This is an optimization exercise on Yosys and OpenROAD, whose aim is small area, not a production implementation. Where RTL was checked, it was by simulation tests only, not by an equivalence proof against the original. Some runs may be left out. An edit can pass the tests and still lose a function that they never use. For runs 2 and 7, only the layout was checked, not whether the RTL still works. Power is estimated from default activity; no workload was simulated.

**Run 1: signal wires on met2**

Bar = 50 µm.
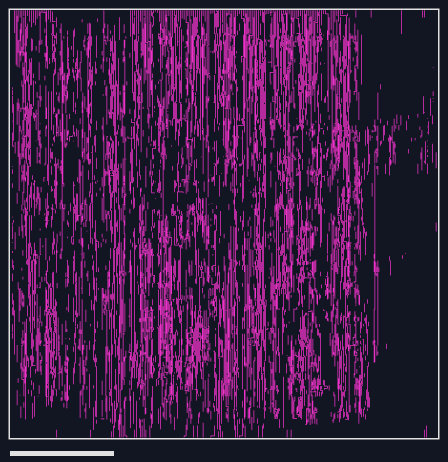
**Run 1: supply network**

Pins as bars on the die edge. Tap cells in gray.
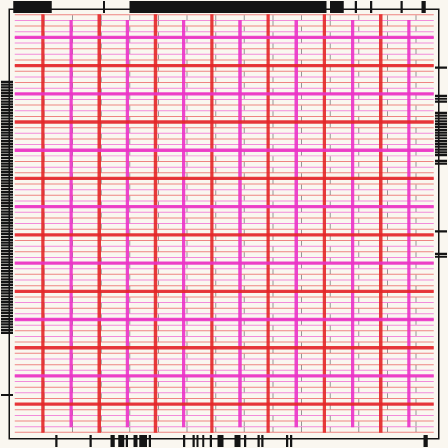
**Run 1: clock wiring as the flow saved it**

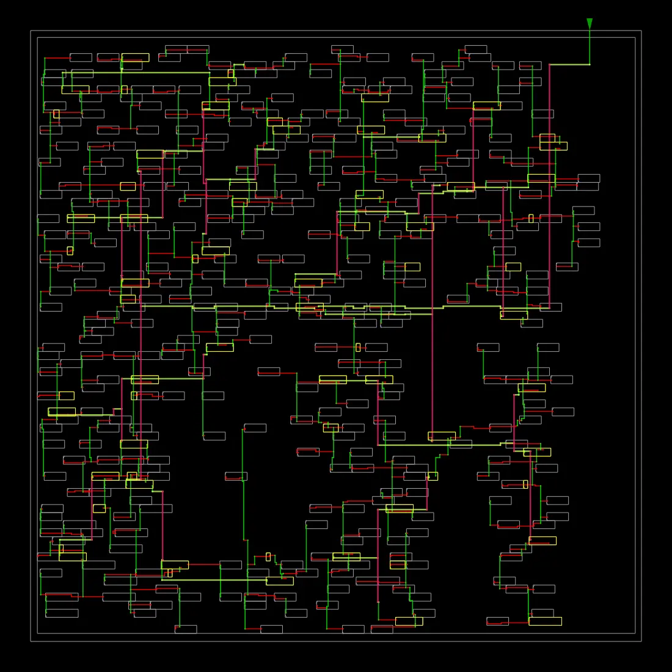
### flow/design.v
`timescale 1ns / 1ps
module Allocator
	#(parameter MODEL_ADDR_WIDTH=10, MODEL_DATA_WIDTH=18, MODEL_LOC_SIZE=1024,
					WEIGHT_ADDR_WIDTH=11, WEIGHT_DATA_WIDTH=9, WEIGHT_LOC_SIZE=2048,
					TENSOR_ADDR_WIDTH=9, TENSOR_DATA_WIDTH=36, TENSOR_LOC_SIZE=512)
	(input clk_11MHz, input resetn,
	output reg [7:0] N,
	output reg [7:0] M,
	output reg mm_ena,
	output reg mm_wea,
	output reg [MODEL_ADDR_WIDTH-1:0] mm_addra,
	output reg [MODEL_DATA_WIDTH-1:0] mm_dla,
	output wm_ena_0, wm_ena_1, wm_ena_2, wm_ena_3, wm_ena_4, wm_ena_5, wm_ena_6, wm_ena_7,
	output wm_wea_0, wm_wea_1, wm_wea_2, wm_wea_3, wm_wea_4, wm_wea_5, wm_wea_6, wm_wea_7,
	output [WEIGHT_ADDR_WIDTH-1:0] wm_addra_0,
	output [WEIGHT_ADDR_WIDTH-1:0] wm_addra_1,
	output [WEIGHT_ADDR_WIDTH-1:0] wm_addra_2,
	output [WEIGHT_ADDR_WIDTH-1:0] wm_addra_3,
	output [WEIGHT_ADDR_WIDTH-1:0] wm_addra_4,
	output [WEIGHT_ADDR_WIDTH-1:0] wm_addra_5,
	output [WEIGHT_ADDR_WIDTH-1:0] wm_addra_6,
	output [WEIGHT_ADDR_WIDTH-1:0] wm_addra_7,
	output [WEIGHT_DATA_WIDTH-1:0] wm_dla_0,
	output [WEIGHT_DATA_WIDTH-1:0] wm_dla_1,
	output [WEIGHT_DATA_WIDTH-1:0] wm_dla_2,
	output [WEIGHT_DATA_WIDTH-1:0] wm_dla_3,
	output [WEIGHT_DATA_WIDTH-1:0] wm_dla_4,
	output [WEIGHT_DATA_WIDTH-1:0] wm_dla_5,
	output [WEIGHT_DATA_WIDTH-1:0] wm_dla_6,
	output [WEIGHT_DATA_WIDTH-1:0] wm_dla_7,
	output reg tm_ena, tm_wea,
	output reg [TENSOR_ADDR_WIDTH-1:0] tm_addra,
	output [TENSOR_DATA_WIDTH-1:0] tm_dla,
	input [7:0] RxData,
	input valid,
	output reg start_sig,
	output reg [3:0] StateLED
	);
	parameter	IMG_SIZE=10'd784;
	parameter 	Waiting=4'h0,
					FType=4'h1,
					Nnum=4'h2,
					S1=4'h3,
					S2=4'h4,
					WN=4'h5,
					Mnum=4'h6,
					MS1=4'h7,
					MS2=4'h8,
					ReadW=4'h9,
					ReadS=4'hA,
					ReadImage=4'hB,
					Last=4'hC,
					Error=4'hD;
	reg wm_ena[7:0];
	reg wm_wea[7:0];
	reg [WEIGHT_ADDR_WIDTH-1:0] wm_addra[7:0];
	reg [WEIGHT_DATA_WIDTH-1:0] wm_dla[7:0];
	assign wm_ena_0=wm_ena[0];  
	assign wm_ena_1=wm_ena[1];
	assign wm_ena_2=wm_ena[2];
	assign wm_ena_3=wm_ena[3];
	assign wm_ena_4=wm_ena[4];
	assign wm_ena_5=wm_ena[5];
	assign wm_ena_6=wm_ena[6];
	assign wm_ena_7=wm_ena[7];
	assign wm_wea_0=wm_wea[0];  
	assign wm_wea_1=wm_wea[1];
	assign wm_wea_2=wm_wea[2];
	assign wm_wea_3=wm_wea[3];
	assign wm_wea_4=wm_wea[4];
	assign wm_wea_5=wm_wea[5];
	assign wm_wea_6=wm_wea[6];
	assign wm_wea_7=wm_wea[7];
	assign wm_addra_0=wm_addra[0];  
	assign wm_addra_1=wm_addra[1];
	assign wm_addra_2=wm_addra[2];
	assign wm_addra_3=wm_addra[3];
	assign wm_addra_4=wm_addra[4];
	assign wm_addra_5=wm_addra[5];
	assign wm_addra_6=wm_addra[6];
	assign wm_addra_7=wm_addra[7];
	assign wm_dla_0=wm_dla[0];  
	assign wm_dla_1=wm_dla[1];
	assign wm_dla_2=wm_dla[2];
	assign wm_dla_3=wm_dla[3];
	assign wm_dla_4=wm_dla[4];
	assign wm_dla_5=wm_dla[5];
	assign wm_dla_6=wm_dla[6];
	assign wm_dla_7=wm_dla[7];
	reg [3:0] state;
	reg [3:0] next_state;
	reg [0:0] ncnt;
	reg [15:0] i;
	reg [15:0] cnt;
	reg [15:0] line;
	reg [15:0] acline;
	reg [15:0] L;
	reg [15:0] COL;
	reg [15:0] ROW;
	reg [7:0] buffer;
	reg [31:0] img_buffer;
	integer iter;
	assign tm_dla=img_buffer;
	always @(posedge clk_11MHz)
	begin
		if(~resetn)
		begin
			N<=0; M<=0; ROW<=0; COL<=0; 
			mm_ena<=0; mm_wea<=0; buffer<=0;
			mm_addra<=0; mm_dla<=0;
			for(iter=0;iter<8;iter=iter+1)
			begin
				wm_ena[iter]<=0; wm_wea[iter]<=0;
				wm_addra[iter]<=0; wm_dla[iter]<=0;
			end
			tm_ena<=0; tm_wea<=0;
			tm_addra<=0;
			img_buffer<=0;
		end
		else if(valid)
		begin
			case(state)
			Nnum:
			begin
				N<=RxData;
			end
			S1:
			begin
				if(ncnt==0)
				begin
					mm_ena<=0; mm_wea<=0;
					buffer<=RxData;
				end
				else
				begin
					mm_ena<=1; mm_wea<=1;
					mm_addra<=i*4; mm_dla<={1'b0, 1'b0, buffer, RxData};
				end
			end
			S2:
			begin
				if(ncnt==0)
				begin
					mm_ena<=0; mm_wea<=0;
					buffer<=RxData;
				end
				else
				begin
					mm_ena<=1; mm_wea<=1;
					mm_addra<=i*4+1; mm_dla<={1'b0, 1'b0, buffer, RxData};
				end
			end
			WN:
			begin
				if(ncnt==0)
				begin
					mm_ena<=0; mm_wea<=0;
					buffer<=RxData;
				end
				else
				begin
					mm_ena<=1; mm_wea<=1;
					mm_addra<=i*4+2; mm_dla<={1'b0, 1'b0, buffer, RxData};
				end
			end
			Mnum:
			begin
				M<=RxData;
			end
			MS1:
			begin
				if(ncnt==0) begin buffer<=RxData; end
				else begin ROW<={buffer, RxData}; end
			end
			MS2:
			begin
				if(ncnt==0) begin buffer<=RxData; end
				else begin COL<={buffer, RxData}; end
			end
			ReadW:
			begin
				for(iter=0;iter<8;iter=iter+1)
				begin
					if(iter==L[2:0]) begin
						wm_ena[iter]<=1; wm_wea[iter]<=1;
						wm_addra[iter]<=acline[WEIGHT_ADDR_WIDTH-1:0]; wm_dla[iter]<={1'b0, RxData};
					end
					else begin
						wm_ena[iter]<=0; wm_wea[iter]<=0;
					end
				end
			end
			ReadImage:
			begin
				tm_ena<=(i[1:0]==3)?(1):(0); tm_wea<=(i[1:0]==3)?(1):(0); tm_addra<=i/4;
				img_buffer<={RxData[7:0], img_buffer[31:8]};
			end
			Last:
			begin
				mm_ena<=0; mm_wea<=0;
				for(iter=0;iter<8;iter=iter+1)
				begin
					wm_ena[iter]<=0; wm_wea[iter]<=0;
				end
				tm_ena<=0; tm_wea<=0;
			end
			default:
			begin
				mm_ena<=0; mm_wea<=0;
				end
			endcase
		end
		else
		begin
			mm_ena<=0; mm_wea<=0;
			for(iter=0;iter<8;iter=iter+1)
			begin
				wm_ena[iter]<=0; wm_wea[iter]<=0;
			end
			tm_ena<=0; tm_wea<=0;
		end
	end
	always @(posedge clk_11MHz)
	begin
		if(~resetn)
		begin
			cnt <= 0; ncnt <= 0;
			L<=0;
			line<=0; acline<=0;
			start_sig<=0;
		end
		else if(valid)
		begin
			case(state)
			Waiting:
			begin
				cnt <= 0; ncnt <= 0;
				start_sig <= 0;
			end
			FType:
			begin
				cnt <= (RxData==8'h03)?(IMG_SIZE-1):(0); ncnt <= 0;
				i<=0;
				end
			Nnum:
			begin
				cnt <= RxData-1; ncnt <= 0;
				i<=0;
			end
			S1:
			begin
				cnt <= cnt; ncnt <= (ncnt==0)?(1):(0);
			end
			S2:
			begin
				cnt <= cnt; ncnt <= (ncnt==0)?(1):(0);
			end
			WN:
			begin
				cnt <= (ncnt==1 && cnt>0)?(cnt-1):(cnt);
				ncnt <= (ncnt==0)?(1):(0);
				i<=(ncnt==1 && cnt>0)?(i+1):(i);
			end
			Mnum:
			begin
				cnt <= RxData-1; ncnt <= 0;
				i<=0;
				acline <= 0;
			end
			MS1:
			begin
				cnt <= cnt; ncnt <= (ncnt==0)?(1):(0);
			end
			MS2:
			begin
				cnt <= cnt; ncnt <= (ncnt==0)?(1):(0);
				L <= 0;
				line <= 0;
			end
			ReadW:
			begin
				cnt <= (L==COL-1 && line==ROW-1 && cnt>0)?(cnt-1):(cnt);
				ncnt <= 0;
				L <= (L==COL-1)?(0):(L+1);
				line <= (L==COL-1)?(line+1):(line);
				acline <= (L[2:0]==3'h7 || L==COL-1)?(acline+1):(acline);
			end
			ReadImage:
			begin
				cnt <= cnt-1; ncnt <= 0;
				i<=i+1;
				start_sig <= (cnt==0)?(1):(0);
			end
			Last:
			begin
				cnt <= 0; ncnt <= 0;
				start_sig<=0;
			end
			default:
			begin
				cnt <= cnt; ncnt <= ncnt;
				start_sig<=0;
			end
			endcase
		end
		else
		begin
			cnt <= cnt; ncnt <= ncnt;
			start_sig <= 0;
		end
	end
	always @(*) begin
		case(state)
		Waiting: next_state = (RxData==8'hFF) ? (FType) : (Waiting);
		FType: next_state = (RxData==8'h01) ? (Nnum) : ((RxData==8'h02) ? (Mnum) : ((RxData==8'h03) ? (ReadImage) : (Error)));
		Nnum: next_state = S1;
		S1: next_state = (ncnt==0)?(S1):(S2);
		S2: next_state = (ncnt==0)?(S2):(WN);
		WN: next_state = (ncnt==0)?(WN):((cnt>0) ? (S1) : (Last));
		Mnum: next_state = MS1;
		MS1: next_state = (ncnt==0)?(MS1):(MS2);
		MS2: next_state = (ncnt==0)?(MS2):(ReadW);
		ReadW: next_state = (L!=COL-1 || line!=ROW-1)?(ReadW):((cnt>0)?(MS1):(Last));
		ReadImage: next_state = (cnt>0) ? (ReadImage) : (Last);
		Last: next_state = (RxData==8'hFF) ? (Waiting) : (Error);
		default: next_state = Waiting;
		endcase
	end
	always @(posedge clk_11MHz) begin
		if(~resetn) begin state <= Waiting; end
		else if(valid) begin state <= next_state; end
		else begin state <= state; end
	end
	reg [2:0] instage;
	always @(posedge clk_11MHz) begin
		if(~resetn) begin instage<=0; StateLED <= 0; end
		else if(valid) begin
			case(state)
			FType: begin
				instage<=(next_state==Nnum)?(1):((next_state==Mnum)?(2):((next_state==ReadImage)?(3):(0)));
				StateLED[3]<=0;
			end
			Nnum: StateLED[0]<=1;
			Mnum: StateLED[1]<=1;
			ReadImage: StateLED[2]<=1;
			Last: begin
					StateLED[3]<=(next_state!=Error && instage==3)?(1):(StateLED[3]);
					StateLED[2]<=(next_state!=Error && instage==3)?(0):(StateLED[2]);
					StateLED[1]<=(next_state!=Error && instage==2)?(0):(StateLED[1]);
					StateLED[0]<=(next_state!=Error && instage==1)?(0):(StateLED[0]);
			end
			endcase
		end
	end
endmodule
### flow/run.sh
#!/bin/bash
# synth_recipe.tcl (not shown) runs the flow's synth.tcl, then flattens the netlist and writes it again
# the make line also repeats each setting of config.mk as NAME=value (left out here)
make -C /OpenROAD-flow-scripts/flow DESIGN_CONFIG=/design/flow/config.mk WORK_HOME=/design/flow/orfs CLKGATE_MAP_FILE= SYNTH_SCRIPT=/design/flow/synth_recipe.tcl finish
### flow/config.mk
export PLATFORM = sky130hd
export DESIGN_NAME = Allocator
export DESIGN_NICKNAME = Allocator
export VERILOG_FILES = /design/flow/design.v
export SDC_FILE = /design/flow/constraint.sdc
export NUM_CORES = 4
export LEC_CHECK = 0
export CAP_MARGIN = 20
export CORE_MARGIN = 2
export CORE_UTILIZATION = 40
export SLEW_MARGIN = 20
### flow/constraint.sdc
create_clock -name core_clock -period 5.0 [get_ports {clk_11MHz}]
set_input_delay 1.0000 -clock core_clock [delete_from_list [all_inputs] [get_ports {clk_11MHz}]]
set_output_delay 1.0000 -clock core_clock [all_outputs]
set_load 0.01 [all_outputs]
==> out/metrics.csv, run 1 <==
stage;metric;value;unit
pwr;p_sw_share;24.3;%
cells_and_area;nets;2304;
critical_path;slowest_delay;0.62;ns
critical_path;worstPathRequired;5.41;ns
critical_path;cpMaxStageDelayCell;or4b_1;
global_route;grt_overflow;0;
cells_and_area;n_antenna_cell;0;
global_route;grt.total_usage;25.4;%
timing;hold_violations;0;
critical_path;end_kind;register;
logic_synthesis;yosysWarnings;5;
critical_path;crit_buf_inv;1;
logic_synthesis;async_flop_share;0;%
clock_tree;cts_root_buf;clkbuf_16;
global_route;antenna_found_initial;1;
logic_synthesis;ys_top_cells_by_count;595 x nand2_1, 356 x dfxtp_1, 319 x a21oi_1, 145 x clkbuf_1, 104 x nor2_1;
clock_tree;clockBufferDepth;3;
logic_synthesis;synthCells;2110;
critical_path;path_cells;inv_1 > ha_1 > or4b_1 > nor4_1 > o22ai_1 > nor4_1 > o2111a_1 > nand4_1 > a21boi_0 > o22ai_1;
critical_path;arrival;4.10;ns
logic_synthesis;synth_top_area_share;43.5;%
timing;finalSetupTns;0;ns
die;initial_core_util;40.3;%
logic_synthesis;synth_seq_cells;367;
clock_tree;cts_tree;done;
logic_synthesis;synth_most_common_cell;nand2_1;
timing;relSlewSlack;27.5;%
logic_synthesis;synth_edf_count;11;
die;dieArea;42600;µm²
die;io-pin-count;285;
logic_synthesis;yosysSeqAreaShare;45.5;%
timing;rsz0062_at_grt;no;
pwr;p_leak;6.93;nW
critical_path;path_delay_family;simple AND/OR/NAND/NOR gates;
logic_synthesis;synth_top_area_cell;dfxtp_1;
timing;finalSetupViolations;0;
routing;drc_errors;0;
logic_synthesis;synth.distinct_cells;81;
cells_and_area;drive_gt1_share;5.69;%
outcome;status;no timing/DRC/antenna violations;
routing;drtAntennaViolNets;0;
clock_tree;post_cts_buffers;0;
flow_run;max-cap-violations;0;
timing;finalMaxSlewViolations;0;
logic_synthesis;avgSynthCellArea;7.76;µm²
timing;fin_ws;1.31;ns
timing;worst_pin_slew;1.09;ns
placement;hpwl;37.3;mm
clock_tree;htreeDepth;2;
cells_and_area;syn2layout_area_growth;25.2;%
clock_tree;cts_hold_buf;0;
critical_path;start_kind;register;
pwr;power;0.00633;W
routing;viasPerCell;5.50;
routing;drtPass1Iterations;5;
min_path;min_path_type;reg2reg;
critical_path;crit_type;reg2reg;
clock_tree;cts.clk_slew.worst_paths;0.06;ns
global_route;grt_pass1_vias;14300;
logic_synthesis;synth_area_leaders;dfxtp_1 44%, nand2_1 14%, a21oi_1 9.8%;
critical_path;critPathMaxFanout;15;
timing;fin_crit_sh;73.7;%
pwr;pwr-share-seq;47.4;%
die;num_rows;74;
placement;port_buffers;270;
pwr;clockPowerShare;46.6;%
routing;wl_per_cell;19.7;µm
clock_tree;cts_resized;0;
About 'signal wires on met2':
1850 nets have wire on it. The wires run mostly vertical. The longest straight run is 101 µm. The layer holds 46% of the routed length. The layer carries 25.7 mm of wire.
DR vias: 15600
drt total wl: 55.8 mm

About 'supply network':
Magenta stands for VDD. Red stands for VSS.
The core has 74 rows. 532 tap cells.
Core Area: 40600 µm²
Die Width: 206 µm
peak supply drop: 0.274 mV

About 'clock wiring as the flow saved it':
Power Clock: 0.00295 W
worst skew pair latency: 0.56 ns
CLK BUF: 58
CTS Sinks: 367
clk_skew: 0.0129 ns

run 1: final timing paths:
kind                startpoint      endpoint  slack [ns]  cells past startpoint
hold reg to reg   wm_dla[7][6]  wm_dla[7][6]        0.45                      2
hold / removal    wm_dla[7][6]  wm_dla[7][6]        0.45                      2
setup / recovery        ROW[0]       cnt[11]        1.31                     10
setup reg to reg        ROW[0]       cnt[11]        1.31                     10
run 1: per-layer routing:
metal | share of wire [%] | track usage, %
met1 | 43 | 33.3
met2 | 46 | 40.1
met5 | 0 | 0
met4 | 3.4 | 9.95
met3 | 7.7 | 6.46
run 1: cell families (layout without fill, tap and decap cells):
kind of cell	after synthesis	after routing	share of synthesized area [%]
mux	30	30	1.85
compound gates	481	481	17.3
other cells	1	14	0.0229
simple gates	938	938	25.2
buf+inv	215	394	5.55
xor+xnor	62	62	3.32
flops	367	367	45.5
fa+ha+maj	16	16	1.22
run 1: cell usage in the layout (no fill, tap or decap), drive strengths merged, types with 17 or more instances in the layout:
cell type,n
nand2,595
dfxtp,356
a21oi,319
clkdlybuf4s50,269
nor2,105
clkbuf,58
nand3,51
nor3,42
o21ai,36
xnor2,35
inv,32
mux2i,28
xor2,27
buf,27
and3,22
or3,20
or4,18
nor4,17
run 1: registers in the layout (all words and copies together) (netlist names), 8 cells and up:
register    flops
wm_dla         64
tm_addra        9
mm_addra       10
line           16
cnt            16
ROW            16
N               8
L              16
wm_ena          8
img_buffer     32
buffer          8
acline         11
i              11
COL            16
mm_dla         16
M               8
wm_addra       88
run 1: power groups by stage:
stage	registers (W)	logic (W)	clock network [W]
after global placement	0.00306	0.000370	0
after global routing	0.00300	0.000409	0.00310
final	0.00300	0.000376	0.00295
after floorplan	0.00304	0.000275	0
after CTS	0.00300	0.000372	0.00300
after detailed placement	0.00306	0.000371	0
run 1: metrics by stage:
stage | instance area (µm²) | hold slack, ns | instances
4_1_cts | 20500 | 0.454 | 2834
3_3_place_gp | 19200 | 0.442 | 2766
2_1_floorplan | 16400 | 0.441 | 2123
5_1_grt | 20500 | 0.470 | 2834
6_report | 20500 | 0.454 | 2834
3_5_place_dp | 19200 | 0.447 | 2766
run 1: layout make-up:
class | instances | area [µm²]
repair buffers | 296 | 2890
flip-flops and latches | 367 | 7460
inverters | 30 | 120
fillers | 3889 | 20100
clock buffers | 58 | 1200
clock inverters | 10 | 88.8
multi-input cells | 1541 | 8080
well taps | 532 | 666
run 1: worst min-delay path, delay by kind of cell, from the launching register on:
family	cells	cell delay (ns)
and+or+nand+nor	1	0.05
AOI/OAI and AO/OA	1	0.05
DFF	1	0.31
**Run 1: cell classes on the final placement**

Fill, decap, tap and diode cells in gray.
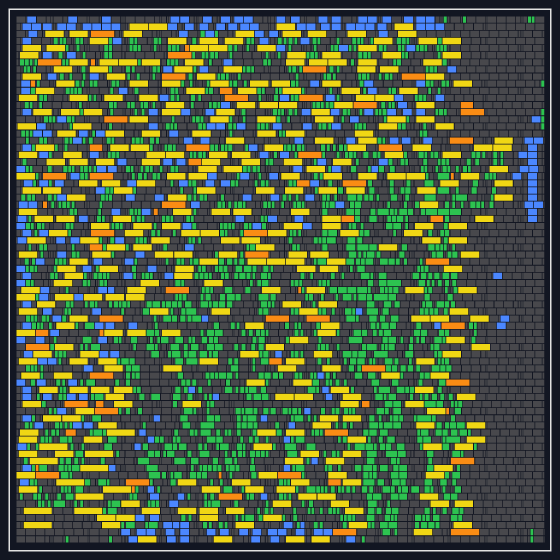

## Run 2: files that changed since run 1, shown whole
removed: flow/run.sh
==> flow/design.v <==
`timescale 1ns / 1ps
module Allocator
	#(parameter MODEL_ADDR_WIDTH=10, MODEL_DATA_WIDTH=18, MODEL_LOC_SIZE=1024,
					WEIGHT_ADDR_WIDTH=11, WEIGHT_DATA_WIDTH=9, WEIGHT_LOC_SIZE=2048,
					TENSOR_ADDR_WIDTH=9, TENSOR_DATA_WIDTH=36, TENSOR_LOC_SIZE=512)
	(input clk_11MHz, input resetn,
	output reg [7:0] N,
	output reg [7:0] M,
	output reg mm_ena,
	output mm_wea,
	output [MODEL_ADDR_WIDTH-1:0] mm_addra,
	output [MODEL_DATA_WIDTH-1:0] mm_dla,
	output wm_ena_0, wm_ena_1, wm_ena_2, wm_ena_3, wm_ena_4, wm_ena_5, wm_ena_6, wm_ena_7,
	output wm_wea_0, wm_wea_1, wm_wea_2, wm_wea_3, wm_wea_4, wm_wea_5, wm_wea_6, wm_wea_7,
	output [WEIGHT_ADDR_WIDTH-1:0] wm_addra_0,
	output [WEIGHT_ADDR_WIDTH-1:0] wm_addra_1,
	output [WEIGHT_ADDR_WIDTH-1:0] wm_addra_2,
	output [WEIGHT_ADDR_WIDTH-1:0] wm_addra_3,
	output [WEIGHT_ADDR_WIDTH-1:0] wm_addra_4,
	output [WEIGHT_ADDR_WIDTH-1:0] wm_addra_5,
	output [WEIGHT_ADDR_WIDTH-1:0] wm_addra_6,
	output [WEIGHT_ADDR_WIDTH-1:0] wm_addra_7,
	output [WEIGHT_DATA_WIDTH-1:0] wm_dla_0,
	output [WEIGHT_DATA_WIDTH-1:0] wm_dla_1,
	output [WEIGHT_DATA_WIDTH-1:0] wm_dla_2,
	output [WEIGHT_DATA_WIDTH-1:0] wm_dla_3,
	output [WEIGHT_DATA_WIDTH-1:0] wm_dla_4,
	output [WEIGHT_DATA_WIDTH-1:0] wm_dla_5,
	output [WEIGHT_DATA_WIDTH-1:0] wm_dla_6,
	output [WEIGHT_DATA_WIDTH-1:0] wm_dla_7,
	output reg tm_ena,
	output tm_wea,
	output [TENSOR_ADDR_WIDTH-1:0] tm_addra,
	output [TENSOR_DATA_WIDTH-1:0] tm_dla,
	input [7:0] RxData,
	input valid,
	output reg start_sig,
	output reg [3:0] StateLED
	);
	localparam [4:0]
		Waiting = 5'd0,  FType = 5'd1,  Nnum = 5'd2,  Error = 5'd3,
		S1a  = 5'd8,  S1b  = 5'd9,  S2a  = 5'd10, S2b  = 5'd11,
		WNa  = 5'd12, WNb  = 5'd13, LastM = 5'd14,
		Mnum = 5'd16, ReadW = 5'd17, LastW = 5'd18,
		MS1a = 5'd20, MS1b = 5'd21, MS2a = 5'd22, MS2b = 5'd23,
		ReadImage = 5'd24, LastI = 5'd25;
	reg [4:0] state, next_state;
	reg [15:0] C;        
	reg [7:0]  D;        
	reg [23:0] img;      
	reg [15:0] L;        
	reg [15:0] rowcnt;   
	reg [10:0] acline;   
	reg [2:0]  lane;     
	reg        we;       
	wire ms    = (state[4:2] == 3'b101);
	wire [15:0] Cinc = C + 16'd1;
	wire [16:0] Linc = {1'b0, L} + 17'd1;
	wire [15:0] COL  = {img[15:8], img[23:16]};
	wire rowend  = (Linc == {1'b0, COL});
	wire lastrow = (rowcnt == 16'd1);
	wire mend    = (&C);
	wire nend    = (Cinc == {8'd0, N});
	wire iend    = (C[9:0] == 10'd782);
	assign mm_wea = mm_ena;
	assign mm_addra = {C[7:0], state == S1a || state == LastM, state == WNa};
	assign mm_dla = {2'b00, img[23:16], D};
	wire [7:0] wsel = {8{we}} & (8'd1 << lane);
	assign {wm_ena_7, wm_ena_6, wm_ena_5, wm_ena_4, wm_ena_3, wm_ena_2, wm_ena_1, wm_ena_0} = wsel;
	assign {wm_wea_7, wm_wea_6, wm_wea_5, wm_wea_4, wm_wea_3, wm_wea_2, wm_wea_1, wm_wea_0} = wsel;
	assign wm_addra_0 = acline; assign wm_addra_1 = acline;
	assign wm_addra_2 = acline; assign wm_addra_3 = acline;
	assign wm_addra_4 = acline; assign wm_addra_5 = acline;
	assign wm_addra_6 = acline; assign wm_addra_7 = acline;
	assign wm_dla_0 = {1'b0, D}; assign wm_dla_1 = {1'b0, D};
	assign wm_dla_2 = {1'b0, D}; assign wm_dla_3 = {1'b0, D};
	assign wm_dla_4 = {1'b0, D}; assign wm_dla_5 = {1'b0, D};
	assign wm_dla_6 = {1'b0, D}; assign wm_dla_7 = {1'b0, D};
	assign tm_wea = tm_ena;
	assign tm_addra = {1'b0, C[9:2]};
	assign tm_dla = {4'b0000, D, img};
	always @(*) begin
		case (state)
		Waiting:   next_state = (RxData == 8'hFF) ? FType : Waiting;
		FType:     next_state = (RxData == 8'h01) ? Nnum : (RxData == 8'h02) ? Mnum :
		                        (RxData == 8'h03) ? ReadImage : Error;
		Nnum:      next_state = S1a;
		S1a:       next_state = S1b;
		S1b:       next_state = S2a;
		S2a:       next_state = S2b;
		S2b:       next_state = WNa;
		WNa:       next_state = WNb;
		WNb:       next_state = nend ? LastM : S1a;
		Mnum:      next_state = MS1a;
		MS1a:      next_state = MS1b;
		MS1b:      next_state = MS2a;
		MS2a:      next_state = MS2b;
		MS2b:      next_state = ReadW;
		ReadW:     next_state = (rowend && lastrow) ? (mend ? LastW : MS1a) : ReadW;
		ReadImage: next_state = iend ? LastI : ReadImage;
		LastM, LastW, LastI: next_state = (RxData == 8'hFF) ? Waiting : Error;
		default:   next_state = Waiting;
		endcase
	end
	always @(posedge clk_11MHz) begin
		if (~resetn) begin
			state <= Waiting;
			N <= 0; M <= 0; StateLED <= 0;
			mm_ena <= 0; we <= 0; tm_ena <= 0; start_sig <= 0;
		end else begin
			mm_ena <= valid && (state == S1b || state == S2b || state == WNb);
			we <= valid && (state == ReadW || (we && ms));
			tm_ena <= valid && state == ReadImage && C[1:0] == 2'd2;
			start_sig <= valid && state == ReadImage && iend;
			if (valid) begin
				state <= next_state;
				case (state)
				FType: StateLED[3] <= 0;
				Nnum: begin N <= RxData; StateLED[0] <= 1; end
				Mnum: begin M <= RxData; StateLED[1] <= 1; end
				ReadImage: StateLED[2] <= 1;
				LastM: if (RxData == 8'hFF) StateLED[0] <= 0;
				LastW: if (RxData == 8'hFF) StateLED[1] <= 0;
				LastI: if (RxData == 8'hFF) begin StateLED[2] <= 0; StateLED[3] <= 1; end
				default: ;
				endcase
			end
		end
	end
	always @(posedge clk_11MHz) begin
		if (state == ReadW) lane <= L[2:0];
		if (valid || state != ReadW) L <= (state == ReadW && !rowend) ? Linc[15:0] : 16'd0;
		if (valid) begin
			if (!ms) D <= RxData;
			if (state != ReadW) img <= {ms ? RxData : D, img[23:8]};
			case (state)
			FType: C <= 16'hFFFF;
			Mnum: begin
				C[7:0] <= ~RxData;
				acline <= 11'h7FF;
			end
			S1a, MS1a, ReadImage: C <= Cinc;
			MS2b: rowcnt <= {img[7:0], img[15:8]};
			ReadW: begin
				acline <= acline + {10'd0, L[2:0] == 3'd0};
				if (rowend && rowcnt != 16'd0) rowcnt <= rowcnt - 16'd1;
			end
			default: ;
			endcase
		end
	end
endmodule
==> flow/flow/run.sh <==
#!/bin/bash
# Standard layout, with each port's buffer the smallest buffer cell.
export BUFFER_PORTS_ARGS="-buffer_cell sky130_fd_sc_hd__buf_1"
bash standard.sh > standard_flow.log 2>&1
==> flow/standard.sh <==
#!/bin/bash
# synth_recipe.tcl (not shown) runs the flow's synth.tcl, then flattens the netlist and writes it again
# the make line also repeats each setting of config.mk as NAME=value (left out here)
make -C /OpenROAD-flow-scripts/flow DESIGN_CONFIG=/design/flow/config.mk WORK_HOME=/design/flow/orfs CLKGATE_MAP_FILE= SYNTH_SCRIPT=/design/flow/synth_recipe.tcl "${@:-finish}"
==> flow/config.mk <==
export PLATFORM = sky130hd
export DESIGN_NAME = Allocator
export DESIGN_NICKNAME = Allocator
export VERILOG_FILES = /design/flow/design.v
export SDC_FILE = /design/flow/constraint.sdc
export NUM_CORES = 4
export LEC_CHECK = 0
export ABC_AREA = 1
export CAP_MARGIN = 20
export CORE_MARGIN = 2
export CORE_UTILIZATION = 70
export CTS_BUF_LIST = sky130_fd_sc_hd__clkbuf_4
export SLEW_MARGIN = 20
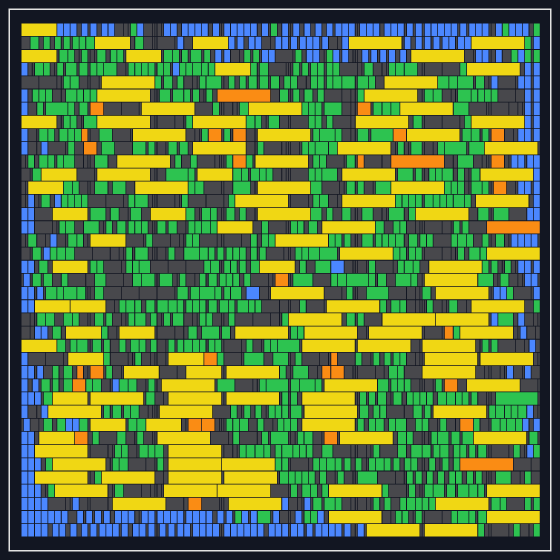
**Above:** run 2 (cell classes on the final placement).
Fill, decap, tap and diode cells in gray.
Green stands for combinational and other logic, cells 686, share of their area 40%. Yellow stands for flops, cells 123, share of their area 43%. Orange stands for clock drivers and dummy loads, cells 32, share of their area 3.9%. Blue stands for other buffers and delay cells, cells 271, share of their area 13%.

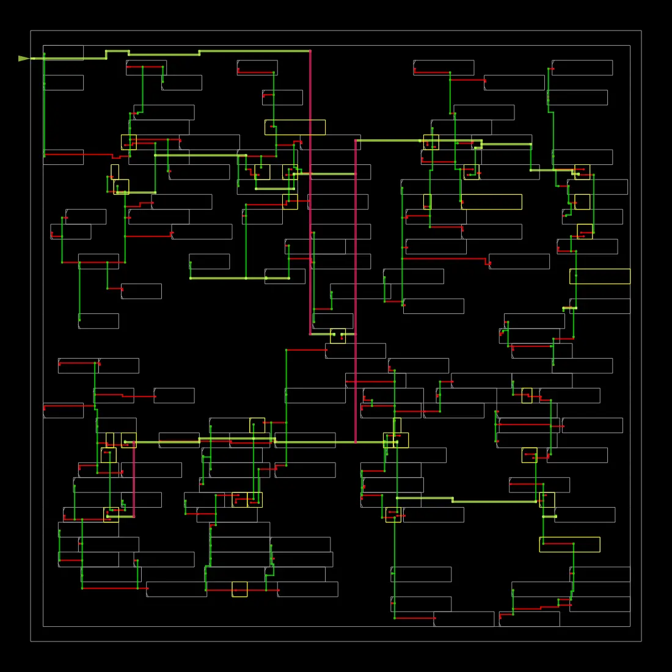
**Above:** run 2 (clock wiring as the flow saved it).
CTS Sinks: 123
worst skew pair latency: 0.54 ns
Power Clock: 0.000765 W
num sequential: 123
clk_skew: 0.0178 ns

==> run 2 against run 1 <==
Synthesized cell count shrank 52%. Via count shrank 58%. Combinational power shrank about 70%. Clock power shrank 74%. Cell count shrank 56%. First-iteration DRC count shrank 56%. Count of clock-buffer cells in the layout shrank 37. Worst setup slack gained 0.60 ns. Highest routed layer unchanged.
==> out/metrics.csv, run 2 <==
stage;metric;value;unit
outcome;status;no timing/DRC/antenna violations;
logic_synthesis;synth_compound_area_share;7.67;%
global_route;antenna_found_initial;0;
min_path;min_path_type;reg2reg;
logic_synthesis;ys_top_cells_by_count;211 x nand2_1, 199 x buf_4, 100 x inv_1, 94 x edfxtp_1, 90 x nor2_1;
global_route;grt_pass1_vias;5594;
logic_synthesis;yosysWarnings;1;
clock_tree;post_cts_buffers;0;
cells_and_area;syn2layout_area_growth;0.541;%
routing;drtAntennaViolNets;0;
timing;worst_pin_slew;0.974;ns
die;io-pin-count;285;
routing;viasPerCell;5.23;
timing;finalSetupViolations;0;
critical_path;arrival;2.08;ns
logic_synthesis;synthCells;1004;
routing;drtPass1Iterations;5;
clock_tree;cts_root_buf;clkbuf_4;
cells_and_area;final_cell_mix;269 x buf_1, 211 x nand2_1, 100 x inv_1, 94 x edfxtp_1, 89 x nor2_1;
flow_run;max-cap-violations;0;
logic_synthesis;yosysSeqAreaShare;42.1;%
placement;hpwl;14.0;mm
cells_and_area;nets;1118;
routing;drc_errors;0;
logic_synthesis;synth_top_family_by_area;buffers and inverters;
logic_synthesis;synth_top_area_share;34.9;%
critical_path;end_kind;output pin;
logic_synthesis;synth_edf_count;94;
routing;via_count;6564;
global_route;grt.total_usage;29.1;%
cells_and_area;design_area;8140;µm²
placement;port_buffers;269;
logic_synthesis;yosys.area_share.adder;1.24;%
logic_synthesis;synth_top_area_cell;edfxtp_1;
logic_synthesis;synth_area_leaders;edfxtp_1 35%, buf_4 18%, nand2_1 9.8%;
pwr;power;0.00201;W
placement;postPlaceCellArea;7820;µm²
logic_synthesis;synth_seq_cells;123;
clock_tree;cts.clk_slew.worst_paths;0.11;ns
timing;finalSetupTns;0;ns
logic_synthesis;avgSynthCellArea;8.06;µm²
logic_synthesis;async_flop_share;0;%
logic_synthesis;synth_simple_gate_area_share;22.5;%
cells_and_area;top_register;img;
critical_path;crit_type;reg2out;
die;coreArea;11400;µm²
cells_and_area;layout_commonest_cell;buf_1;
logic_synthesis;synth_most_common_cell;nand2_1;
critical_path;critPathMaxFanout;6;
routing;wl_per_cell;14.6;µm
critical_path;cpMaxStageDelayCell;dfxtp_1;
cells_and_area;n_antenna_cell;0;
critical_path;path_cells;nand2_1 > nor2_1 > inv_1 > o21ai_0 > buf_1;
timing;relSlewSlack;34.7;%
cells_and_area;drive_gt1_share;5.13;%
die;num_rows;39;
global_route;grt_overflow;0;
routing;routed_wl;18.3;mm
clock_tree;cts_hold_buf;0;
critical_path;slowest_delay;0.47;ns
clock_tree;htreeDepth;4;
timing;finalMaxSlewViolations;0;
die;dieArea;12400;µm²
timing;fin_crit_sh;61.7;%
clock_tree;cts_tree;done;
placement;dp.cells;1223;
die;die_w;112;µm
logic_synthesis;synth.distinct_cells;42;
critical_path;start_kind;register;
critical_path;worstPathRequired;4.00;ns
timing;rsz0062_at_grt;no;
clock_tree;clockBufferDepth;2;
cells_and_area;largest_reg_flops;24;
logic_synthesis;synth-xor-area-share;2.46;%
logic_synthesis;muxShareOfSynthArea;0;%
run 2: area by class of cell:
cell class / count / area [µm²]
Sequential cell: 123 / 3400
Fill cell: 966 / 3230
Clock inverter: 11 / 153
Clock buffer: 21 / 158
Inverter: 107 / 402
Tap cell: 143 / 179
Timing Repair Buffer: 271 / 1020
Multi-Input combinational cell: 579 / 2820
run 2: cell families after synthesis:
logic type,Yosys count
and+or+nand+nor,422
buffers and inverters,316
DFF,123
AOI/OAI and AO/OA,113
xor gates and xnor gates,21
adders and majority gates,8
other,1
run 2: metal layers:
layer  global-route usage, %  vias to the layer above  wire [µm]
met5                       0                        -          0
met4                    9.14                        0        331
met3                    5.66                       20       1220
met2                    48.3                      294       8990
met1                    39.1                     2978       7790
li1                        -                     3272          -
run 2: where the power goes:
| part | total, W | internal, W | switching (W) | leakage, nW |
|---|---|---|---|---|
| combinational | 0.000112 | 0.0000318 | 0.0000803 | 1.83 |
| sequential | 0.00113 | 0.00111 | 0.0000235 | 1.14 |
| clock | 0.000765 | 0.000411 | 0.000354 | 0.167 |
| total | 0.00201 | 0.00155 | 0.000458 | 3.13 |
run 2: path summary, 6_finish.rpt:
check	from	end	slack, ns	cells past startpoint
max	state[3]	mm_addra[1]	1.92	5
min	N[5]	N[5]	0.49	2
max reg2reg	L[0]	rowcnt[10]	2.25	12
min reg2reg	N[5]	N[5]	0.49	2
run 2: worst max-delay path: cells and delay by family (launching register included):
family	cells	cell delay, ns
compound gates	1	0.31
flops	1	0.47
simple gates	2	0.44
buf+inv	2	0.33
run 2: stage by stage:
stage	hold slack, ns	setup slack, ns
finish	0.495	1.92
global route	0.505	1.81
CTS	0.491	1.97
detailed placement	0.476	1.91
global placement	0.462	1.91
floorplan	0.457	1.84
**Run 2: M4 wires**

Bar = 20 µm. Supply wires on this layer in gray.
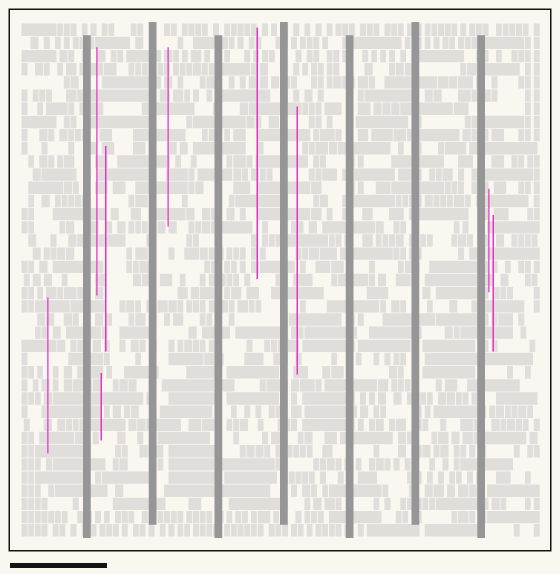

## Run 3: what changed since run 2
--- a/flow/design.v
+++ b/flow/design.v
@@ -129,7 +129,6 @@
 	end
 	always @(posedge clk_11MHz) begin
 		if (state == ReadW) lane <= L[2:0];
-		if (valid || state != ReadW) L <= (state == ReadW && !rowend) ? Linc[15:0] : 16'd0;
 		if (valid) begin
 			if (!ms) D <= RxData;
 			if (state != ReadW) img <= {ms ? RxData : D, img[23:8]};
@@ -137,11 +136,13 @@
 			FType: C <= 16'hFFFF;
 			Mnum: begin
 				C[7:0] <= ~RxData;
+				L <= 0;
 				acline <= 11'h7FF;
 			end
 			S1a, MS1a, ReadImage: C <= Cinc;
 			MS2b: rowcnt <= {img[7:0], img[15:8]};
 			ReadW: begin
+				L <= rowend ? 16'd0 : Linc[15:0];
 				acline <= acline + {10'd0, L[2:0] == 3'd0};
 				if (rowend && rowcnt != 16'd0) rowcnt <= rowcnt - 16'd1;
 			end
==> flow/run.sh (new file) <==
#!/bin/bash
# synth_recipe.tcl (not shown) runs the flow's synth.tcl, then flattens the netlist and writes it again
# the make line also repeats each setting of config.mk as NAME=value (left out here)
make -C /OpenROAD-flow-scripts/flow DESIGN_CONFIG=/design/flow/config.mk WORK_HOME=/design/flow/orfs CLKGATE_MAP_FILE= SYNTH_SCRIPT=/design/flow/synth_recipe.tcl finish
--- a/flow/config.mk
+++ b/flow/config.mk
@@ -9,5 +9,4 @@
 export CAP_MARGIN = 20
 export CORE_MARGIN = 2
 export CORE_UTILIZATION = 70
-export CTS_BUF_LIST = sky130_fd_sc_hd__clkbuf_4
 export SLEW_MARGIN = 20
removed: flow/flow/run.sh
removed: flow/standard.sh
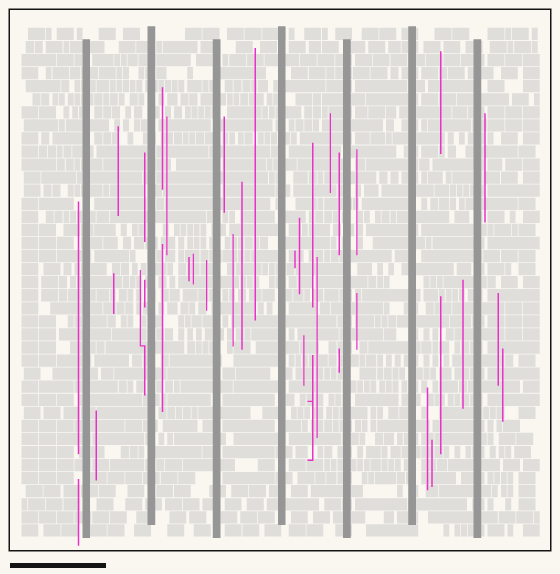
**Above:** run 3 (M4 wires).
Bar = 20 µm. Supply wires on this layer in gray.
The longest straight run is 56.4 µm. The layer carries 764 µm of wire. The layer holds 3.5% of the routed length.
DR vias: 7118
drt total wl: 21.7 mm

==> run 3 against run 2 <==
Sequential cell count did not move. Count of clock-buffer cells in the layout fell by 4. Cell count rose by 0.32%. Non-clock buffer count did not move. Power rose by 30%. Critical path depth rose by 1. Clock skew fell by 0.011 ns. Largest cell class unchanged.
==> out/metrics.csv, run 3 <==
stage;metric;value;unit
cells_and_area;drive_gt1_share;7.08;%
clock_tree;cts_hold_buf;0;
placement;hpwl;15.2;mm
critical_path;slowest_delay;0.92;ns
critical_path;crit_type;reg2reg;
pwr;irDropWorstVdd;0.289;mV
routing;drc_errors;0;
clock_tree;htreeDepth;4;
critical_path;path_cells;inv_2 > nor3_2 > inv_2 > o21ai_1 > inv_1 > o21ai_0;
critical_path;start_kind;register;
placement;postPlaceCellArea;9630;µm²
critical_path;critPathMaxFanout;18;
routing;drtAntennaViolNets;0;
pwr;p_leak;4.07;nW
pwr;clockPowerShare;45.3;%
critical_path;cpMaxStageDelayCell;o21ai_0;
logic_synthesis;synth_edf_count;94;
clock_tree;cts_resized;0;
clock_tree;worstSkewPairLatency;0.43;ns
global_route;grt_pass1_vias;6591;
timing;worst_pin_slew;1.07;ns
flow_run;max-cap-violations;0;
cells_and_area;nets;1122;
critical_path;worstPathRequired;5.05;ns
global_route;grt.total_usage;33.7;%
clock_tree;cts_root_buf;clkbuf_16;
min_path;min_path_type;reg2reg;
timing;clock_skew;0.00728;ns
timing;rsz0062_at_grt;no;
timing;relSlewSlack;27.9;%
global_route;antenna_found_initial;0;
pwr;p_sw;0.000658;W
critical_path;arrival;3.59;ns
logic_synthesis;synth.distinct_cells;47;
cells_and_area;syn2layout_area_growth;24.0;%
clock_tree;cts_tree;done;
critical_path;crit_buf_inv;3;
timing;hold_ws;0.491;ns
global_route;grt_overflow;0;
die;dieArea;12600;µm²
logic_synthesis;avgSynthCellArea;8.15;µm²
logic_synthesis;synth_top_area_cell;edfxtp_1;
cells_and_area;top_register;img;
critical_path;path_delay_family;compound AO/OA/AOI/OAI gates;
pwr;power.internal;0.00196;W
logic_synthesis;synth_seq_cells;123;
clock_tree;cts.clk_slew.worst_paths;0.06;ns
die;die_w;112;µm
critical_path;end_kind;register;
cells_and_area;fillers;539;
die;num_rows;39;
logic_synthesis;synth_area_leaders;edfxtp_1 34%, buf_4 18%, nand2_1 9.7%;
clock_tree;post_cts_buffers;0;
die;initial_core_util;71.8;%
die;io-pin-count;285;
routing;viasPerCell;5.65;
clock_tree;clockBufferDepth;2;
cells_and_area;n_antenna_cell;0;
pwr;power;0.00262;W
logic_synthesis;ys_top_cells_by_count;213 x nand2_1, 199 x buf_4, 98 x inv_1, 94 x edfxtp_1, 71 x nor2_1;
placement;port_buffers;269;
pwr;p_sw_share;25.1;%
logic_synthesis;yosysSeqAreaShare;41.3;%
outcome;status;no timing/DRC/antenna violations;
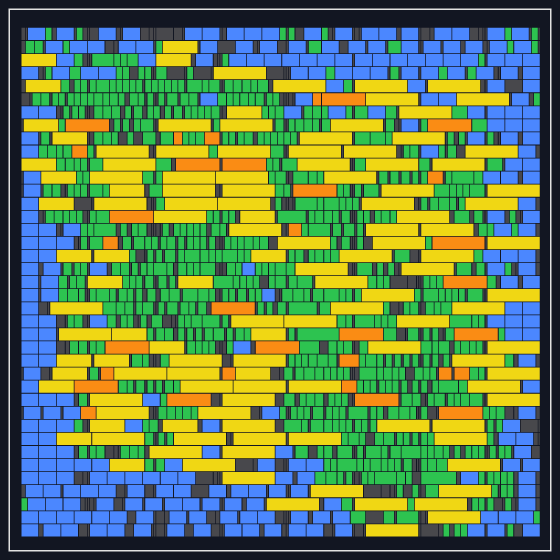
**Above:** run 3 (cell classes on the final placement).
Fill, decap, tap and diode cells in gray.
Green stands for combinational and other logic, cells 690, share of their area 33%. Orange stands for clock drivers and dummy loads, cells 32, share of their area 5.7%. Yellow stands for flops, cells 123, share of their area 34%. Blue stands for other buffers and delay cells, cells 271, share of their area 27%.
final core utilization: 89.0%
post-route cell area: 10200 µm²
Core Area: 11500 µm²

## run 3: cell count changes in the layout (fill, tap and decap cells not counted), moves of 4 or more
cell	previous run	this run
buf_1	269	0
clkdlybuf4s50_1	0	269
clkbuf_4	21	0
nor2_1	89	71
clkbuf_16	0	17
nor2_2	8	19
a31oi_1	7	2
clkinv_1	6	2
inv_6	0	4
nand2_2	0	4
nor3_2	5	1
## run 3: metrics by stage
| step | setup WS [ns] | std cells |
|---|---|---|
| after global routing | 1.21 | 1259 |
| after CTS | 1.52 | 1259 |
| after detailed placement | 1.55 | 1227 |
| after global placement | 1.71 | 1227 |
| after floorplan | 1.88 | 1024 |
| final | 1.46 | 1259 |
## run 3: cells by family (layout without fill, tap and decap cells)
family                   Yosys count  in the layout  synth area share (%)
AO/OA/AOI/OAI                    113            113                  7.68
XOR/XNOR                          23             23                  2.63
adder cells (fa/ha/maj)            8              8                  1.22
buffers and inverters            317            409                  23.7
flip-flops                       123            123                  41.4
other                              1             15                0.0456
AND/OR/NAND/NOR                  425            425                  23.4
## run 3: power groups by stage
| stage | Clock, W | Combinational (W) | Sequential, W |
|---|---|---|---|
| 6_report | 0.00119 | 0.000266 | 0.00117 |
| 4_1_cts | 0.00118 | 0.000266 | 0.00117 |
| 3_3_place_gp | 0 | 0.000258 | 0.00119 |
| 5_1_grt | 0.00122 | 0.000280 | 0.00117 |
| 3_5_place_dp | 0 | 0.000263 | 0.00119 |
| 2_1_floorplan | 0 | 0.000155 | 0.00119 |
## run 3: routing by layer
layer | GRT usage, % | part of all wire, % | vias up
met2 | 57.0 | 50 | 490
li1 | - | - | 3285
met3 | 9.29 | 9.8 | 86
met5 | 0 | 0 | -
met1 | 40.8 | 36 | 3257
met4 | 14.4 | 3.5 | 0
## run 3: worst paths after layout
path	start	end	slack, ns	cells past startpoint
worst min-delay path	StateLED[0]	StateLED[0]	0.49	2
worst max-delay path	state[4]	C[11]	1.46	6
worst max register to register	state[4]	C[11]	1.46	6
worst min register to register	StateLED[0]	StateLED[0]	0.49	2
## run 3: layout make-up
| class | instances | area (µm²) | share of cell area, % |
|---|---|---|---|
| repair buffers | 271 | 2710 | 26.5 |
| flip-flops and latches | 123 | 3400 | 33.4 |
| inverters | 106 | 400 | 3.92 |
| clock buffers | 17 | 425 | 4.17 |
| multi-input cells | 584 | 2950 | 28.9 |
| clock inverters | 15 | 143 | 1.40 |
| well taps | 143 | 179 | 1.75 |
## run 3: worst register-to-register path: cells and delay by family, from the launching register on
family	cells	cell delay (ns)
flip-flops	1	0.42
AND/OR/NAND/NOR	1	0.33
buffers and inverters	3	0.68
AO/OA/AOI/OAI	2	1.72
**Run 3: clock wiring as the flow saved it**

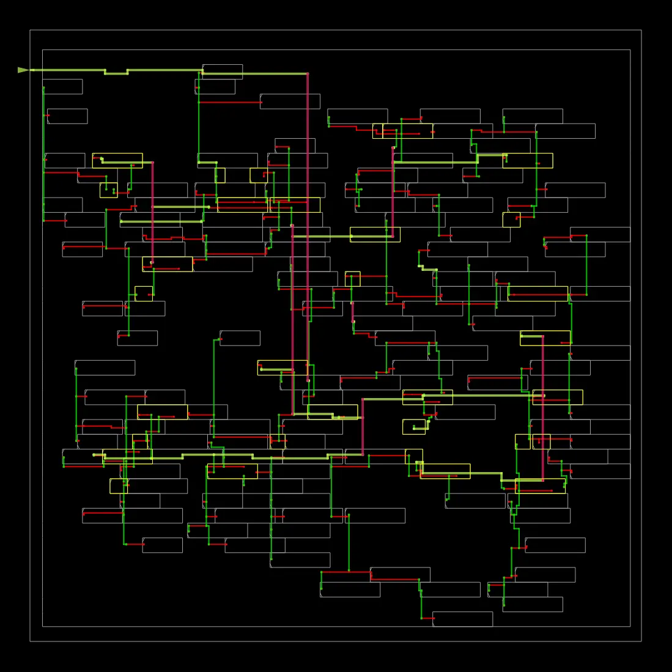

--- run 4 (changed files replaced; the others as in run 3) ---
removed: flow/run.sh
==> flow/design.v <==
`timescale 1ns / 1ps
module Allocator
	#(parameter MODEL_ADDR_WIDTH=10, MODEL_DATA_WIDTH=18, MODEL_LOC_SIZE=1024,
					WEIGHT_ADDR_WIDTH=11, WEIGHT_DATA_WIDTH=9, WEIGHT_LOC_SIZE=2048,
					TENSOR_ADDR_WIDTH=9, TENSOR_DATA_WIDTH=36, TENSOR_LOC_SIZE=512)
	(input clk_11MHz, input resetn,
	output reg [7:0] N,
	output reg [7:0] M,
	output reg mm_ena,
	output mm_wea,
	output [MODEL_ADDR_WIDTH-1:0] mm_addra,
	output [MODEL_DATA_WIDTH-1:0] mm_dla,
	output wm_ena_0, wm_ena_1, wm_ena_2, wm_ena_3, wm_ena_4, wm_ena_5, wm_ena_6, wm_ena_7,
	output wm_wea_0, wm_wea_1, wm_wea_2, wm_wea_3, wm_wea_4, wm_wea_5, wm_wea_6, wm_wea_7,
	output [WEIGHT_ADDR_WIDTH-1:0] wm_addra_0,
	output [WEIGHT_ADDR_WIDTH-1:0] wm_addra_1,
	output [WEIGHT_ADDR_WIDTH-1:0] wm_addra_2,
	output [WEIGHT_ADDR_WIDTH-1:0] wm_addra_3,
	output [WEIGHT_ADDR_WIDTH-1:0] wm_addra_4,
	output [WEIGHT_ADDR_WIDTH-1:0] wm_addra_5,
	output [WEIGHT_ADDR_WIDTH-1:0] wm_addra_6,
	output [WEIGHT_ADDR_WIDTH-1:0] wm_addra_7,
	output [WEIGHT_DATA_WIDTH-1:0] wm_dla_0,
	output [WEIGHT_DATA_WIDTH-1:0] wm_dla_1,
	output [WEIGHT_DATA_WIDTH-1:0] wm_dla_2,
	output [WEIGHT_DATA_WIDTH-1:0] wm_dla_3,
	output [WEIGHT_DATA_WIDTH-1:0] wm_dla_4,
	output [WEIGHT_DATA_WIDTH-1:0] wm_dla_5,
	output [WEIGHT_DATA_WIDTH-1:0] wm_dla_6,
	output [WEIGHT_DATA_WIDTH-1:0] wm_dla_7,
	output reg tm_ena,
	output tm_wea,
	output [TENSOR_ADDR_WIDTH-1:0] tm_addra,
	output [TENSOR_DATA_WIDTH-1:0] tm_dla,
	input [7:0] RxData,
	input valid,
	output reg start_sig,
	output reg [3:0] StateLED
	);
	reg [1:0] t;
	reg [2:0] p;
	reg [15:0] C;        
	reg [7:0]  D;        
	reg [23:0] img;      
	reg [15:0] L;        
	reg [15:0] rowcnt;   
	reg [10:0] acline;   
	reg [2:0]  lane;     
	reg        we;       
	wire ctrl   = (t == 2'b00);
	wire model  = (t == 2'b01);
	wire wgt    = (t == 2'b10);
	wire image  = (t == 2'b11);
	wire plast  = (p == 3'd7);
	wire FF     = (RxData == 8'hFF);
	wire Waiting = ctrl & ~p[0] & ~p[1];
	wire FType   = ctrl & p[0];
	wire Nnum    = model & (p == 3'd0);
	wire Mnum    = wgt & (p == 3'd0);
	wire MS2b    = wgt & (p == 3'd4);
	wire ReadW   = wgt & (p == 3'd5);
	wire ReadImg = image & ~p[1];
	function [16:0] inc16(input [15:0] x);
		integer k;
		reg c;
		begin
			c = 1'b1;
			for (k = 0; k < 16; k = k + 1) begin
				inc16[k] = x[k] ^ c;
				c = c & x[k];
			end
			inc16[16] = c;
		end
	endfunction
	function [15:0] dec16(input [15:0] x);
		integer k;
		reg b;
		begin
			b = 1'b1;
			for (k = 0; k < 16; k = k + 1) begin
				dec16[k] = x[k] ^ b;
				b = b & ~x[k];
			end
		end
	endfunction
	function [10:0] inc11(input [10:0] x, input ci);
		integer k;
		reg c;
		begin
			c = ci;
			for (k = 0; k < 11; k = k + 1) begin
				inc11[k] = x[k] ^ c;
				c = c & x[k];
			end
		end
	endfunction
	wire [16:0] Cinc17 = inc16(C);
	wire [15:0] Cinc = Cinc17[15:0];
	wire [16:0] Linc = inc16(L);
	wire [15:0] COL  = {img[15:8], img[23:16]};
	wire rowend  = (Linc == {1'b0, COL});
	wire lastrow = (rowcnt == 16'd1);
	wire mend    = (&C);
	wire nend    = (Cinc == {8'd0, N});
	wire iend    = (C[9:0] == 10'd782);
	assign mm_wea = mm_ena;
	assign mm_addra = {C[7:0], ~(p[2] ^ p[1]), p[2] & ~p[1]};
	assign mm_dla = {2'b00, img[23:16], D};
	wire [7:0] wsel = {8{we}} & (8'd1 << lane);
	assign {wm_ena_7, wm_ena_6, wm_ena_5, wm_ena_4, wm_ena_3, wm_ena_2, wm_ena_1, wm_ena_0} = wsel;
	assign {wm_wea_7, wm_wea_6, wm_wea_5, wm_wea_4, wm_wea_3, wm_wea_2, wm_wea_1, wm_wea_0} = wsel;
	assign wm_addra_0 = acline; assign wm_addra_1 = acline;
	assign wm_addra_2 = acline; assign wm_addra_3 = acline;
	assign wm_addra_4 = acline; assign wm_addra_5 = acline;
	assign wm_addra_6 = acline; assign wm_addra_7 = acline;
	assign wm_dla_0 = {1'b0, D}; assign wm_dla_1 = {1'b0, D};
	assign wm_dla_2 = {1'b0, D}; assign wm_dla_3 = {1'b0, D};
	assign wm_dla_4 = {1'b0, D}; assign wm_dla_5 = {1'b0, D};
	assign wm_dla_6 = {1'b0, D}; assign wm_dla_7 = {1'b0, D};
	assign tm_wea = tm_ena;
	assign tm_addra = {1'b0, C[9:2]};
	assign tm_dla = {4'b0000, D, img};
	reg [1:0] nt;
	reg [2:0] np;
	always @(*) begin
		nt = t; np = p + 3'd1;
		if (plast) begin
			nt = 2'b00; np = FF ? 3'd0 : 3'd2;
		end else case (t)
		2'b00: begin
			if (p[1]) np = 3'd0;
			else if (p[0]) begin
				if (RxData == 8'h01) begin nt = 2'b01; np = 3'd0; end
				else if (RxData == 8'h02) begin nt = 2'b10; np = 3'd0; end
				else if (RxData == 8'h03) begin nt = 2'b11; np = 3'd1; end
				else np = 3'd2;
			end else np = FF ? 3'd1 : 3'd0;
		end
		2'b01: if (p == 3'd6) np = nend ? 3'd7 : 3'd1;
		2'b10: if (p == 3'd5) np = (rowend && lastrow) ? (mend ? 3'd7 : 3'd1) : 3'd5;
		2'b11: np = iend ? 3'd7 : 3'd1;
		endcase
	end
	always @(posedge clk_11MHz) begin
		if (~resetn) begin
			t <= 2'b00; p <= 3'd0;
			N <= 0; M <= 0; StateLED <= 0;
			mm_ena <= 0; we <= 0; tm_ena <= 0; start_sig <= 0;
		end else begin
			mm_ena <= valid && model && !p[0] && p != 3'd0;
			we <= valid && (ReadW || (we && !plast));
			tm_ena <= valid && ReadImg && C[1:0] == 2'd2;
			start_sig <= valid && ReadImg && iend;
			if (valid) begin
				t <= nt; p <= np;
				if (Nnum) N <= RxData;
				if (Mnum) M <= RxData;
				if (FType) StateLED[3] <= 0;
				if (image && plast && FF) StateLED[3] <= 1;
				if (model) StateLED[0] <= !(plast && FF);
				if (wgt) StateLED[1] <= !(plast && FF);
				if (image) StateLED[2] <= !(plast && FF);
			end
		end
	end
	always @(posedge clk_11MHz) begin
		if (ReadW) lane <= L[2:0];
		if (valid || !ReadW) L <= (ReadW && !rowend) ? Linc[15:0] : 16'd0;
		if (valid) begin
			if (ReadW || !we) D <= RxData;
			if (!ReadW) img <= {wgt ? RxData : D, img[23:8]};
			if (FType) C <= 16'hFFFF;
			else if (Mnum) C[7:0] <= ~RxData;
			else if (p == 3'd1 && !ctrl) C <= Cinc;
			if (Mnum) acline <= 11'h7FF;
			else if (ReadW) acline <= inc11(acline, L[2:0] == 3'd0);
			if (MS2b) rowcnt <= {img[7:0], img[15:8]};
			else if (ReadW && rowend && rowcnt != 16'd0) rowcnt <= dec16(rowcnt);
		end
	end
endmodule
==> flow/flow/run.sh <==
#!/bin/bash
# Standard layout, with each port's buffer the smallest buffer cell and a
# clock tree of small buffers without dummy loads.
export BUFFER_PORTS_ARGS="-buffer_cell sky130_fd_sc_hd__buf_1"
export CTS_ARGS="-sink_clustering_enable -repair_clock_nets -buf_list sky130_fd_sc_hd__clkbuf_4 -dont_use_dummy_load"
bash standard.sh > standard_flow.log 2>&1
==> flow/standard.sh <==
#!/bin/bash
# synth_recipe.tcl (not shown) runs the flow's synth.tcl, then flattens the netlist and writes it again
# the make line also repeats each setting of config.mk as NAME=value (left out here)
make -C /OpenROAD-flow-scripts/flow DESIGN_CONFIG=/design/flow/config.mk WORK_HOME=/design/flow/orfs CLKGATE_MAP_FILE= SYNTH_SCRIPT=/design/flow/synth_recipe.tcl "${@:-finish}"
==> flow/config.mk <==
export PLATFORM = sky130hd
export DESIGN_NAME = Allocator
export DESIGN_NICKNAME = Allocator
export VERILOG_FILES = /design/flow/design.v
export SDC_FILE = /design/flow/constraint.sdc
export NUM_CORES = 4
export LEC_CHECK = 0
export ABC_AREA = 1
export CAP_MARGIN = 20
export CORE_MARGIN = 2
export CORE_UTILIZATION = 70
export CTS_BUF_LIST = sky130_fd_sc_hd__clkbuf_4
export SLEW_MARGIN = 20
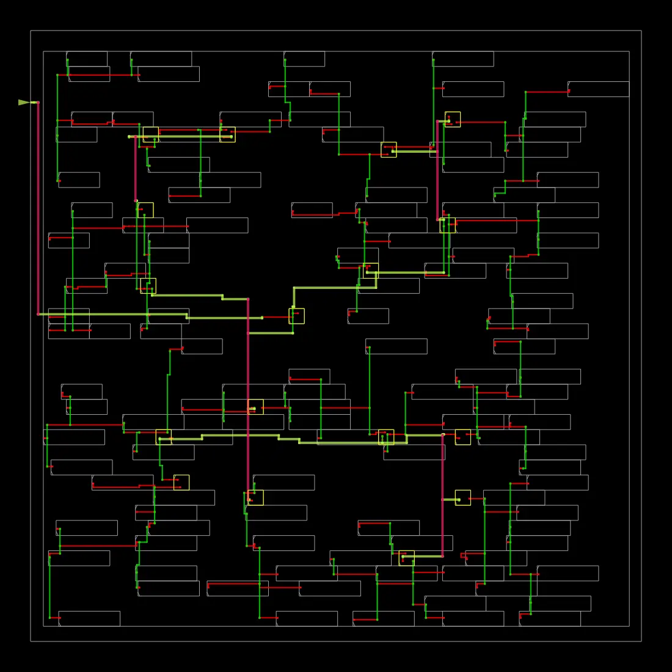
**Above:** run 4 (clock wiring as the flow saved it).
clk_skew: 0.0341 ns
Power Clock: 0.000456 W
worst skew pair latency: 0.52 ns
CTS Buf Count: 17
CLK BUF: 17

==> run 4 against run 3 <==
Worst setup slack worse by 1.2 ns. Routed wire length is 26% lower. Utilization is 19 points lower. Non-clock buffer count is 2 higher. Largest power group is now sequential cells. Highest routed layer unchanged.
==> out/metrics.csv, run 4 <==
stage;metric;value;unit
critical_path;arrival;4.91;ns
placement;postPlaceCellArea;7530;µm²
critical_path;crit_type;reg2reg;
cells_and_area;fillers;870;
cells_and_area;layout.cells.non_filler;1089;
die;die_height;110;µm
logic_synthesis;synth_most_common_cell;buf_4;
cells_and_area;n_antenna_cell;0;
global_route;grt_overflow;0;
logic_synthesis;synth_edf_count;94;
global_route;grt_max_degree;34;
die;coreArea;10900;µm²
logic_synthesis;yosysWarnings;1;
timing;fin_ws;0.306;ns
clock_tree;htreeDepth;4;
clock_tree;clockBufferDepth;2;
clock_tree;cts_sinks;123;
global_route;antenna_found_initial;0;
timing;fin_crit_sh;93.9;%
pwr;p_per_area;225;nW/µm²
critical_path;critPathMaxFanout;16;
logic_synthesis;synth_top_area_share;36.0;%
die;io-pin-count;285;
clock_tree;cts.clk_slew.worst_paths;0.08;ns
flow_run;max-cap-violations;0;
logic_synthesis;synth_seq_cells;123;
cells_and_area;largest_reg_flops;24;
placement;hpwl;13.0;mm
routing;drc_errors;0;
cells_and_area;utilization;70.4;%
cells_and_area;final_cell_mix;269 x buf_1, 111 x nand2_1, 94 x edfxtp_1, 92 x inv_1, 88 x nor2_1;
logic_synthesis;async_flop_share;0;%
global_route;grt_pass1_wl;24.2;mm
critical_path;start_kind;register;
die;initial_core_util;72.0;%
routing;drtAntennaViolNets;0;
logic_synthesis;synthFlopType;edfxtp_1;
die;dieArea;12100;µm²
outcome;status;no timing/DRC/antenna violations;
die;num_rows;38;
critical_path;slowest_delay;0.45;ns
timing;hold_violations;0;
placement;port_buffers;269;
critical_path;path_cells;ha_1 > ha_1 > ha_1 > ha_1 > ha_1 > ha_1 > ha_1 > ha_1 > ha_1 > ha_1 > ha_1 > ha_1 > ha_1 > ha_1 > ha_1 > inv_1 > nor2_1 > nor2_1 > nand3_1 > nor2_1 > and2_2 > nand4_1 > a21oi_1 > buf_6;
routing;viasPerCell;5.18;
cells_and_area;design_area;7670;µm²
critical_path;cpMostUsedCell;ha_1;
timing;max_freq;0.213;GHz
cells_and_area;layout_commonest_cell;buf_1;
logic_synthesis;synthesis.area;7840;µm²
clock_tree;cts_tree;done;
routing;drtPass1Iterations;5;
placement;dp_slack;0.240;ns
global_route;grt.total_usage;27.0;%
critical_path;cpMaxStageDelayCell;edfxtp_1;
logic_synthesis;synth_area_leaders;edfxtp_1 36%, buf_4 19%, ha_1 9.9%;
timing;relSlewSlack;45.6;%
min_path;min_path_type;reg2reg;
cells_and_area;nets;1024;
logic_synthesis;avgSynthCellArea;9.15;µm²
timing;min_period;4.69;ns
pwr;irDropWorstVdd;0.177;mV
timing;finalMaxSlewViolations;0;
placement;place.gp.congestion;0.933;
logic_synthesis;synth.distinct_cells;37;
placement;dp.cells;1071;
routing;wl_per_cell;14.8;µm
timing;hold_ws;0.493;ns
clock_tree;cts_hold_buf;0;
routing;drt-initial-drc-count;313;
critical_path;worstPathRequired;5.21;ns
die;die_w;110;µm
critical_path;end_kind;register;
logic_synthesis;yosysSeqAreaShare;43.4;%
cells_and_area;top_register;img;
pwr;p_leak;3.19;nW
timing;worst_pin_slew;0.813;ns
logic_synthesis;ys_top_cells_by_count;199 x buf_4, 111 x nand2_1, 94 x edfxtp_1, 92 x inv_1, 89 x nor2_1;
global_route;grt_pass1_vias;4890;
cells_and_area;drive_gt1_share;6.43;%
clock_tree;cts_root_buf;clkbuf_4;
cells_and_area;syn2layout_area_growth;-2.19;%
timing;finalSetupViolations;0;
logic_synthesis;synth_top_area_cell;edfxtp_1;
logic_synthesis;synthCells;857;
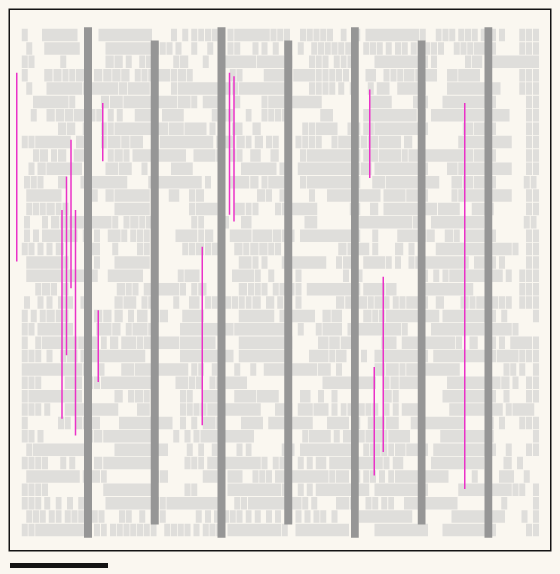
**Above:** run 4 (M4 wires).
Bar = 20 µm. Supply wires on this layer in gray.
The layer carries 464 µm of wire. The layer holds 2.9% of the routed length.
DR vias: 5636
drt total wl: 16.1 mm

## run 4: changes by cell type in the layout (fill, tap and decap cells not counted), sizes merged, moves of 7 or more
cell / delta
clkdlybuf4s50: -269
a21oi: +9
nor2: +7
nand4: -11
or2: +12
ha: +54
o21ai: -22
buf: +271
nor3: -9
nand3: -47
inv: -13
nand2: -104
xor2: -11
## run 4: path summary, 6_finish.rpt
path	startpoint	to	slack [ns]	cells past startpoint
max	L[0]	rowcnt[2]	0.31	24
min	L[1]	lane[1]	0.49	0
max reg2reg	L[0]	rowcnt[2]	0.31	24
min reg2reg	L[1]	lane[1]	0.49	0
## run 4: cells by family (layout without fill, tap and decap cells)
family	Yosys count	in the layout	synth area share, %
AND/OR/NAND/NOR	264	264	14.8
adder cells (fa/ha/maj)	62	62	9.90
AO/OA/AOI/OAI	87	87	5.89
XOR/XNOR	11	11	1.23
other	1	15	0.0478
buffers and inverters	309	387	24.7
flip-flops	123	123	43.4
## run 4: area by class of cell
cell class                 count  area [µm²]  area share, %
sequential                   123        3400           44.4
multi-input combinational    439        2550           33.3
timing repair buffer         273        1040           13.6
inverter                      97         364           4.75
tap                          140         175           2.28
clock buffer                  17         128           1.66
## run 4: repair_timing
item | 4_1_cts | 5_1_grt
setup endpoints to repair | 0 | 16
setup buffers | 0 | 1
resized for setup | 0 | 1
## run 4: where the power goes
| group | switching, W | internal [W] |
|---|---|---|
| clock network | 0.000301 | 0.000155 |
| registers | 0.0000287 | 0.00111 |
| logic | 0.0000934 | 0.0000366 |
## run 4: worst max-delay path: cells and delay by family, from the launching register on
| family | cells | cell delay [ns] |
|---|---|---|
| adder cells (fa/ha/maj) | 15 | 2.84 |
| AND/OR/NAND/NOR | 6 | 0.65 |
| flip-flops | 1 | 0.45 |
| buffers and inverters | 2 | 0.32 |
| AO/OA/AOI/OAI | 1 | 0.17 |
## run 4: per-stage QoR
stage               power, W  TNS [ns]
finish               0.00172         0
global route         0.00180   -0.0419
CTS                  0.00174         0
detailed placement   0.00129         0
global placement     0.00129         0
floorplan            0.00130         0
## run 4: metal layers
metal  up-vias  global-route usage (%)  share of wire, %
met5         -                       0                 0
met4         0                    11.6               2.9
met3        33                    6.22               6.4
met2       248                    46.6                51
met1      2613                    32.3                40
li1       2742                       -                 -
**Run 4: signal wires on met2**

Bar = 20 µm.
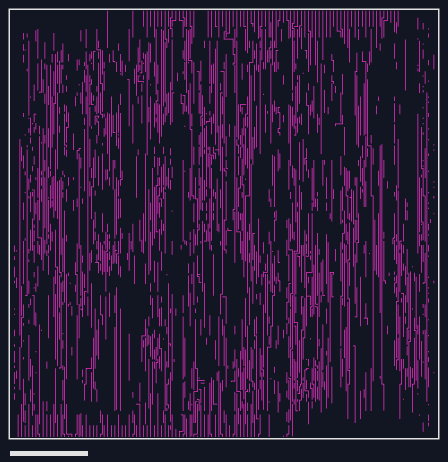

## Run 5: what changed since run 4
==> flow/flow/run.sh (replaced) <==
#!/bin/bash
# Standard layout, with each port's buffer the smallest buffer cell.
export BUFFER_PORTS_ARGS="-buffer_cell sky130_fd_sc_hd__buf_1"
bash standard.sh > standard_flow.log 2>&1
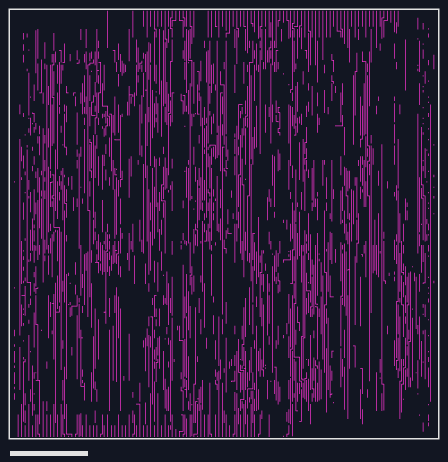
**Above:** run 5 (signal wires on met2).
Bar = 20 µm.
DR vias: 5620
drt total wl: 16.3 mm

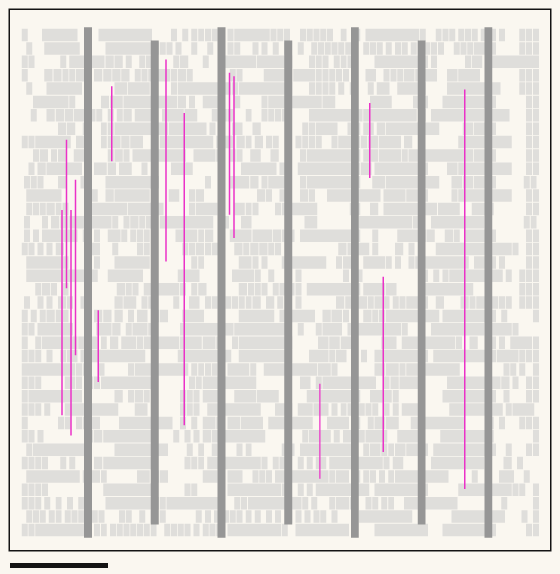
**Above:** run 5 (M4 wires).
Bar = 20 µm. Supply wires on this layer in gray.
The longest straight run is 80.9 µm. 11 nets have wire on it.

==> run 5 against run 4 <==
Still clean on timing, DRC and antenna. First-iteration DRC count rose by 0.96%. Utilization rose by 1.5 points. Synthesized cell count did not move. Cell count rose by 1.2%. Global-route usage rose by 0.32 points. Worst hold slack improved by 0.0085 ns. Design area rose by 2.2%. Clock power rose by 65%. Fmax barely moved. Routed wire length rose by 1.1%. Sequential power barely moved. Count of clock-buffer cells in the layout rose by 2. Critical path type unchanged. Largest cell class unchanged. Largest power group unchanged.
==> out/metrics.csv, run 5 <==
stage;metric;value;unit
min_path;min_path_type;reg2reg;
clock_tree;cts_root_buf;clkbuf_4;
timing;min_period;4.70;ns
cells_and_area;design_area;7840;µm²
timing;finalMaxSlewViolations;0;
logic_synthesis;synth_top_area_share;36.0;%
global_route;grt_pass1_wl;24.5;mm
global_route;antenna_found_initial;0;
global_route;grt.total_usage;27.3;%
routing;drtAntennaViolNets;0;
logic_synthesis;yosysSeqAreaShare;43.4;%
critical_path;start_kind;register;
cells_and_area;n_antenna_cell;0;
routing;drc_errors;0;
clock_tree;worstSkewPairLatency;0.53;ns
logic_synthesis;yosysWarnings;1;
timing;fin_crit_sh;93.9;%
clock_tree;clockBufferDepth;2;
cells_and_area;fillers;852;
global_route;grt_max_degree;34;
logic_synthesis;synth_seq_cells;123;
logic_synthesis;ys_top_cells_by_count;199 x buf_4, 111 x nand2_1, 94 x edfxtp_1, 92 x inv_1, 89 x nor2_1;
pwr;p_per_area;258;nW/µm²
critical_path;critPathMaxFanout;16;
timing;clock_skew;0.0173;ns
pwr;irDropWorstVdd;0.226;mV
timing;finalSetupViolations;0;
die;num_rows;38;
placement;port_buffers;269;
critical_path;end_kind;register;
logic_synthesis;synth_top_area_cell;edfxtp_1;
die;coreArea;10900;µm²
timing;fin_ws;0.305;ns
routing;drt-initial-drc-count;316;
placement;hpwl;13.0;mm
timing;hold_violations;0;
critical_path;crit_type;reg2reg;
placement;place.gp.congestion;0.933;
timing;worst_pin_slew;0.816;ns
cells_and_area;nets;1024;
clock_tree;cts_tree;done;
logic_synthesis;synth_area_leaders;edfxtp_1 36%, buf_4 19%, ha_1 9.9%;
logic_synthesis;synth.distinct_cells;37;
timing;relSlewSlack;45.4;%
placement;postPlaceCellArea;7530;µm²
timing;max_freq;0.213;GHz
cells_and_area;drive_gt1_share;7.48;%
logic_synthesis;async_flop_share;0;%
placement;dp_slack;0.240;ns
pwr;p_leak;3.28;nW
clock_tree;numCtsBuffers;17;
die;die_height;110;µm
cells_and_area;top_register;img;
logic_synthesis;synth_edf_count;94;
critical_path;arrival;4.93;ns
logic_synthesis;synthesis.area;7840;µm²
logic_synthesis;synthCells;857;
logic_synthesis;avgSynthCellArea;9.15;µm²
cells_and_area;final_cell_mix;269 x buf_1, 111 x nand2_1, 94 x edfxtp_1, 92 x inv_1, 88 x nor2_1;
clock_tree;cts_sinks;123;
die;io-pin-count;285;
global_route;grt_overflow;0;
cells_and_area;layout_commonest_cell;buf_1;
critical_path;worstPathRequired;5.23;ns
routing;drtPass1Iterations;5;
die;initial_core_util;72.0;%
flow_run;max-cap-violations;0;
global_route;grt_pass1_vias;4954;
clock_tree;cts.clk_slew.worst_paths;0.10;ns
routing;wl_per_cell;14.8;µm
cells_and_area;utilization;72.0;%
routing;viasPerCell;5.10;
cells_and_area;syn2layout_area_growth;-0.0479;%
outcome;status;no timing/DRC/antenna violations;
cells_and_area;largest_reg_flops;24;
logic_synthesis;synthFlopType;edfxtp_1;
die;die_w;110;µm
logic_synthesis;synth_most_common_cell;buf_4;
clock_tree;htreeDepth;4;
die;dieArea;12100;µm²
run 5: cell counts after synthesis:
Identical to the previous run, type by type.
run 5: final timing paths:
check | slack (ns) | start | cells after the start | endpoint
worst min register to register | 0.50 | L[1] | 0 | lane[1]
worst max register to register | 0.30 | L[0] | 24 | rowcnt[2]
worst min-delay path | 0.50 | L[1] | 0 | lane[1]
worst max-delay path | 0.30 | L[0] | 24 | rowcnt[2]
run 5: cell type report:
type | count | area, µm² | share of cell area (%)
Clock inverter | 11 | 153 | 1.95
Sequential cell | 123 | 3400 | 43.4
Clock buffer | 19 | 143 | 1.82
Timing Repair Buffer | 273 | 1040 | 13.3
Inverter | 97 | 364 | 4.65
Tap cell | 140 | 175 | 2.24
Multi-Input combinational cell | 439 | 2550 | 32.6
run 5: cell families (layout without fill, tap and decap cells):
kind of cell    count (synthesis)  after routing  share of synthesized area [%]
buf+inv                       309            400                           24.7
simple gates                  264            264                           14.8
flops                         123            123                           43.4
compound gates                 87             87                           5.89
fa+ha+maj                      62             62                           9.90
xor+xnor                       11             11                           1.23
other cells                     1             15                         0.0478
run 5: repair_timing:
item / 4_1_cts / 5_1_grt
hold buffers: 0 / 0
endpoints found under the setup margin: 0 / 16
gates resized for setup: 0 / 1
buffers inserted: 0 / 1
endpoints found under the hold margin: 0 / 0
run 5: metrics by stage:
step | hold slack, ns | TNS, ns | instances | power, W
after floorplan | 0.454 | 0 | 871 | 0.00130
after global placement | 0.465 | 0 | 1071 | 0.00129
after detailed placement | 0.479 | 0 | 1071 | 0.00129
after global routing | 0.518 | -0.00654 | 1102 | 0.00209
final | 0.501 | 0 | 1102 | 0.00202
after CTS | 0.497 | 0 | 1101 | 0.00203
run 5: power breakdown:
group | switching, W | total [W] | leakage (nW) | internal, W
logic | 0.0000933 | 0.000130 | 2.00 | 0.0000366
clock network | 0.000358 | 0.000753 | 0.167 | 0.000395
registers | 0.0000287 | 0.00114 | 1.12 | 0.00111
run 5: worst max-delay path, cell delays in order, from the launching register on:
cell,delay [ns]
edfxtp_1,0.44
ha_1,0.23
ha_1,0.18
ha_1,0.18
ha_1,0.18
ha_1,0.18
ha_1,0.18
ha_1,0.18
ha_1,0.18
ha_1,0.18
ha_1,0.18
ha_1,0.18
ha_1,0.18
ha_1,0.18
ha_1,0.19
ha_1,0.27
inv_1,0.11
nor2_1,0.05
nor2_1,0.12
nand3_1,0.10
nor2_1,0.12
and2_2,0.17
nand4_1,0.08
a21oi_1,0.17
buf_6,0.22
run 5: per-layer routing:
layer	vias up	routed length [µm]	GRT usage, %	share of wire, %
li1	2751	-	-	-
met1	2605	6540	32.4	40
met5	-	0	0	0
met4	0	497	12.7	3.1
met3	32	1000	5.69	6.2
met2	232	8250	47.4	51
**Run 5: cell classes on the final placement**

Fill, decap, tap and diode cells in gray.
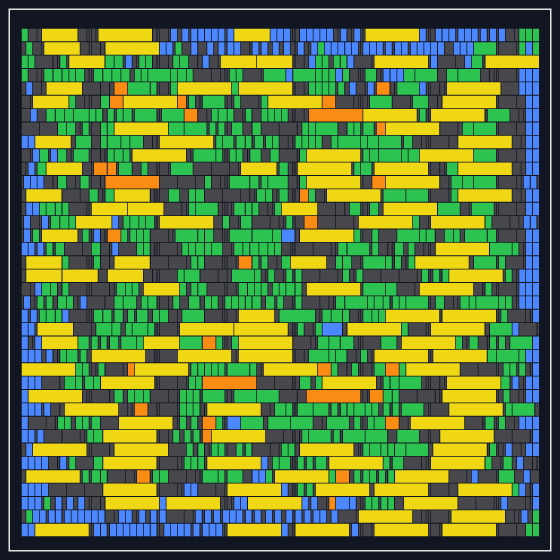

## Run 6: what changed since run 5
==> flow/flow/run.sh (replaced) <==
#!/bin/bash
# Standard layout, with each port's buffer the smallest buffer cell and a
# clock tree of few larger buffers without dummy loads.
export BUFFER_PORTS_ARGS="-buffer_cell sky130_fd_sc_hd__buf_1"
export CTS_ARGS="-sink_clustering_enable -repair_clock_nets -buf_list sky130_fd_sc_hd__clkbuf_8 -dont_use_dummy_load -sink_clustering_size 40 -sink_clustering_max_diameter 150"
bash standard.sh > standard_flow.log 2>&1
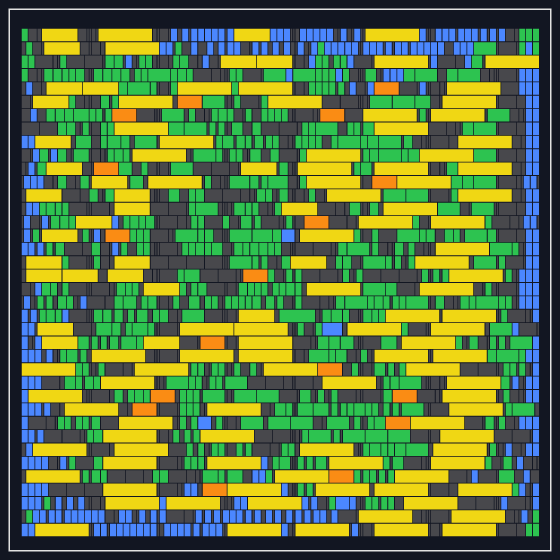
**Above:** run 6 (cell classes on the final placement).
Fill, decap, tap and diode cells in gray.
Blue stands for other buffers and delay cells, cells 273, share of their area 14%. Orange stands for clock drivers, cells 17, share of their area 3.1%. Yellow stands for flops, cells 123, share of their area 45%. Green stands for combinational and other logic, cells 536, share of their area 38%.
Core Area: 10900 µm²
Seq area share: 43.8%
num rows: 38

==> run 6 against run 5 <==
Clock power shrank 17%. Design area shrank 0.78%. Register-to-register slack is essentially flat. Critical path depth is the same. Sequential share of layout area grew 0.34 points. Fmax shrank 0.12%. Power shrank 6.3%. First-iteration DRC count shrank 0.95%. Critical endpoint unchanged. Largest cell class unchanged. Largest power group unchanged.
==> out/metrics.csv, run 6 <==
stage;metric;value;unit
timing;finalMaxSlewViolations;0;
logic_synthesis;synth.distinct_cells;37;
logic_synthesis;ys_top_cells_by_count;199 x buf_4, 111 x nand2_1, 94 x edfxtp_1, 92 x inv_1, 89 x nor2_1;
logic_synthesis;synth_top_area_cell;edfxtp_1;
routing;drt-initial-drc-count;313;
placement;port_buffers;269;
global_route;antenna_found_initial;0;
logic_synthesis;synthCells;857;
routing;drtPass1Iterations;5;
logic_synthesis;synth_most_common_cell;buf_4;
clock_tree;clockBufferDepth;2;
logic_synthesis;synth_area_leaders;edfxtp_1 36%, buf_4 19%, ha_1 9.9%;
timing;finalSetupViolations;0;
clock_tree;cts_hold_buf;0;
critical_path;crit_start;L[0];
pwr;combPwrFrac;6.9;%
timing;hold_violations;0;
critical_path;crit_type;reg2reg;
critical_path;arrival;4.83;ns
pwr;p_sw_share;23.6;%
min_path;min_path_type;reg2reg;
cells_and_area;final_cell_mix;269 x buf_1, 111 x nand2_1, 94 x edfxtp_1, 92 x inv_1, 88 x nor2_1;
placement;hpwl;13.0;mm
critical_path;cpMostUsedCell;ha_1;
pwr;clockPowerShare;32.9;%
placement;postPlaceCellArea;7530;µm²
critical_path;worstPathRequired;5.13;ns
die;dieArea;12100;µm²
cells_and_area;fillers;857;
cells_and_area;largest_reg_flops;24;
logic_synthesis;synth_top_area_share;36.0;%
timing;fin_crit_sh;94.0;%
outcome;status;no timing/DRC/antenna violations;
timing;worst_pin_slew;0.798;ns
logic_synthesis;avgSynthCellArea;9.15;µm²
cells_and_area;design_area;7770;µm²
logic_synthesis;synth_seq_cells;123;
timing;finalSetupTns;0;ns
critical_path;start_kind;register;
pwr;p_leak;3.24;nW
logic_synthesis;yosysWarnings;1;
cells_and_area;layout_commonest_cell;buf_1;
cells_and_area;n_antenna_cell;0;
timing;relSlewSlack;46.6;%
die;io-pin-count;285;
logic_synthesis;yosysSeqAreaShare;43.4;%
critical_path;end_kind;register;
global_route;grt_pass1_wl;24.6;mm
global_route;grt.total_usage;27.3;%
critical_path;critPathMaxFanout;16;
pwr;pwr-share-seq;60.2;%
cells_and_area;drive_gt1_share;6.43;%
logic_synthesis;synthesis.area;7840;µm²
routing;via_count;5647;
routing;drc_errors;0;
routing;routed_wl;16.3;mm
flow_run;max-cap-violations;0;
critical_path;regToRegSetupSlack;0.30;ns
clock_tree;htreeDepth;4;
clock_tree;cts.clk_slew.worst_paths;0.06;ns
timing;max_freq;0.213;GHz
critical_path;path_cells;ha_1 > ha_1 > ha_1 > ha_1 > ha_1 > ha_1 > ha_1 > ha_1 > ha_1 > ha_1 > ha_1 > ha_1 > ha_1 > ha_1 > ha_1 > inv_1 > nor2_1 > nor2_1 > nand3_1 > nor2_1 > and2_2 > nand4_1 > a21oi_1 > buf_6;
placement;place.gp.congestion;0.933;
clock_tree;cts_sinks;123;
global_route;grt_overflow;0;
critical_path;rr_endpoint;rowcnt[2];
pwr;p_sw;0.000448;W
global_route;grt_max_degree;34;
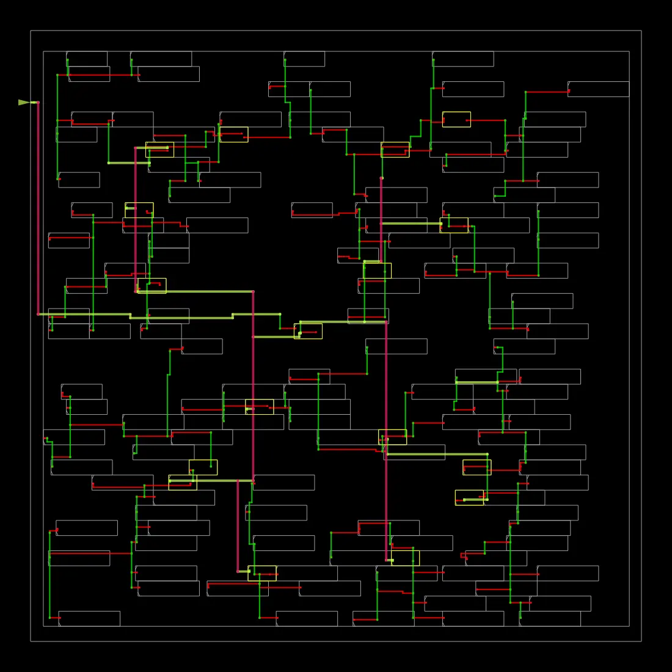
**Above:** run 6 (clock wiring as the flow saved it).
worst skew pair latency: 0.44 ns
Power Clock: 0.000624 W
clk_skew: 0.0227 ns

run 6: cell type report:
class | instances | area (µm²) | area share, %
Clock buffer | 17 | 234 | 3.01
Inverter | 97 | 364 | 4.68
Multi-Input combinational cell | 439 | 2550 | 32.9
Sequential cell | 123 | 3400 | 43.8
Tap cell | 140 | 175 | 2.25
Timing Repair Buffer | 273 | 1040 | 13.4
run 6: repair_timing:
| item | 4_1_cts | 5_1_grt |
|---|---|---|
| setup endpoints to repair | 0 | 16 |
| setup buffers | 0 | 1 |
| gates resized for setup | 0 | 1 |
run 6: cell families after synthesis:
family / Yosys count / synth area share (%)
buffers and inverters: 309 / 24.7
other: 1 / 0.0478
XOR/XNOR: 11 / 1.23
AO/OA/AOI/OAI: 87 / 5.89
AND/OR/NAND/NOR: 264 / 14.8
adder cells (fa/ha/maj): 62 / 9.90
flip-flops: 123 / 43.4
run 6: how the worst min path moves through the flow:
stage,from,endpoint,cells past startpoint
finish,L[1],lane[1],0
global route,L[2],lane[2],0
CTS,StateLED[3],StateLED[3],2
detailed placement,StateLED[3],StateLED[3],2
global placement,StateLED[3],StateLED[3],2
floorplan,L[1],lane[1],0
run 6: metal layers:
layer  global-route usage [%]  vias to the layer above  routed length, µm
met5                        0                        -                  0
met4                     13.1                        0                526
met3                     4.98                       37               1060
met2                     47.5                      268               8310
met1                     32.3                     2609               6390
li1                         -                     2733                  -
run 6: metrics by stage:
step	worst slack, ns	std cells	hold WS, ns
after CTS	0.237	1088	0.491
after global placement	0.418	1071	0.465
after global routing	0.000494	1089	0.512
after floorplan	0.0247	871	0.454
after detailed placement	0.240	1071	0.479
final	0.299	1089	0.491
run 6: power by group through the flow:
stage	logic [W]	registers (W)	clock network [W]
3_3_place_gp	0.000130	0.00116	0
4_1_cts	0.000131	0.00114	0.000632
6_report	0.000130	0.00114	0.000624
5_1_grt	0.000141	0.00114	0.000674
3_5_place_dp	0.000131	0.00116	0
2_1_floorplan	0.000134	0.00116	0
run 6: worst max-delay path, delay by kind of cell, from the launching register on:
family,cells,cell delay (ns)
fa+ha+maj,15,2.84
compound gates,1,0.17
flops,1,0.44
buf+inv,2,0.32
simple gates,6,0.65
**Run 6: signal wires on met2**

Bar = 20 µm.
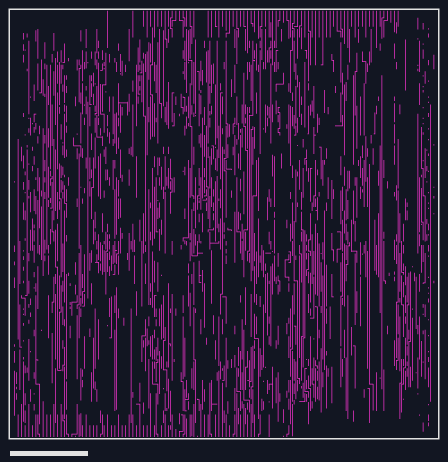

## Run 7: what changed since run 6
--- a/flow/design.v
+++ b/flow/design.v
@@ -39,7 +39,7 @@
 	);
 	reg [1:0] t;
 	reg [2:0] p;
-	reg [15:0] C;        
+	reg [9:0]  C;        
 	reg [7:0]  D;        
 	reg [23:0] img;      
 	reg [15:0] L;        
@@ -57,7 +57,6 @@
 	wire FType   = ctrl & p[0];
 	wire Nnum    = model & (p == 3'd0);
 	wire Mnum    = wgt & (p == 3'd0);
-	wire MS2b    = wgt & (p == 3'd4);
 	wire ReadW   = wgt & (p == 3'd5);
 	wire ReadImg = image & ~p[1];
 	function [16:0] inc16(input [15:0] x);
@@ -94,14 +93,15 @@
 			end
 		end
 	endfunction
-	wire [16:0] Cinc17 = inc16(C);
-	wire [15:0] Cinc = Cinc17[15:0];
+	wire [16:0] Cinc17 = inc16({6'd0, C});
+	wire [9:0]  Cinc = Cinc17[9:0];
+	wire [16:0] Hinc17 = inc16({8'd0, img[7:0]});
+	wire [7:0]  Hinc = Hinc17[7:0];
 	wire [16:0] Linc = inc16(L);
 	wire [15:0] COL  = {img[15:8], img[23:16]};
 	wire rowend  = (Linc == {1'b0, COL});
 	wire lastrow = (rowcnt == 16'd1);
-	wire mend    = (&C);
-	wire nend    = (Cinc == {8'd0, N});
+	wire mend    = (&C[7:0]) & (&img[7:0]);
 	wire iend    = (C[9:0] == 10'd782);
 	assign mm_wea = mm_ena;
 	assign mm_addra = {C[7:0], ~(p[2] ^ p[1]), p[2] & ~p[1]};
@@ -136,7 +136,7 @@
 				else np = 3'd2;
 			end else np = FF ? 3'd1 : 3'd0;
 		end
-		2'b01: if (p == 3'd6) np = nend ? 3'd7 : 3'd1;
+		2'b01: if (p == 3'd6) np = lastrow ? 3'd7 : 3'd1;
 		2'b10: if (p == 3'd5) np = (rowend && lastrow) ? (mend ? 3'd7 : 3'd1) : 3'd5;
 		2'b11: np = iend ? 3'd7 : 3'd1;
 		endcase
@@ -168,14 +168,20 @@
 		if (valid || !ReadW) L <= (ReadW && !rowend) ? Linc[15:0] : 16'd0;
 		if (valid) begin
 			if (ReadW || !we) D <= RxData;
-			if (!ReadW) img <= {wgt ? RxData : D, img[23:8]};
-			if (FType) C <= 16'hFFFF;
+			if (!ReadW) img[23:8] <= {wgt ? RxData : D, img[23:16]};
+			if (wgt) begin
+				if (Mnum) img[7:0] <= 8'hFF;
+				else if (p == 3'd1 && (&C[7:0])) img[7:0] <= Hinc;
+			end else img[7:0] <= img[15:8];
+			if (FType) C <= 10'h3FF;
 			else if (Mnum) C[7:0] <= ~RxData;
 			else if (p == 3'd1 && !ctrl) C <= Cinc;
 			if (Mnum) acline <= 11'h7FF;
 			else if (ReadW) acline <= inc11(acline, L[2:0] == 3'd0);
-			if (MS2b) rowcnt <= {img[7:0], img[15:8]};
-			else if (ReadW && rowend && rowcnt != 16'd0) rowcnt <= dec16(rowcnt);
+			if (wgt && p == 3'd1) rowcnt[15:8] <= RxData;
+			else if (Nnum) rowcnt <= {8'd0, RxData};
+			else if (wgt && p == 3'd2) rowcnt[7:0] <= RxData;
+			else if ((ReadW && rowend && rowcnt != 16'd0) || (model && p == 3'd6)) rowcnt <= dec16(rowcnt);
 		end
 	end
 endmodule
==> flow/flow/run.sh (replaced) <==
#!/bin/bash
# Standard layout, with each port's buffer the smallest buffer cell and a
# clock tree of small buffers without dummy loads.
export BUFFER_PORTS_ARGS="-buffer_cell sky130_fd_sc_hd__buf_1"
export CTS_ARGS="-sink_clustering_enable -repair_clock_nets -buf_list {sky130_fd_sc_hd__clkbuf_1 sky130_fd_sc_hd__clkbuf_2 sky130_fd_sc_hd__clkbuf_4} -dont_use_dummy_load"
bash standard.sh > standard_flow.log 2>&1
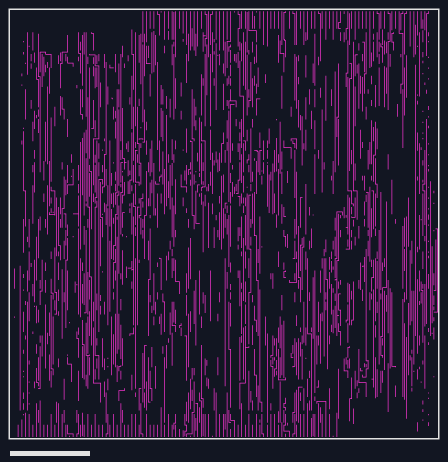
**Above:** run 7 (signal wires on met2).
Bar = 20 µm.
drt total wl: 16.1 mm
M2 GR Usage: 45.3%

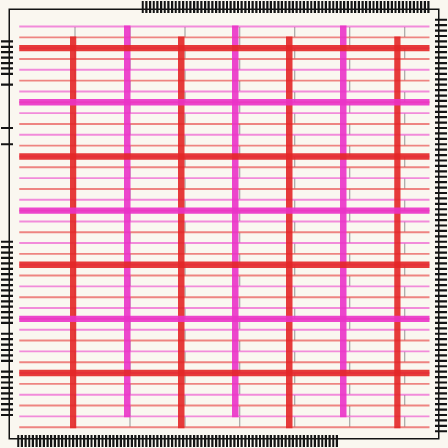
**Above:** run 7 (supply network).
Pins as bars on the die edge. Tap cells in gray.
Red stands for VSS. Magenta stands for VDD.
7 straps on met4. 7 straps on met5. 136 tap cells. 38 met1 rails follow the rows. The core has 37 rows.

==> run 7 against run 6 <==
Register-to-register slack worse by 0.02 ns. Design area decreased by 4.5%. Area after synthesis down 4.3%. Worst hold slack got worse by 0.00082 ns. Global-route usage grew 0.29 points. Largest cell class unchanged. Combinational power rose by 15%. Sequential power decreased by 5%. Sequential cell count decreased by 6. Still clean on timing, DRC and antenna. Fmax is 0.39% lower. Synthesized cell count shrank 5.1%. Critical endpoint is now rowcnt[7]. Worst setup slack worse by 0.019 ns. Largest power group unchanged.
==> out/metrics.csv, run 7 <==
stage;metric;value;unit
critical_path;crit_type;reg2reg;
critical_path;start_kind;register;
min_path;min_path_type;reg2reg;
clock_tree;cts_tree;done;
pwr;clockPowerShare;26.5;%
logic_synthesis;yosysSeqAreaShare;43.0;%
pwr;power.internal;0.00125;W
die;io-pin-count;285;
cells_and_area;layout_commonest_cell;buf_1;
timing;fin_crit_sh;94.4;%
logic_synthesis;synthesis.area;7500;µm²
critical_path;cpMaxStageDelayCell;edfxtp_1;
cells_and_area;layout.cells.non_filler;1051;
timing;finalSetupViolations;0;
cells_and_area;syn2layout_area_growth;-0.984;%
clock_tree;numCtsBuffers;17;
logic_synthesis;synth_top_area_cell;edfxtp_1;
logic_synthesis;synth_most_common_cell;buf_4;
routing;via_count;5448;
placement;port_buffers;269;
cells_and_area;reg_top3;img: 24 flops, L: 16 flops, rowcnt: 16 flops;
pwr;p_sw_share;25.3;%
timing;hold_violations;0;
logic_synthesis;synthFlopType;edfxtp_1;
logic_synthesis;yosysWarnings;1;
die;die_height;108;µm
global_route;antenna_found_initial;0;
die;initial_core_util;72.3;%
global_route;grt_pass1_vias;4775;
timing;finalMaxSlewViolations;0;
pwr;combPwrFrac;8.9;%
outcome;status;no timing/DRC/antenna violations;
logic_synthesis;async_flop_share;0;%
critical_path;worstPathRequired;5.21;ns
cells_and_area;final_cell_mix;269 x buf_1, 105 x nand2_1, 88 x edfxtp_1, 86 x inv_1, 62 x ha_1;
clock_tree;htreeDepth;4;
cells_and_area;n_antenna_cell;0;
global_route;grt.total_usage;27.6;%
global_route;grt_pass1_wl;24.4;mm
cells_and_area;largest_reg_flops;24;
logic_synthesis;synth.distinct_cells;38;
routing;drc_errors;0;
cells_and_area;utilization;71.6;%
routing;wl_per_cell;15.3;µm
die;coreArea;10400;µm²
pwr;p_per_area;226;nW/µm²
logic_synthesis;synth_seq_cells;117;
logic_synthesis;avgSynthCellArea;9.22;µm²
global_route;grt_overflow;0;
pwr;p_sw;0.000424;W
timing;worst_pin_slew;0.820;ns
placement;dp.cells;1032;
clock_tree;cts_hold_buf;0;
clock_tree;cts_root_buf;clkbuf_4;
timing;max_freq;0.212;GHz
cells_and_area;fillers;850;
cells_and_area;top_register;img;
pwr;irDropWorstVdd;0.155;mV
routing;viasPerCell;5.18;
clock_tree;worstSkewPairLatency;0.52;ns
timing;finalSetupTns;0;ns
placement;place.gp.congestion;0.952;
logic_synthesis;synthCells;813;
die;dieArea;11600;µm²
pwr;p_leak;3.11;nW
critical_path;end_kind;register;
timing;clock_skew;0.0321;ns
-- run 7: cell count changes after synthesis, sizes merged, moves of 4 or more --
| cell | change |
|---|---|
| o211ai | +4 |
| nand2 | -8 |
| a21oi | -14 |
| nor2 | -37 |
| o21ai | +17 |
| buf | -9 |
| edfxtp | -6 |
| o22ai | +15 |
-- run 7: logic make-up (layout without fill, tap and decap cells) --
logic type,after synthesis,count (layout),share of synthesized area (%)
xor+xnor,7,7,0.818
other cells,1,15,0.0500
compound gates,110,110,8.36
buf+inv,298,386,24.7
flops,117,117,43.0
fa+ha+maj,62,62,10.3
simple gates,218,218,12.8
-- run 7: power groups by stage --
stage	clock [W]	combinational [W]	sequential [W]
6_report	0.000445	0.000149	0.00108
5_1_grt	0.000497	0.000162	0.00109
4_1_cts	0.000456	0.000149	0.00108
3_5_place_dp	0	0.000149	0.00111
3_3_place_gp	0	0.000148	0.00111
2_1_floorplan	0	0.000146	0.00111
-- run 7: area by class of cell --
cell class | count | area [µm²] | share of cell area (%)
multi-input cells | 412 | 2490 | 33.6
flip-flops and latches | 117 | 3220 | 43.4
well taps | 136 | 170 | 2.29
inverters | 94 | 358 | 4.82
clock buffers | 17 | 128 | 1.72
repair buffers | 275 | 1050 | 14.2
-- run 7: worst reg2reg max path: stages, from the launching register on --
cell and delay [ns]:
edfxtp_1 0.44, ha_1 0.23, ha_1 0.18, ha_1 0.18
ha_1 0.18, ha_1 0.18, ha_1 0.18, ha_1 0.18
ha_1 0.17, ha_1 0.18, ha_1 0.18, ha_1 0.18
ha_1 0.18, ha_1 0.18, ha_1 0.18, ha_1 0.28
nand2_1 0.07, nand2_1 0.04, nand3b_1 0.16, nor2_2 0.13
nand2_1 0.11, nor2_2 0.14, a31oi_2 0.14, nand2_1 0.10
nand3_1 0.11, inv_4 0.14
-- run 7: timing repair --
item / CTS / global route
setup endpoints to repair: 0 / 16
gates resized for setup: 0 / 8
setup buffers: 0 / 2
-- run 7: per-layer routing --
metal / global-route usage [%] / wire (µm) / share of wire [%] / vias up
li1: - / - / - / 2674
met1: 36.1 / 6630 / 41 / 2503
met2: 45.3 / 8000 / 50 / 244
met3: 6.30 / 1120 / 7.0 / 27
met4: 9.25 / 325 / 2.0 / 0
met5: 0 / 0 / 0 / -
-- run 7: worst paths after layout --
check | start | end | cells past startpoint
min reg2reg | L[1] | lane[1] | 0
max | L[0] | rowcnt[7] | 25
min | L[1] | lane[1] | 0
max reg2reg | L[0] | rowcnt[7] | 25
-- run 7: per-stage QoR --
| stage | setup WS [ns] | power (W) |
|---|---|---|
| final | 0.280 | 0.00168 |
| after global routing | -0.0372 | 0.00175 |
| after CTS | 0.0839 | 0.00169 |
| after detailed placement | 0.0930 | 0.00126 |
| after global placement | 0.170 | 0.00125 |
| after floorplan | 0.576 | 0.00125 |
**Run 7: clock wiring as the flow saved it**

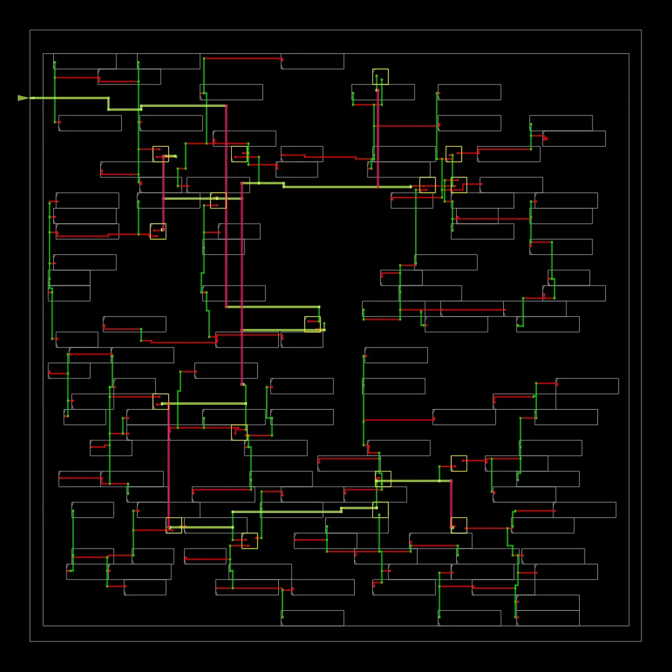

## Run 8: what changed since run 7
--- a/flow/design.v
+++ b/flow/design.v
@@ -43,7 +43,7 @@
 	reg [7:0]  D;        
 	reg [23:0] img;      
 	reg [15:0] L;        
-	reg [15:0] rowcnt;   
+	reg [15:0] nrow;     
 	reg [10:0] acline;   
 	reg [2:0]  lane;     
 	reg        we;       
@@ -71,17 +71,6 @@
 			inc16[16] = c;
 		end
 	endfunction
-	function [15:0] dec16(input [15:0] x);
-		integer k;
-		reg b;
-		begin
-			b = 1'b1;
-			for (k = 0; k < 16; k = k + 1) begin
-				dec16[k] = x[k] ^ b;
-				b = b & ~x[k];
-			end
-		end
-	endfunction
 	function [10:0] inc11(input [10:0] x, input ci);
 		integer k;
 		reg c;
@@ -97,10 +86,12 @@
 	wire [9:0]  Cinc = Cinc17[9:0];
 	wire [16:0] Hinc17 = inc16({8'd0, img[7:0]});
 	wire [7:0]  Hinc = Hinc17[7:0];
+	wire [16:0] Rinc17 = inc16(nrow);
+	wire [15:0] Rinc = Rinc17[15:0];
 	wire [16:0] Linc = inc16(L);
 	wire [15:0] COL  = {img[15:8], img[23:16]};
 	wire rowend  = (Linc == {1'b0, COL});
-	wire lastrow = (rowcnt == 16'd1);
+	wire lastrow = (nrow == 16'hFFFE);
 	wire mend    = (&C[7:0]) & (&img[7:0]);
 	wire iend    = (C[9:0] == 10'd782);
 	assign mm_wea = mm_ena;
@@ -178,10 +169,10 @@
 			else if (p == 3'd1 && !ctrl) C <= Cinc;
 			if (Mnum) acline <= 11'h7FF;
 			else if (ReadW) acline <= inc11(acline, L[2:0] == 3'd0);
-			if (wgt && p == 3'd1) rowcnt[15:8] <= RxData;
-			else if (Nnum) rowcnt <= {8'd0, RxData};
-			else if (wgt && p == 3'd2) rowcnt[7:0] <= RxData;
-			else if ((ReadW && rowend && rowcnt != 16'd0) || (model && p == 3'd6)) rowcnt <= dec16(rowcnt);
+			if (wgt && p == 3'd1) nrow[15:8] <= ~RxData;
+			else if (Nnum) nrow <= {8'hFF, ~RxData};
+			else if (wgt && p == 3'd2) nrow[7:0] <= ~RxData;
+			else if ((ReadW && rowend && !(&nrow)) || (model && p == 3'd6)) nrow <= Rinc;
 		end
 	end
 endmodule
==> flow/flow/run.sh (replaced) <==
#!/bin/bash
# Standard layout, with each port's buffer the smallest buffer cell and a
# clock tree of small buffers without dummy loads.
export BUFFER_PORTS_ARGS="-buffer_cell sky130_fd_sc_hd__buf_1"
export CTS_ARGS="-sink_clustering_enable -repair_clock_nets -buf_list sky130_fd_sc_hd__clkbuf_4 -dont_use_dummy_load"
bash standard.sh > standard_flow.log 2>&1
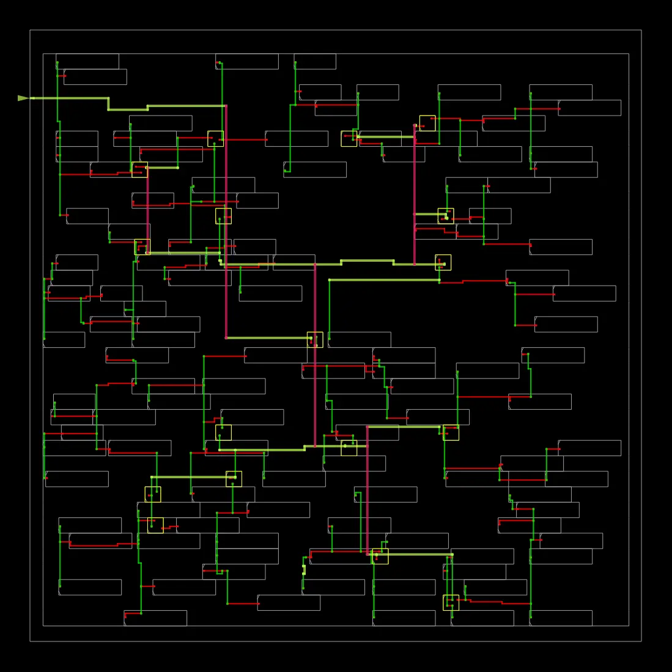
**Above:** run 8 (clock wiring as the flow saved it).
worst skew pair latency: 0.52 ns
clk_skew: 0.0359 ns
CTS Sinks: 117

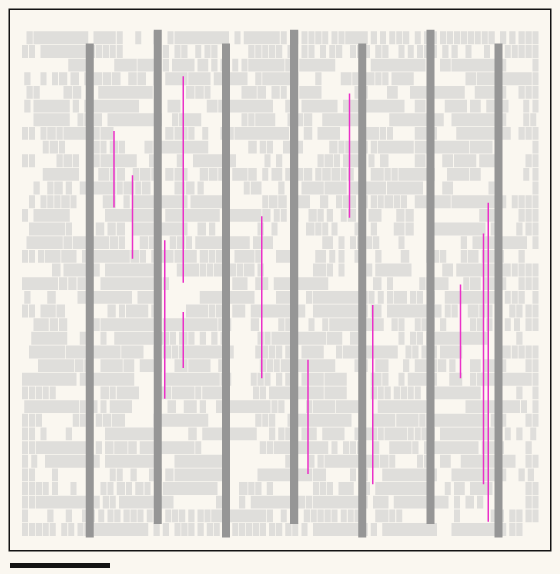
**Above:** run 8 (M4 wires).
Bar = 20 µm. Supply wires on this layer in gray.
The layer carries 360 µm of wire. The longest straight run is 63.2 µm. The layer holds 2.2% of the routed length.
drt total wl: 16.2 mm
DR vias: 5428

==> run 8 against run 7 <==
Routed wire length grew 0.96%. Worst hold slack worse by 0.00051 ns. Count of clock-buffer cells in the layout unchanged. Area after synthesis is essentially flat. Sequential power about the same. Design area decreased by 0.49%. Register-to-register slack got worse by 0.02 ns. First-iteration DRC count fell by 20%. Worst setup slack worse by 0.019 ns. Critical path depth decreased by 3.
==> out/metrics.csv, run 8 <==
stage;metric;value;unit
outcome;status;no timing/DRC/antenna violations;
die;initial_core_util;72.4;%
critical_path;crit_start;L[0];
routing;viasPerCell;5.17;
timing;fin_crit_sh;94.8;%
global_route;grt_pass1_wl;24.1;mm
critical_path;regToRegSetupSlack;0.26;ns
logic_synthesis;yosysWarnings;1;
timing;relSlewSlack;53.3;%
cells_and_area;layout_commonest_cell;buf_1;
critical_path;end_kind;register;
cells_and_area;n_antenna_cell;0;
cells_and_area;drive_gt1_share;7.23;%
logic_synthesis;synth_top_area_cell;edfxtp_1;
cells_and_area;syn2layout_area_growth;-1.52;%
critical_path;slowest_delay;0.46;ns
die;dieArea;11600;µm²
cells_and_area;reg_top3;img: 24 flops, L: 16 flops, nrow: 16 flops;
timing;worst_pin_slew;0.699;ns
logic_synthesis;synth_edf_count;88;
routing;drtAntennaViolNets;0;
cells_and_area;largest_reg_flops;24;
global_route;grt_max_degree;24;
pwr;power;0.00168;W
logic_synthesis;synthCells;813;
critical_path;worstRegToRegCells;22;
clock_tree;numCtsBuffers;17;
clock_tree;htreeDepth;4;
routing;drt-initial-drc-count;245;
logic_synthesis;synth_seq_cells;117;
timing;rsz0062_at_grt;no;
cells_and_area;top_register;img;
critical_path;critPathMaxFanout;16;
logic_synthesis;synthesis.area;7500;µm²
die;die_height;108;µm
min_path;min_path_type;reg2reg;
pwr;irDropWorstVdd;0.161;mV
min_path;hold_path_depth;2;
die;num_rows;37;
routing;drc_errors;0;
logic_synthesis;synth_area_leaders;edfxtp_1 35%, buf_4 19%, ha_1 10%;
logic_synthesis;synth_compound_area_share;7.22;%
logic_synthesis;synth.distinct_cells;37;
global_route;antenna_found_initial;0;
flow_run;max-cap-violations;0;
critical_path;cpMostUsedCell;ha_1;
logic_synthesis;synth-xor-area-share;1.05;%
logic_synthesis;yosys.area_share.adder;10.3;%
clock_tree;clockBufferDepth;2;
logic_synthesis;muxShareOfSynthArea;0;%
global_route;grt_overflow;0;
critical_path;crit_type;reg2reg;
timing;finalMaxSlewViolations;0;
logic_synthesis;synth_top_family_by_area;buffers and inverters;
critical_path;arrival;4.98;ns
critical_path;start_kind;register;
pwr;p_leak;3.06;nW
logic_synthesis;synth_most_common_cell;buf_4;
logic_synthesis;synth_top_area_share;35.2;%
global_route;grt.total_usage;27.6;%
critical_path;worstPathRequired;5.24;ns
min_path;hold_start;StateLED[3];
clock_tree;cts_hold_buf;0;
placement;dp_slack;0.245;ns
clock_tree;cts_root_buf;clkbuf_4;
timing;finalSetupViolations;0;
timing;min_period;4.74;ns
logic_synthesis;synthFlopType;edfxtp_1;
placement;hpwl;12.6;mm
timing;finalSetupTns;0;ns
timing;hold_violations;0;
routing;drtPass1Iterations;5;
die;die_w;108;µm
logic_synthesis;avgSynthCellArea;9.23;µm²
timing;max_freq;0.211;GHz
logic_synthesis;synth_simple_gate_area_share;14.5;%
timing;fin_ws;0.261;ns
logic_synthesis;ys_top_cells_by_count;191 x buf_4, 99 x nand2_1, 88 x edfxtp_1, 87 x nor2_1, 64 x inv_1;
logic_synthesis;async_flop_share;0;%
critical_path;r2r-start;L[0];
min_path;holdPathEnd;StateLED[3];
critical_path;cpMaxStageDelayCell;edfxtp_1;
pwr;p_per_area;227;nW/µm²
cells_and_area;utilization;71.3;%
critical_path;path_cells;ha_1 > ha_1 > ha_1 > ha_1 > ha_1 > ha_1 > ha_1 > ha_1 > ha_1 > ha_1 > ha_1 > ha_1 > ha_1 > ha_1 > ha_1 > inv_1 > a21oi_1 > nand3b_1 > nor2_1 > nand3_1 > nand2_1 > nor2_1;
die;io-pin-count;285;
logic_synthesis;yosysSeqAreaShare;43.0;%
clock_tree;cts.clk_slew.worst_paths;0.09;ns
placement;port_buffers;269;
die;coreArea;10400;µm²
clock_tree;cts_tree;done;
routing;wl_per_cell;15.5;µm
global_route;grt_pass1_vias;4688;
cells_and_area;final_cell_mix;269 x buf_1, 99 x nand2_1, 88 x edfxtp_1, 87 x nor2_1;
cells_and_area;nets;988;
placement;place.gp.congestion;0.893;
critical_path;rr_endpoint;L[4];
==> run 8: changes by cell type after synthesis, moves of 3 or more <==
cell | previous run | this run
o21ai_0 | 44 | 29
nand2_1 | 105 | 99
o22ai_1 | 15 | 7
o211ai_1 | 7 | 1
inv_2 | 5 | 14
inv_1 | 88 | 64
o21ai_1 | 1 | 10
nor3_1 | 2 | 5
nor2_1 | 62 | 87
a21oi_1 | 30 | 44
clkbuf_1 | 8 | 5
nor2_4 | 1 | 6
nand3_1 | 17 | 14
==> run 8: cells by family after synthesis <==
| family | Yosys count |
|---|---|
| compound gates | 100 |
| xor+xnor | 9 |
| fa+ha+maj | 62 |
| buf+inv | 282 |
| flops | 117 |
| other cells | 1 |
| simple gates | 242 |
==> run 8: what timing repair did <==
item                       in CTS  in global routing
setup endpoints to repair       0                 16
buffers inserted                0                  0
gates resized for setup         0                  2
==> run 8: through the flow <==
step | hold WS [ns] | instance area, µm² | instances
3_3_place_gp | 0.463 | 7260 | 1032
6_report | 0.490 | 7390 | 1049
4_1_cts | 0.493 | 7390 | 1049
3_5_place_dp | 0.477 | 7260 | 1032
2_1_floorplan | 0.454 | 7560 | 827
5_1_grt | 0.494 | 7390 | 1049
==> run 8: where the power goes <==
part           internal (W)  switching, W
clock network      0.000155      0.000292
registers           0.00106     0.0000274
logic             0.0000426      0.000107
==> run 8: worst max-delay path: cells and delay by family (launching register included) <==
kind,cells,cell delay (ns)
AOI/OAI and AO/OA,1,0.14
adders and majority gates,15,2.90
buffers and inverters,1,0.06
DFF,1,0.46
and+or+nand+nor,5,0.93
==> run 8: metal layers <==
layer / part of all wire, % / routed length, µm / vias to the layer above / GRT usage [%]
met5: 0 / 0 / - / 0
met4: 2.2 / 359 / 0 / 9.80
met3: 8.0 / 1310 / 28 / 6.05
met2: 51 / 8220 / 268 / 46.3
met1: 39 / 6340 / 2477 / 35.1
li1: - / - / 2655 / -
==> run 8: final cells by class <==
type	instances	area, µm²
Tap cell	136	170
Clock buffer	17	128
Timing Repair Buffer	271	1020
Sequential cell	117	3220
Fill cell	849	2980
Inverter	80	303
Multi-Input combinational cell	428	2540
==> run 8: worst max-delay path by stage <==
stage / endpoint / depth (start not counted)
2_1_floorplan: nrow[10] / 23
3_3_place_gp: nrow[8] / 23
3_5_place_dp: nrow[11] / 23
4_1_cts: nrow[12] / 23
5_1_grt: L[4] / 22
6_report: L[4] / 22
**Run 8: cell classes on the final placement**

Fill, decap, tap and diode cells in gray.
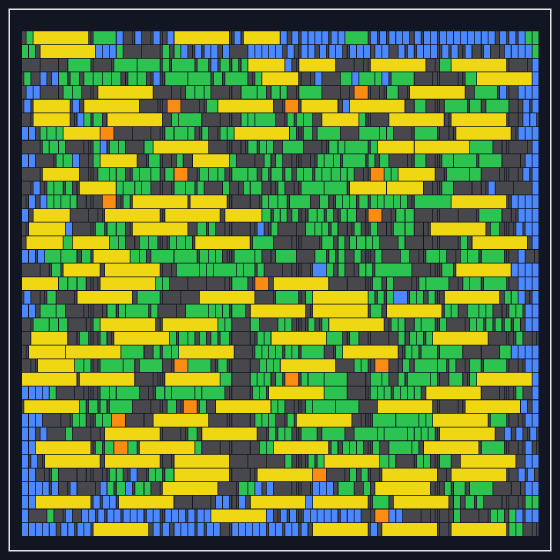

## Run 9: what changed since run 8
==> flow/flow/run.sh (replaced) <==
#!/bin/bash
# The standard layout (standard.sh) with three changes:
#  - synthesis maps the logic with ABC's area mapper (flow/abc_area_map.script)
#    and without Yosys's half/full-adder extraction; registers, the synth
#    options and the flatten/rename steps are the standard flow's own (synth_recipe.tcl)
#  - each port's buffer is the smallest buffer cell
#  - the clock tree uses clkbuf_4 and no dummy loads
set -euo pipefail
here=$PWD
export AREA_ABC_SCRIPT=$here/flow/abc_area_map.script
{
  cat <<'TCL'
# use the area script for the technology mapping call of synth.tcl
proc abc {args} {
  set i [lsearch -exact $args -script]
  if {$i >= 0} { lset args [expr {$i + 1}] $::env(AREA_ABC_SCRIPT) }
  yosys abc {*}$args
}
TCL
  cat synth_recipe.tcl
} > area_synth.tcl
sed -e "s#SYNTH_SCRIPT=[^ ]*#SYNTH_SCRIPT=$here/area_synth.tcl ADDER_MAP_FILE=#" standard.sh > area_standard.sh
grep -q "SYNTH_SCRIPT=$here/area_synth.tcl" area_standard.sh
export BUFFER_PORTS_ARGS="-buffer_cell sky130_fd_sc_hd__buf_1"
export CTS_ARGS="-sink_clustering_enable -repair_clock_nets -buf_list sky130_fd_sc_hd__clkbuf_4 -dont_use_dummy_load"
bash area_standard.sh > standard_flow.log 2>&1
==> flow/flow/abc_area_map.script (new file) <==
strash
balance
rewrite
refactor
balance
rewrite
rewrite -z
balance
refactor -z
rewrite -z
balance
dch -f
amap
topo
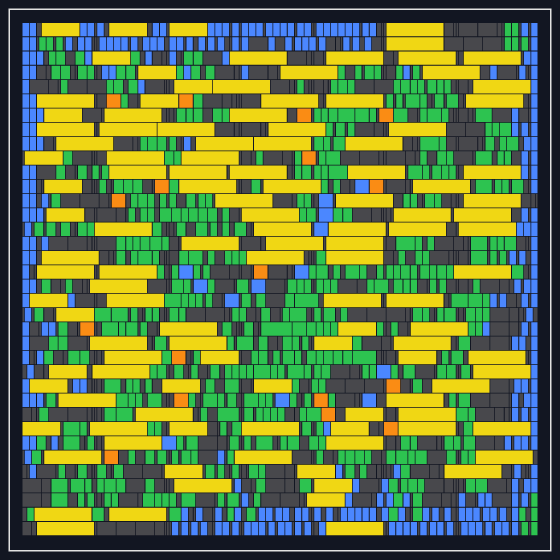
**Above:** run 9 (cell classes on the final placement).
Fill, decap, tap and diode cells in gray.
post-route cell area: 6930 µm²
num rows: 36
Core Area: 9640 µm²
Seq area share: 46.5%
final core utilization: 71.9%

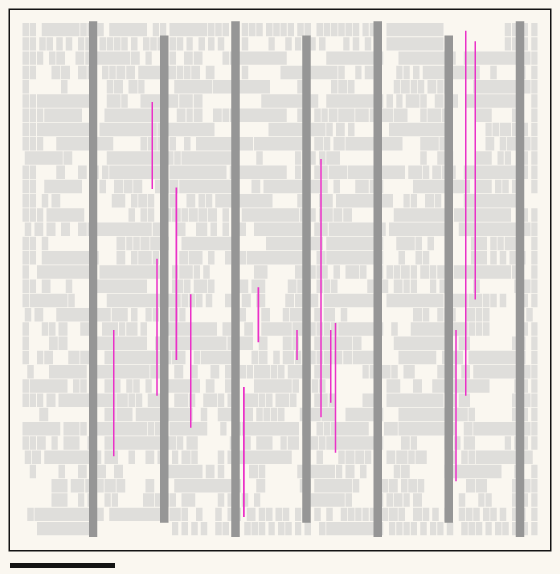
**Above:** run 9 (M4 wires).
Bar = 20 µm. Supply wires on this layer in gray.
drt total wl: 16.2 mm
DR vias: 5654

==> run 9 against run 8 <==
Via count grew 4.2%. Register-to-register slack better by 0.33 ns. Area after synthesis shrank 8.5%. Fmax is 7.6% higher. Still clean. Sequential share of layout area increased by 2.9 points. Critical path type unchanged. Clock power is 1% lower. Non-clock buffer count grew 11. Count of clock-buffer cells in the layout unchanged.
==> out/metrics.csv, run 9 <==
stage;metric;value;unit
critical_path;start_kind;register;
global_route;antenna_found_initial;0;
logic_synthesis;synth_seq_cells;117;
timing;rsz0062_at_grt;no;
timing;fin_crit_sh;88.1;%
critical_path;arrival;4.80;ns
timing;finalSetupViolations;0;
clock_tree;numCtsBuffers;17;
logic_synthesis;synth_top_area_cell;edfxtp_1;
logic_synthesis;synth_most_common_cell;buf_4;
pwr;irDropWorstVdd;0.166;mV
logic_synthesis;synthFlopType;edfxtp_1;
routing;viasPerCell;5.50;
cells_and_area;drive_gt1_share;4.25;%
routing;drtPass1Iterations;6;
logic_synthesis;synthCells;770;
global_route;grt_max_degree;25;
critical_path;critPathMaxFanout;4;
logic_synthesis;ys_top_cells_by_count;188 x buf_4, 122 x nor2_1, 88 x edfxtp_1, 65 x o21ai_0, 60 x nand2_1;
logic_synthesis;yosysSeqAreaShare;47.0;%
timing;fin_ws;0.595;ns
die;die_w;103;µm
cells_and_area;multiInputGateArea;2100;µm²
routing;drtAntennaViolNets;0;
placement;port_buffers;269;
routing;drt-initial-drc-count;354;
pwr;p_leak;2.41;nW
logic_synthesis;async_flop_share;0;%
timing;max_freq;0.227;GHz
logic_synthesis;synth_edf_count;88;
cells_and_area;largest_reg_flops;24;
critical_path;crit_type;reg2reg;
logic_synthesis;synth_top_area_share;38.5;%
cells_and_area;syn2layout_area_growth;1.02;%
timing;finalSetupTns;0;ns
global_route;grt_overflow;0;
cells_and_area;top_register;img;
routing;wl_per_cell;15.8;µm
logic_synthesis;avgSynthCellArea;8.91;µm²
placement;dp.cells;1007;
cells_and_area;layout_commonest_cell;buf_1;
logic_synthesis;synthesis.area;6860;µm²
cells_and_area;fillers;777;
die;initial_core_util;71.2;%
placement;dp_slack;0.554;ns
timing;min_period;4.41;ns
clock_tree;cts_tree;done;
timing;worst_pin_slew;1.04;ns
die;io-pin-count;285;
cells_and_area;nets;908;
logic_synthesis;synth_area_leaders;edfxtp_1 38%, buf_4 21%, dfxtp_1 8.5%;
global_route;grt.total_usage;30.4;%
die;die_height;103;µm
outcome;status;no timing/DRC/antenna violations;
flow_run;max-cap-violations;0;
routing;drc_errors;0;
clock_tree;cts_root_buf;clkbuf_4;
clock_tree;htreeDepth;4;
critical_path;worstPathRequired;5.39;ns
cells_and_area;reg_top3;img: 24 flops, L: 16 flops, nrow: 16 flops;
cells_and_area;seqCellArea;3220;µm²
timing;relSlewSlack;30.7;%
clock_tree;clockBufferDepth;2;
min_path;min_path_type;reg2reg;
placement;hpwl;12.1;mm
cells_and_area;n_antenna_cell;0;
timing;clock_skew;0.0373;ns
cells_and_area;final_cell_mix;269 x buf_1, 122 x nor2_1, 88 x edfxtp_1, 64 x o21ai_0, 57 x nand2_1;
logic_synthesis;synth.distinct_cells;37;
clock_tree;cts_sinks;117;
cells_and_area;layout.cells.non_filler;1028;
global_route;grt_pass1_wl;24.3;mm
global_route;grt_pass1_vias;4805;
critical_path;end_kind;register;
placement;postPlaceCellArea;6750;µm²
placement;place.gp.congestion;0.929;
die;dieArea;10600;µm²
logic_synthesis;yosysWarnings;1;
clock_tree;worstSkewPairLatency;0.51;ns
timing;finalMaxSlewViolations;0;
clock_tree;cts.clk_slew.worst_paths;0.09;ns
timing;hold_violations;0;
pwr;p_per_area;234;nW/µm²
==> run 9: cell count changes after synthesis, moves of 10 or more <==
| cell | before | now |
|---|---|---|
| o21ai_1 | 10 | 0 |
| nor2_1 | 87 | 122 |
| inv_1 | 64 | 0 |
| ha_1 | 62 | 0 |
| or2_2 | 12 | 0 |
| o21ai_0 | 29 | 65 |
| clkinv_1 | 1 | 57 |
| and3_1 | 1 | 13 |
| nor3_1 | 5 | 25 |
| nand2_1 | 99 | 60 |
| inv_2 | 14 | 0 |
| nand3_1 | 14 | 4 |
==> run 9: repair_timing <==
item                       CTS  global route
hold endpoints to repair     0             0
setup endpoints to repair    0            18
resized for setup            0            10
setup buffers                0             4
hold buffers                 0             0
==> run 9: logic make-up after synthesis <==
kind of cell,share of synthesized area [%]
AND/OR/NAND/NOR,15.3
buffers and inverters,23.7
AO/OA/AOI/OAI,14.0
flip-flops,47.0
other,0.0546
==> run 9: power breakdown <==
group	switching [W]	internal, W	total (W)
Sequential	0.0000214	0.00105	0.00107
Combinational	0.0000802	0.0000300	0.000110
Clock	0.000286	0.000155	0.000441
Total	0.000388	0.00124	0.00162
==> run 9: critical path, stage by stage, from the launching register on <==
cell       delay (ns)
edfxtp_1         0.43
buf_4            0.16
o21ai_1          0.24
o21ai_0          0.16
a2111oi_1        0.33
o211ai_1         0.14
a2111oi_0        0.38
o211ai_1         0.15
a211oi_1         0.20
o211ai_1         0.12
a211oi_1         0.18
o211a_1          0.17
o211ai_1         0.08
nor2_1           0.09
o211a_1          0.15
o211ai_1         0.08
nor2_1           0.10
o211ai_1         0.20
nor4_2           0.31
nor3_1           0.09
o311ai_1         0.31
o21a_1           0.17
nor2_1           0.03
==> run 9: cell type report <==
| class | count | share of cell area, % |
|---|---|---|
| clock buffers | 17 | 1.84 |
| repair buffers | 282 | 16.0 |
| flip-flops and latches | 117 | 46.5 |
| well taps | 133 | 2.40 |
| inverters | 57 | 3.09 |
| multi-input cells | 422 | 30.2 |
==> run 9: final timing paths <==
| kind | slack [ns] | start | cells after the start | endpoint |
|---|---|---|---|---|
| hold / removal | 0.52 | StateLED[0] | 2 | StateLED[0] |
| setup / recovery | 0.59 | L[1] | 22 | p[2] |
| hold reg to reg | 0.52 | StateLED[0] | 2 | StateLED[0] |
| setup reg to reg | 0.59 | L[1] | 22 | p[2] |
==> run 9: metal layers <==
| layer | part of all wire, % | track usage (%) |
|---|---|---|
| met4 | 2.4 | 11.3 |
| met2 | 50 | 51.5 |
| met5 | 0 | 0 |
| met3 | 7.8 | 6.10 |
| met1 | 40 | 38.6 |
==> run 9: per-stage QoR <==
step           utilization [%]  hold slack [ns]  power (W)
6_report                  71.9            0.515    0.00162
3_5_place_dp              70.1            0.495    0.00120
2_1_floorplan                -            0.469    0.00120
3_3_place_gp              70.1            0.478    0.00120
4_1_cts                   71.4            0.517    0.00163
5_1_grt                   71.9            0.523    0.00168

==> layout pictures side by side <==
Signal wires on met2.
Bar = 20 µm.
(a)
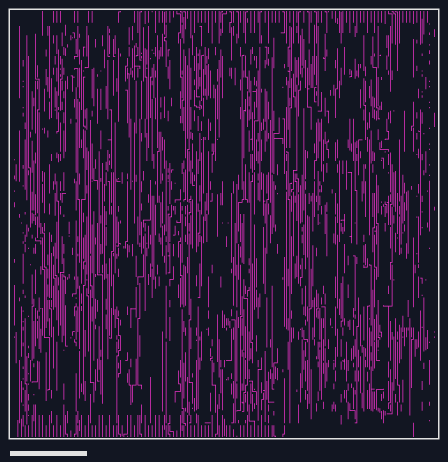
(b)
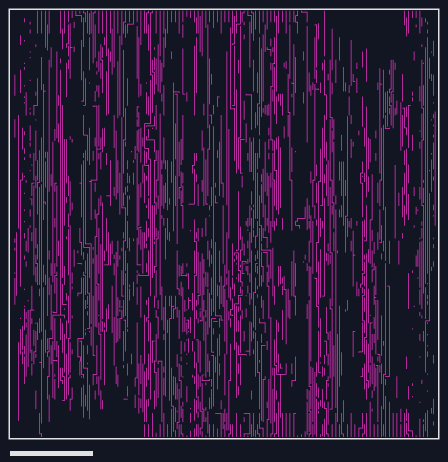
(c)
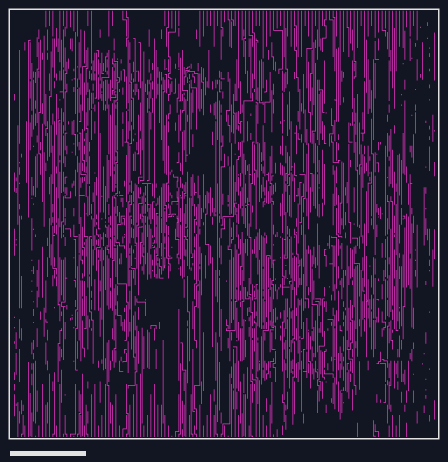
run 3: (c)
run 9: (b)
run 2: (a)
Of these, smallest die: (b)

Key to (c):
The longest straight run is 46.4 µm. 999 nets have wire on it.


==> screenshots <==
Supply network.
Pins as bars on the die edge. Tap cells in gray.
shot_01.png
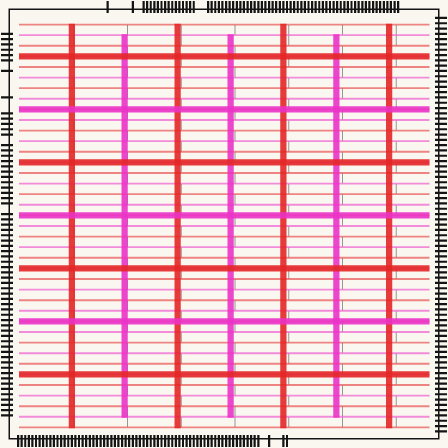
shot_02.png
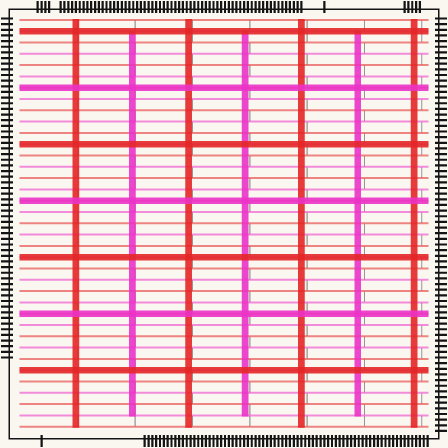
shot_03.png
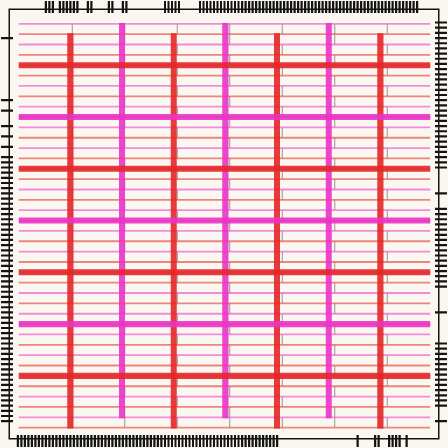
shot_04.png
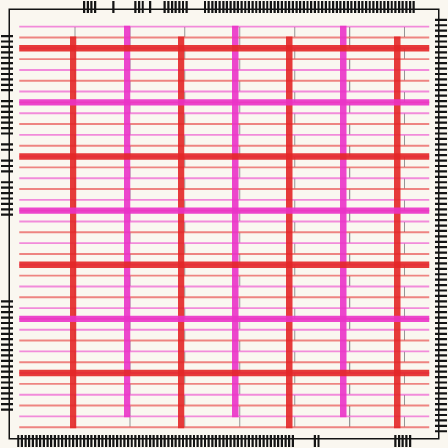
shot_04.png -> run 8
shot_01.png -> run 5
shot_02.png -> run 9
shot_03.png -> run 3

==> re-timing with driven ports <==
In the flow no input, the clock included, has a driving cell. The finished layouts below were timed again as built, in two steps.
Step 1 (the two cells are an assumption about what drives the block):
set clk [get_ports {clk_11MHz}]
set_driving_cell -lib_cell sky130_fd_sc_hd__clkbuf_16 $clk
set_driving_cell -lib_cell sky130_fd_sc_hd__buf_2 [delete_from_list [all_inputs] $clk]
Step 2 moves the port delays by t, midway between the first and last clock arrival at a register: inputs arrive t later, outputs are due t later. That takes back most of the time a late clock gives input paths.
Slacks: no drivers / after step 1 / after step 2; pairs: no drivers / after step 1.
run | shift t [ns] | setup WS [ns] | worst setup path at the end | pins driven straight from the clock port
run 1 | 0.609 | 1.314 / 1.314 / 1.137 | input to register | 1
run 2 | 0.567 | 1.916 / 1.880 / 1.973 | input to register | 1
run 3 | 0.467 | 1.459 / 1.459 / 1.459 | register to register | 1
run 4 | 0.534 | 0.306 / 0.306 / 0.306 | register to register | 1
run 5 | 0.555 | 0.305 / 0.305 / 0.305 | register to register | 1
run 6 | 0.457 | 0.299 / 0.299 / 0.299 | register to register | 1
run 7 | 0.532 | 0.280 / 0.280 / 0.280 | register to register | 1
run 8 | 0.538 | 0.261 / 0.261 / 0.261 | register to register | 1
run 9 | 0.526 | 0.595 / 0.595 / 0.595 | register to register | 1
After both steps setup and hold are still met in every run listed. For run 1, which loses most, drivers alone change the setup slack by 0.000 ns; drivers and shift together by -0.177 ns.
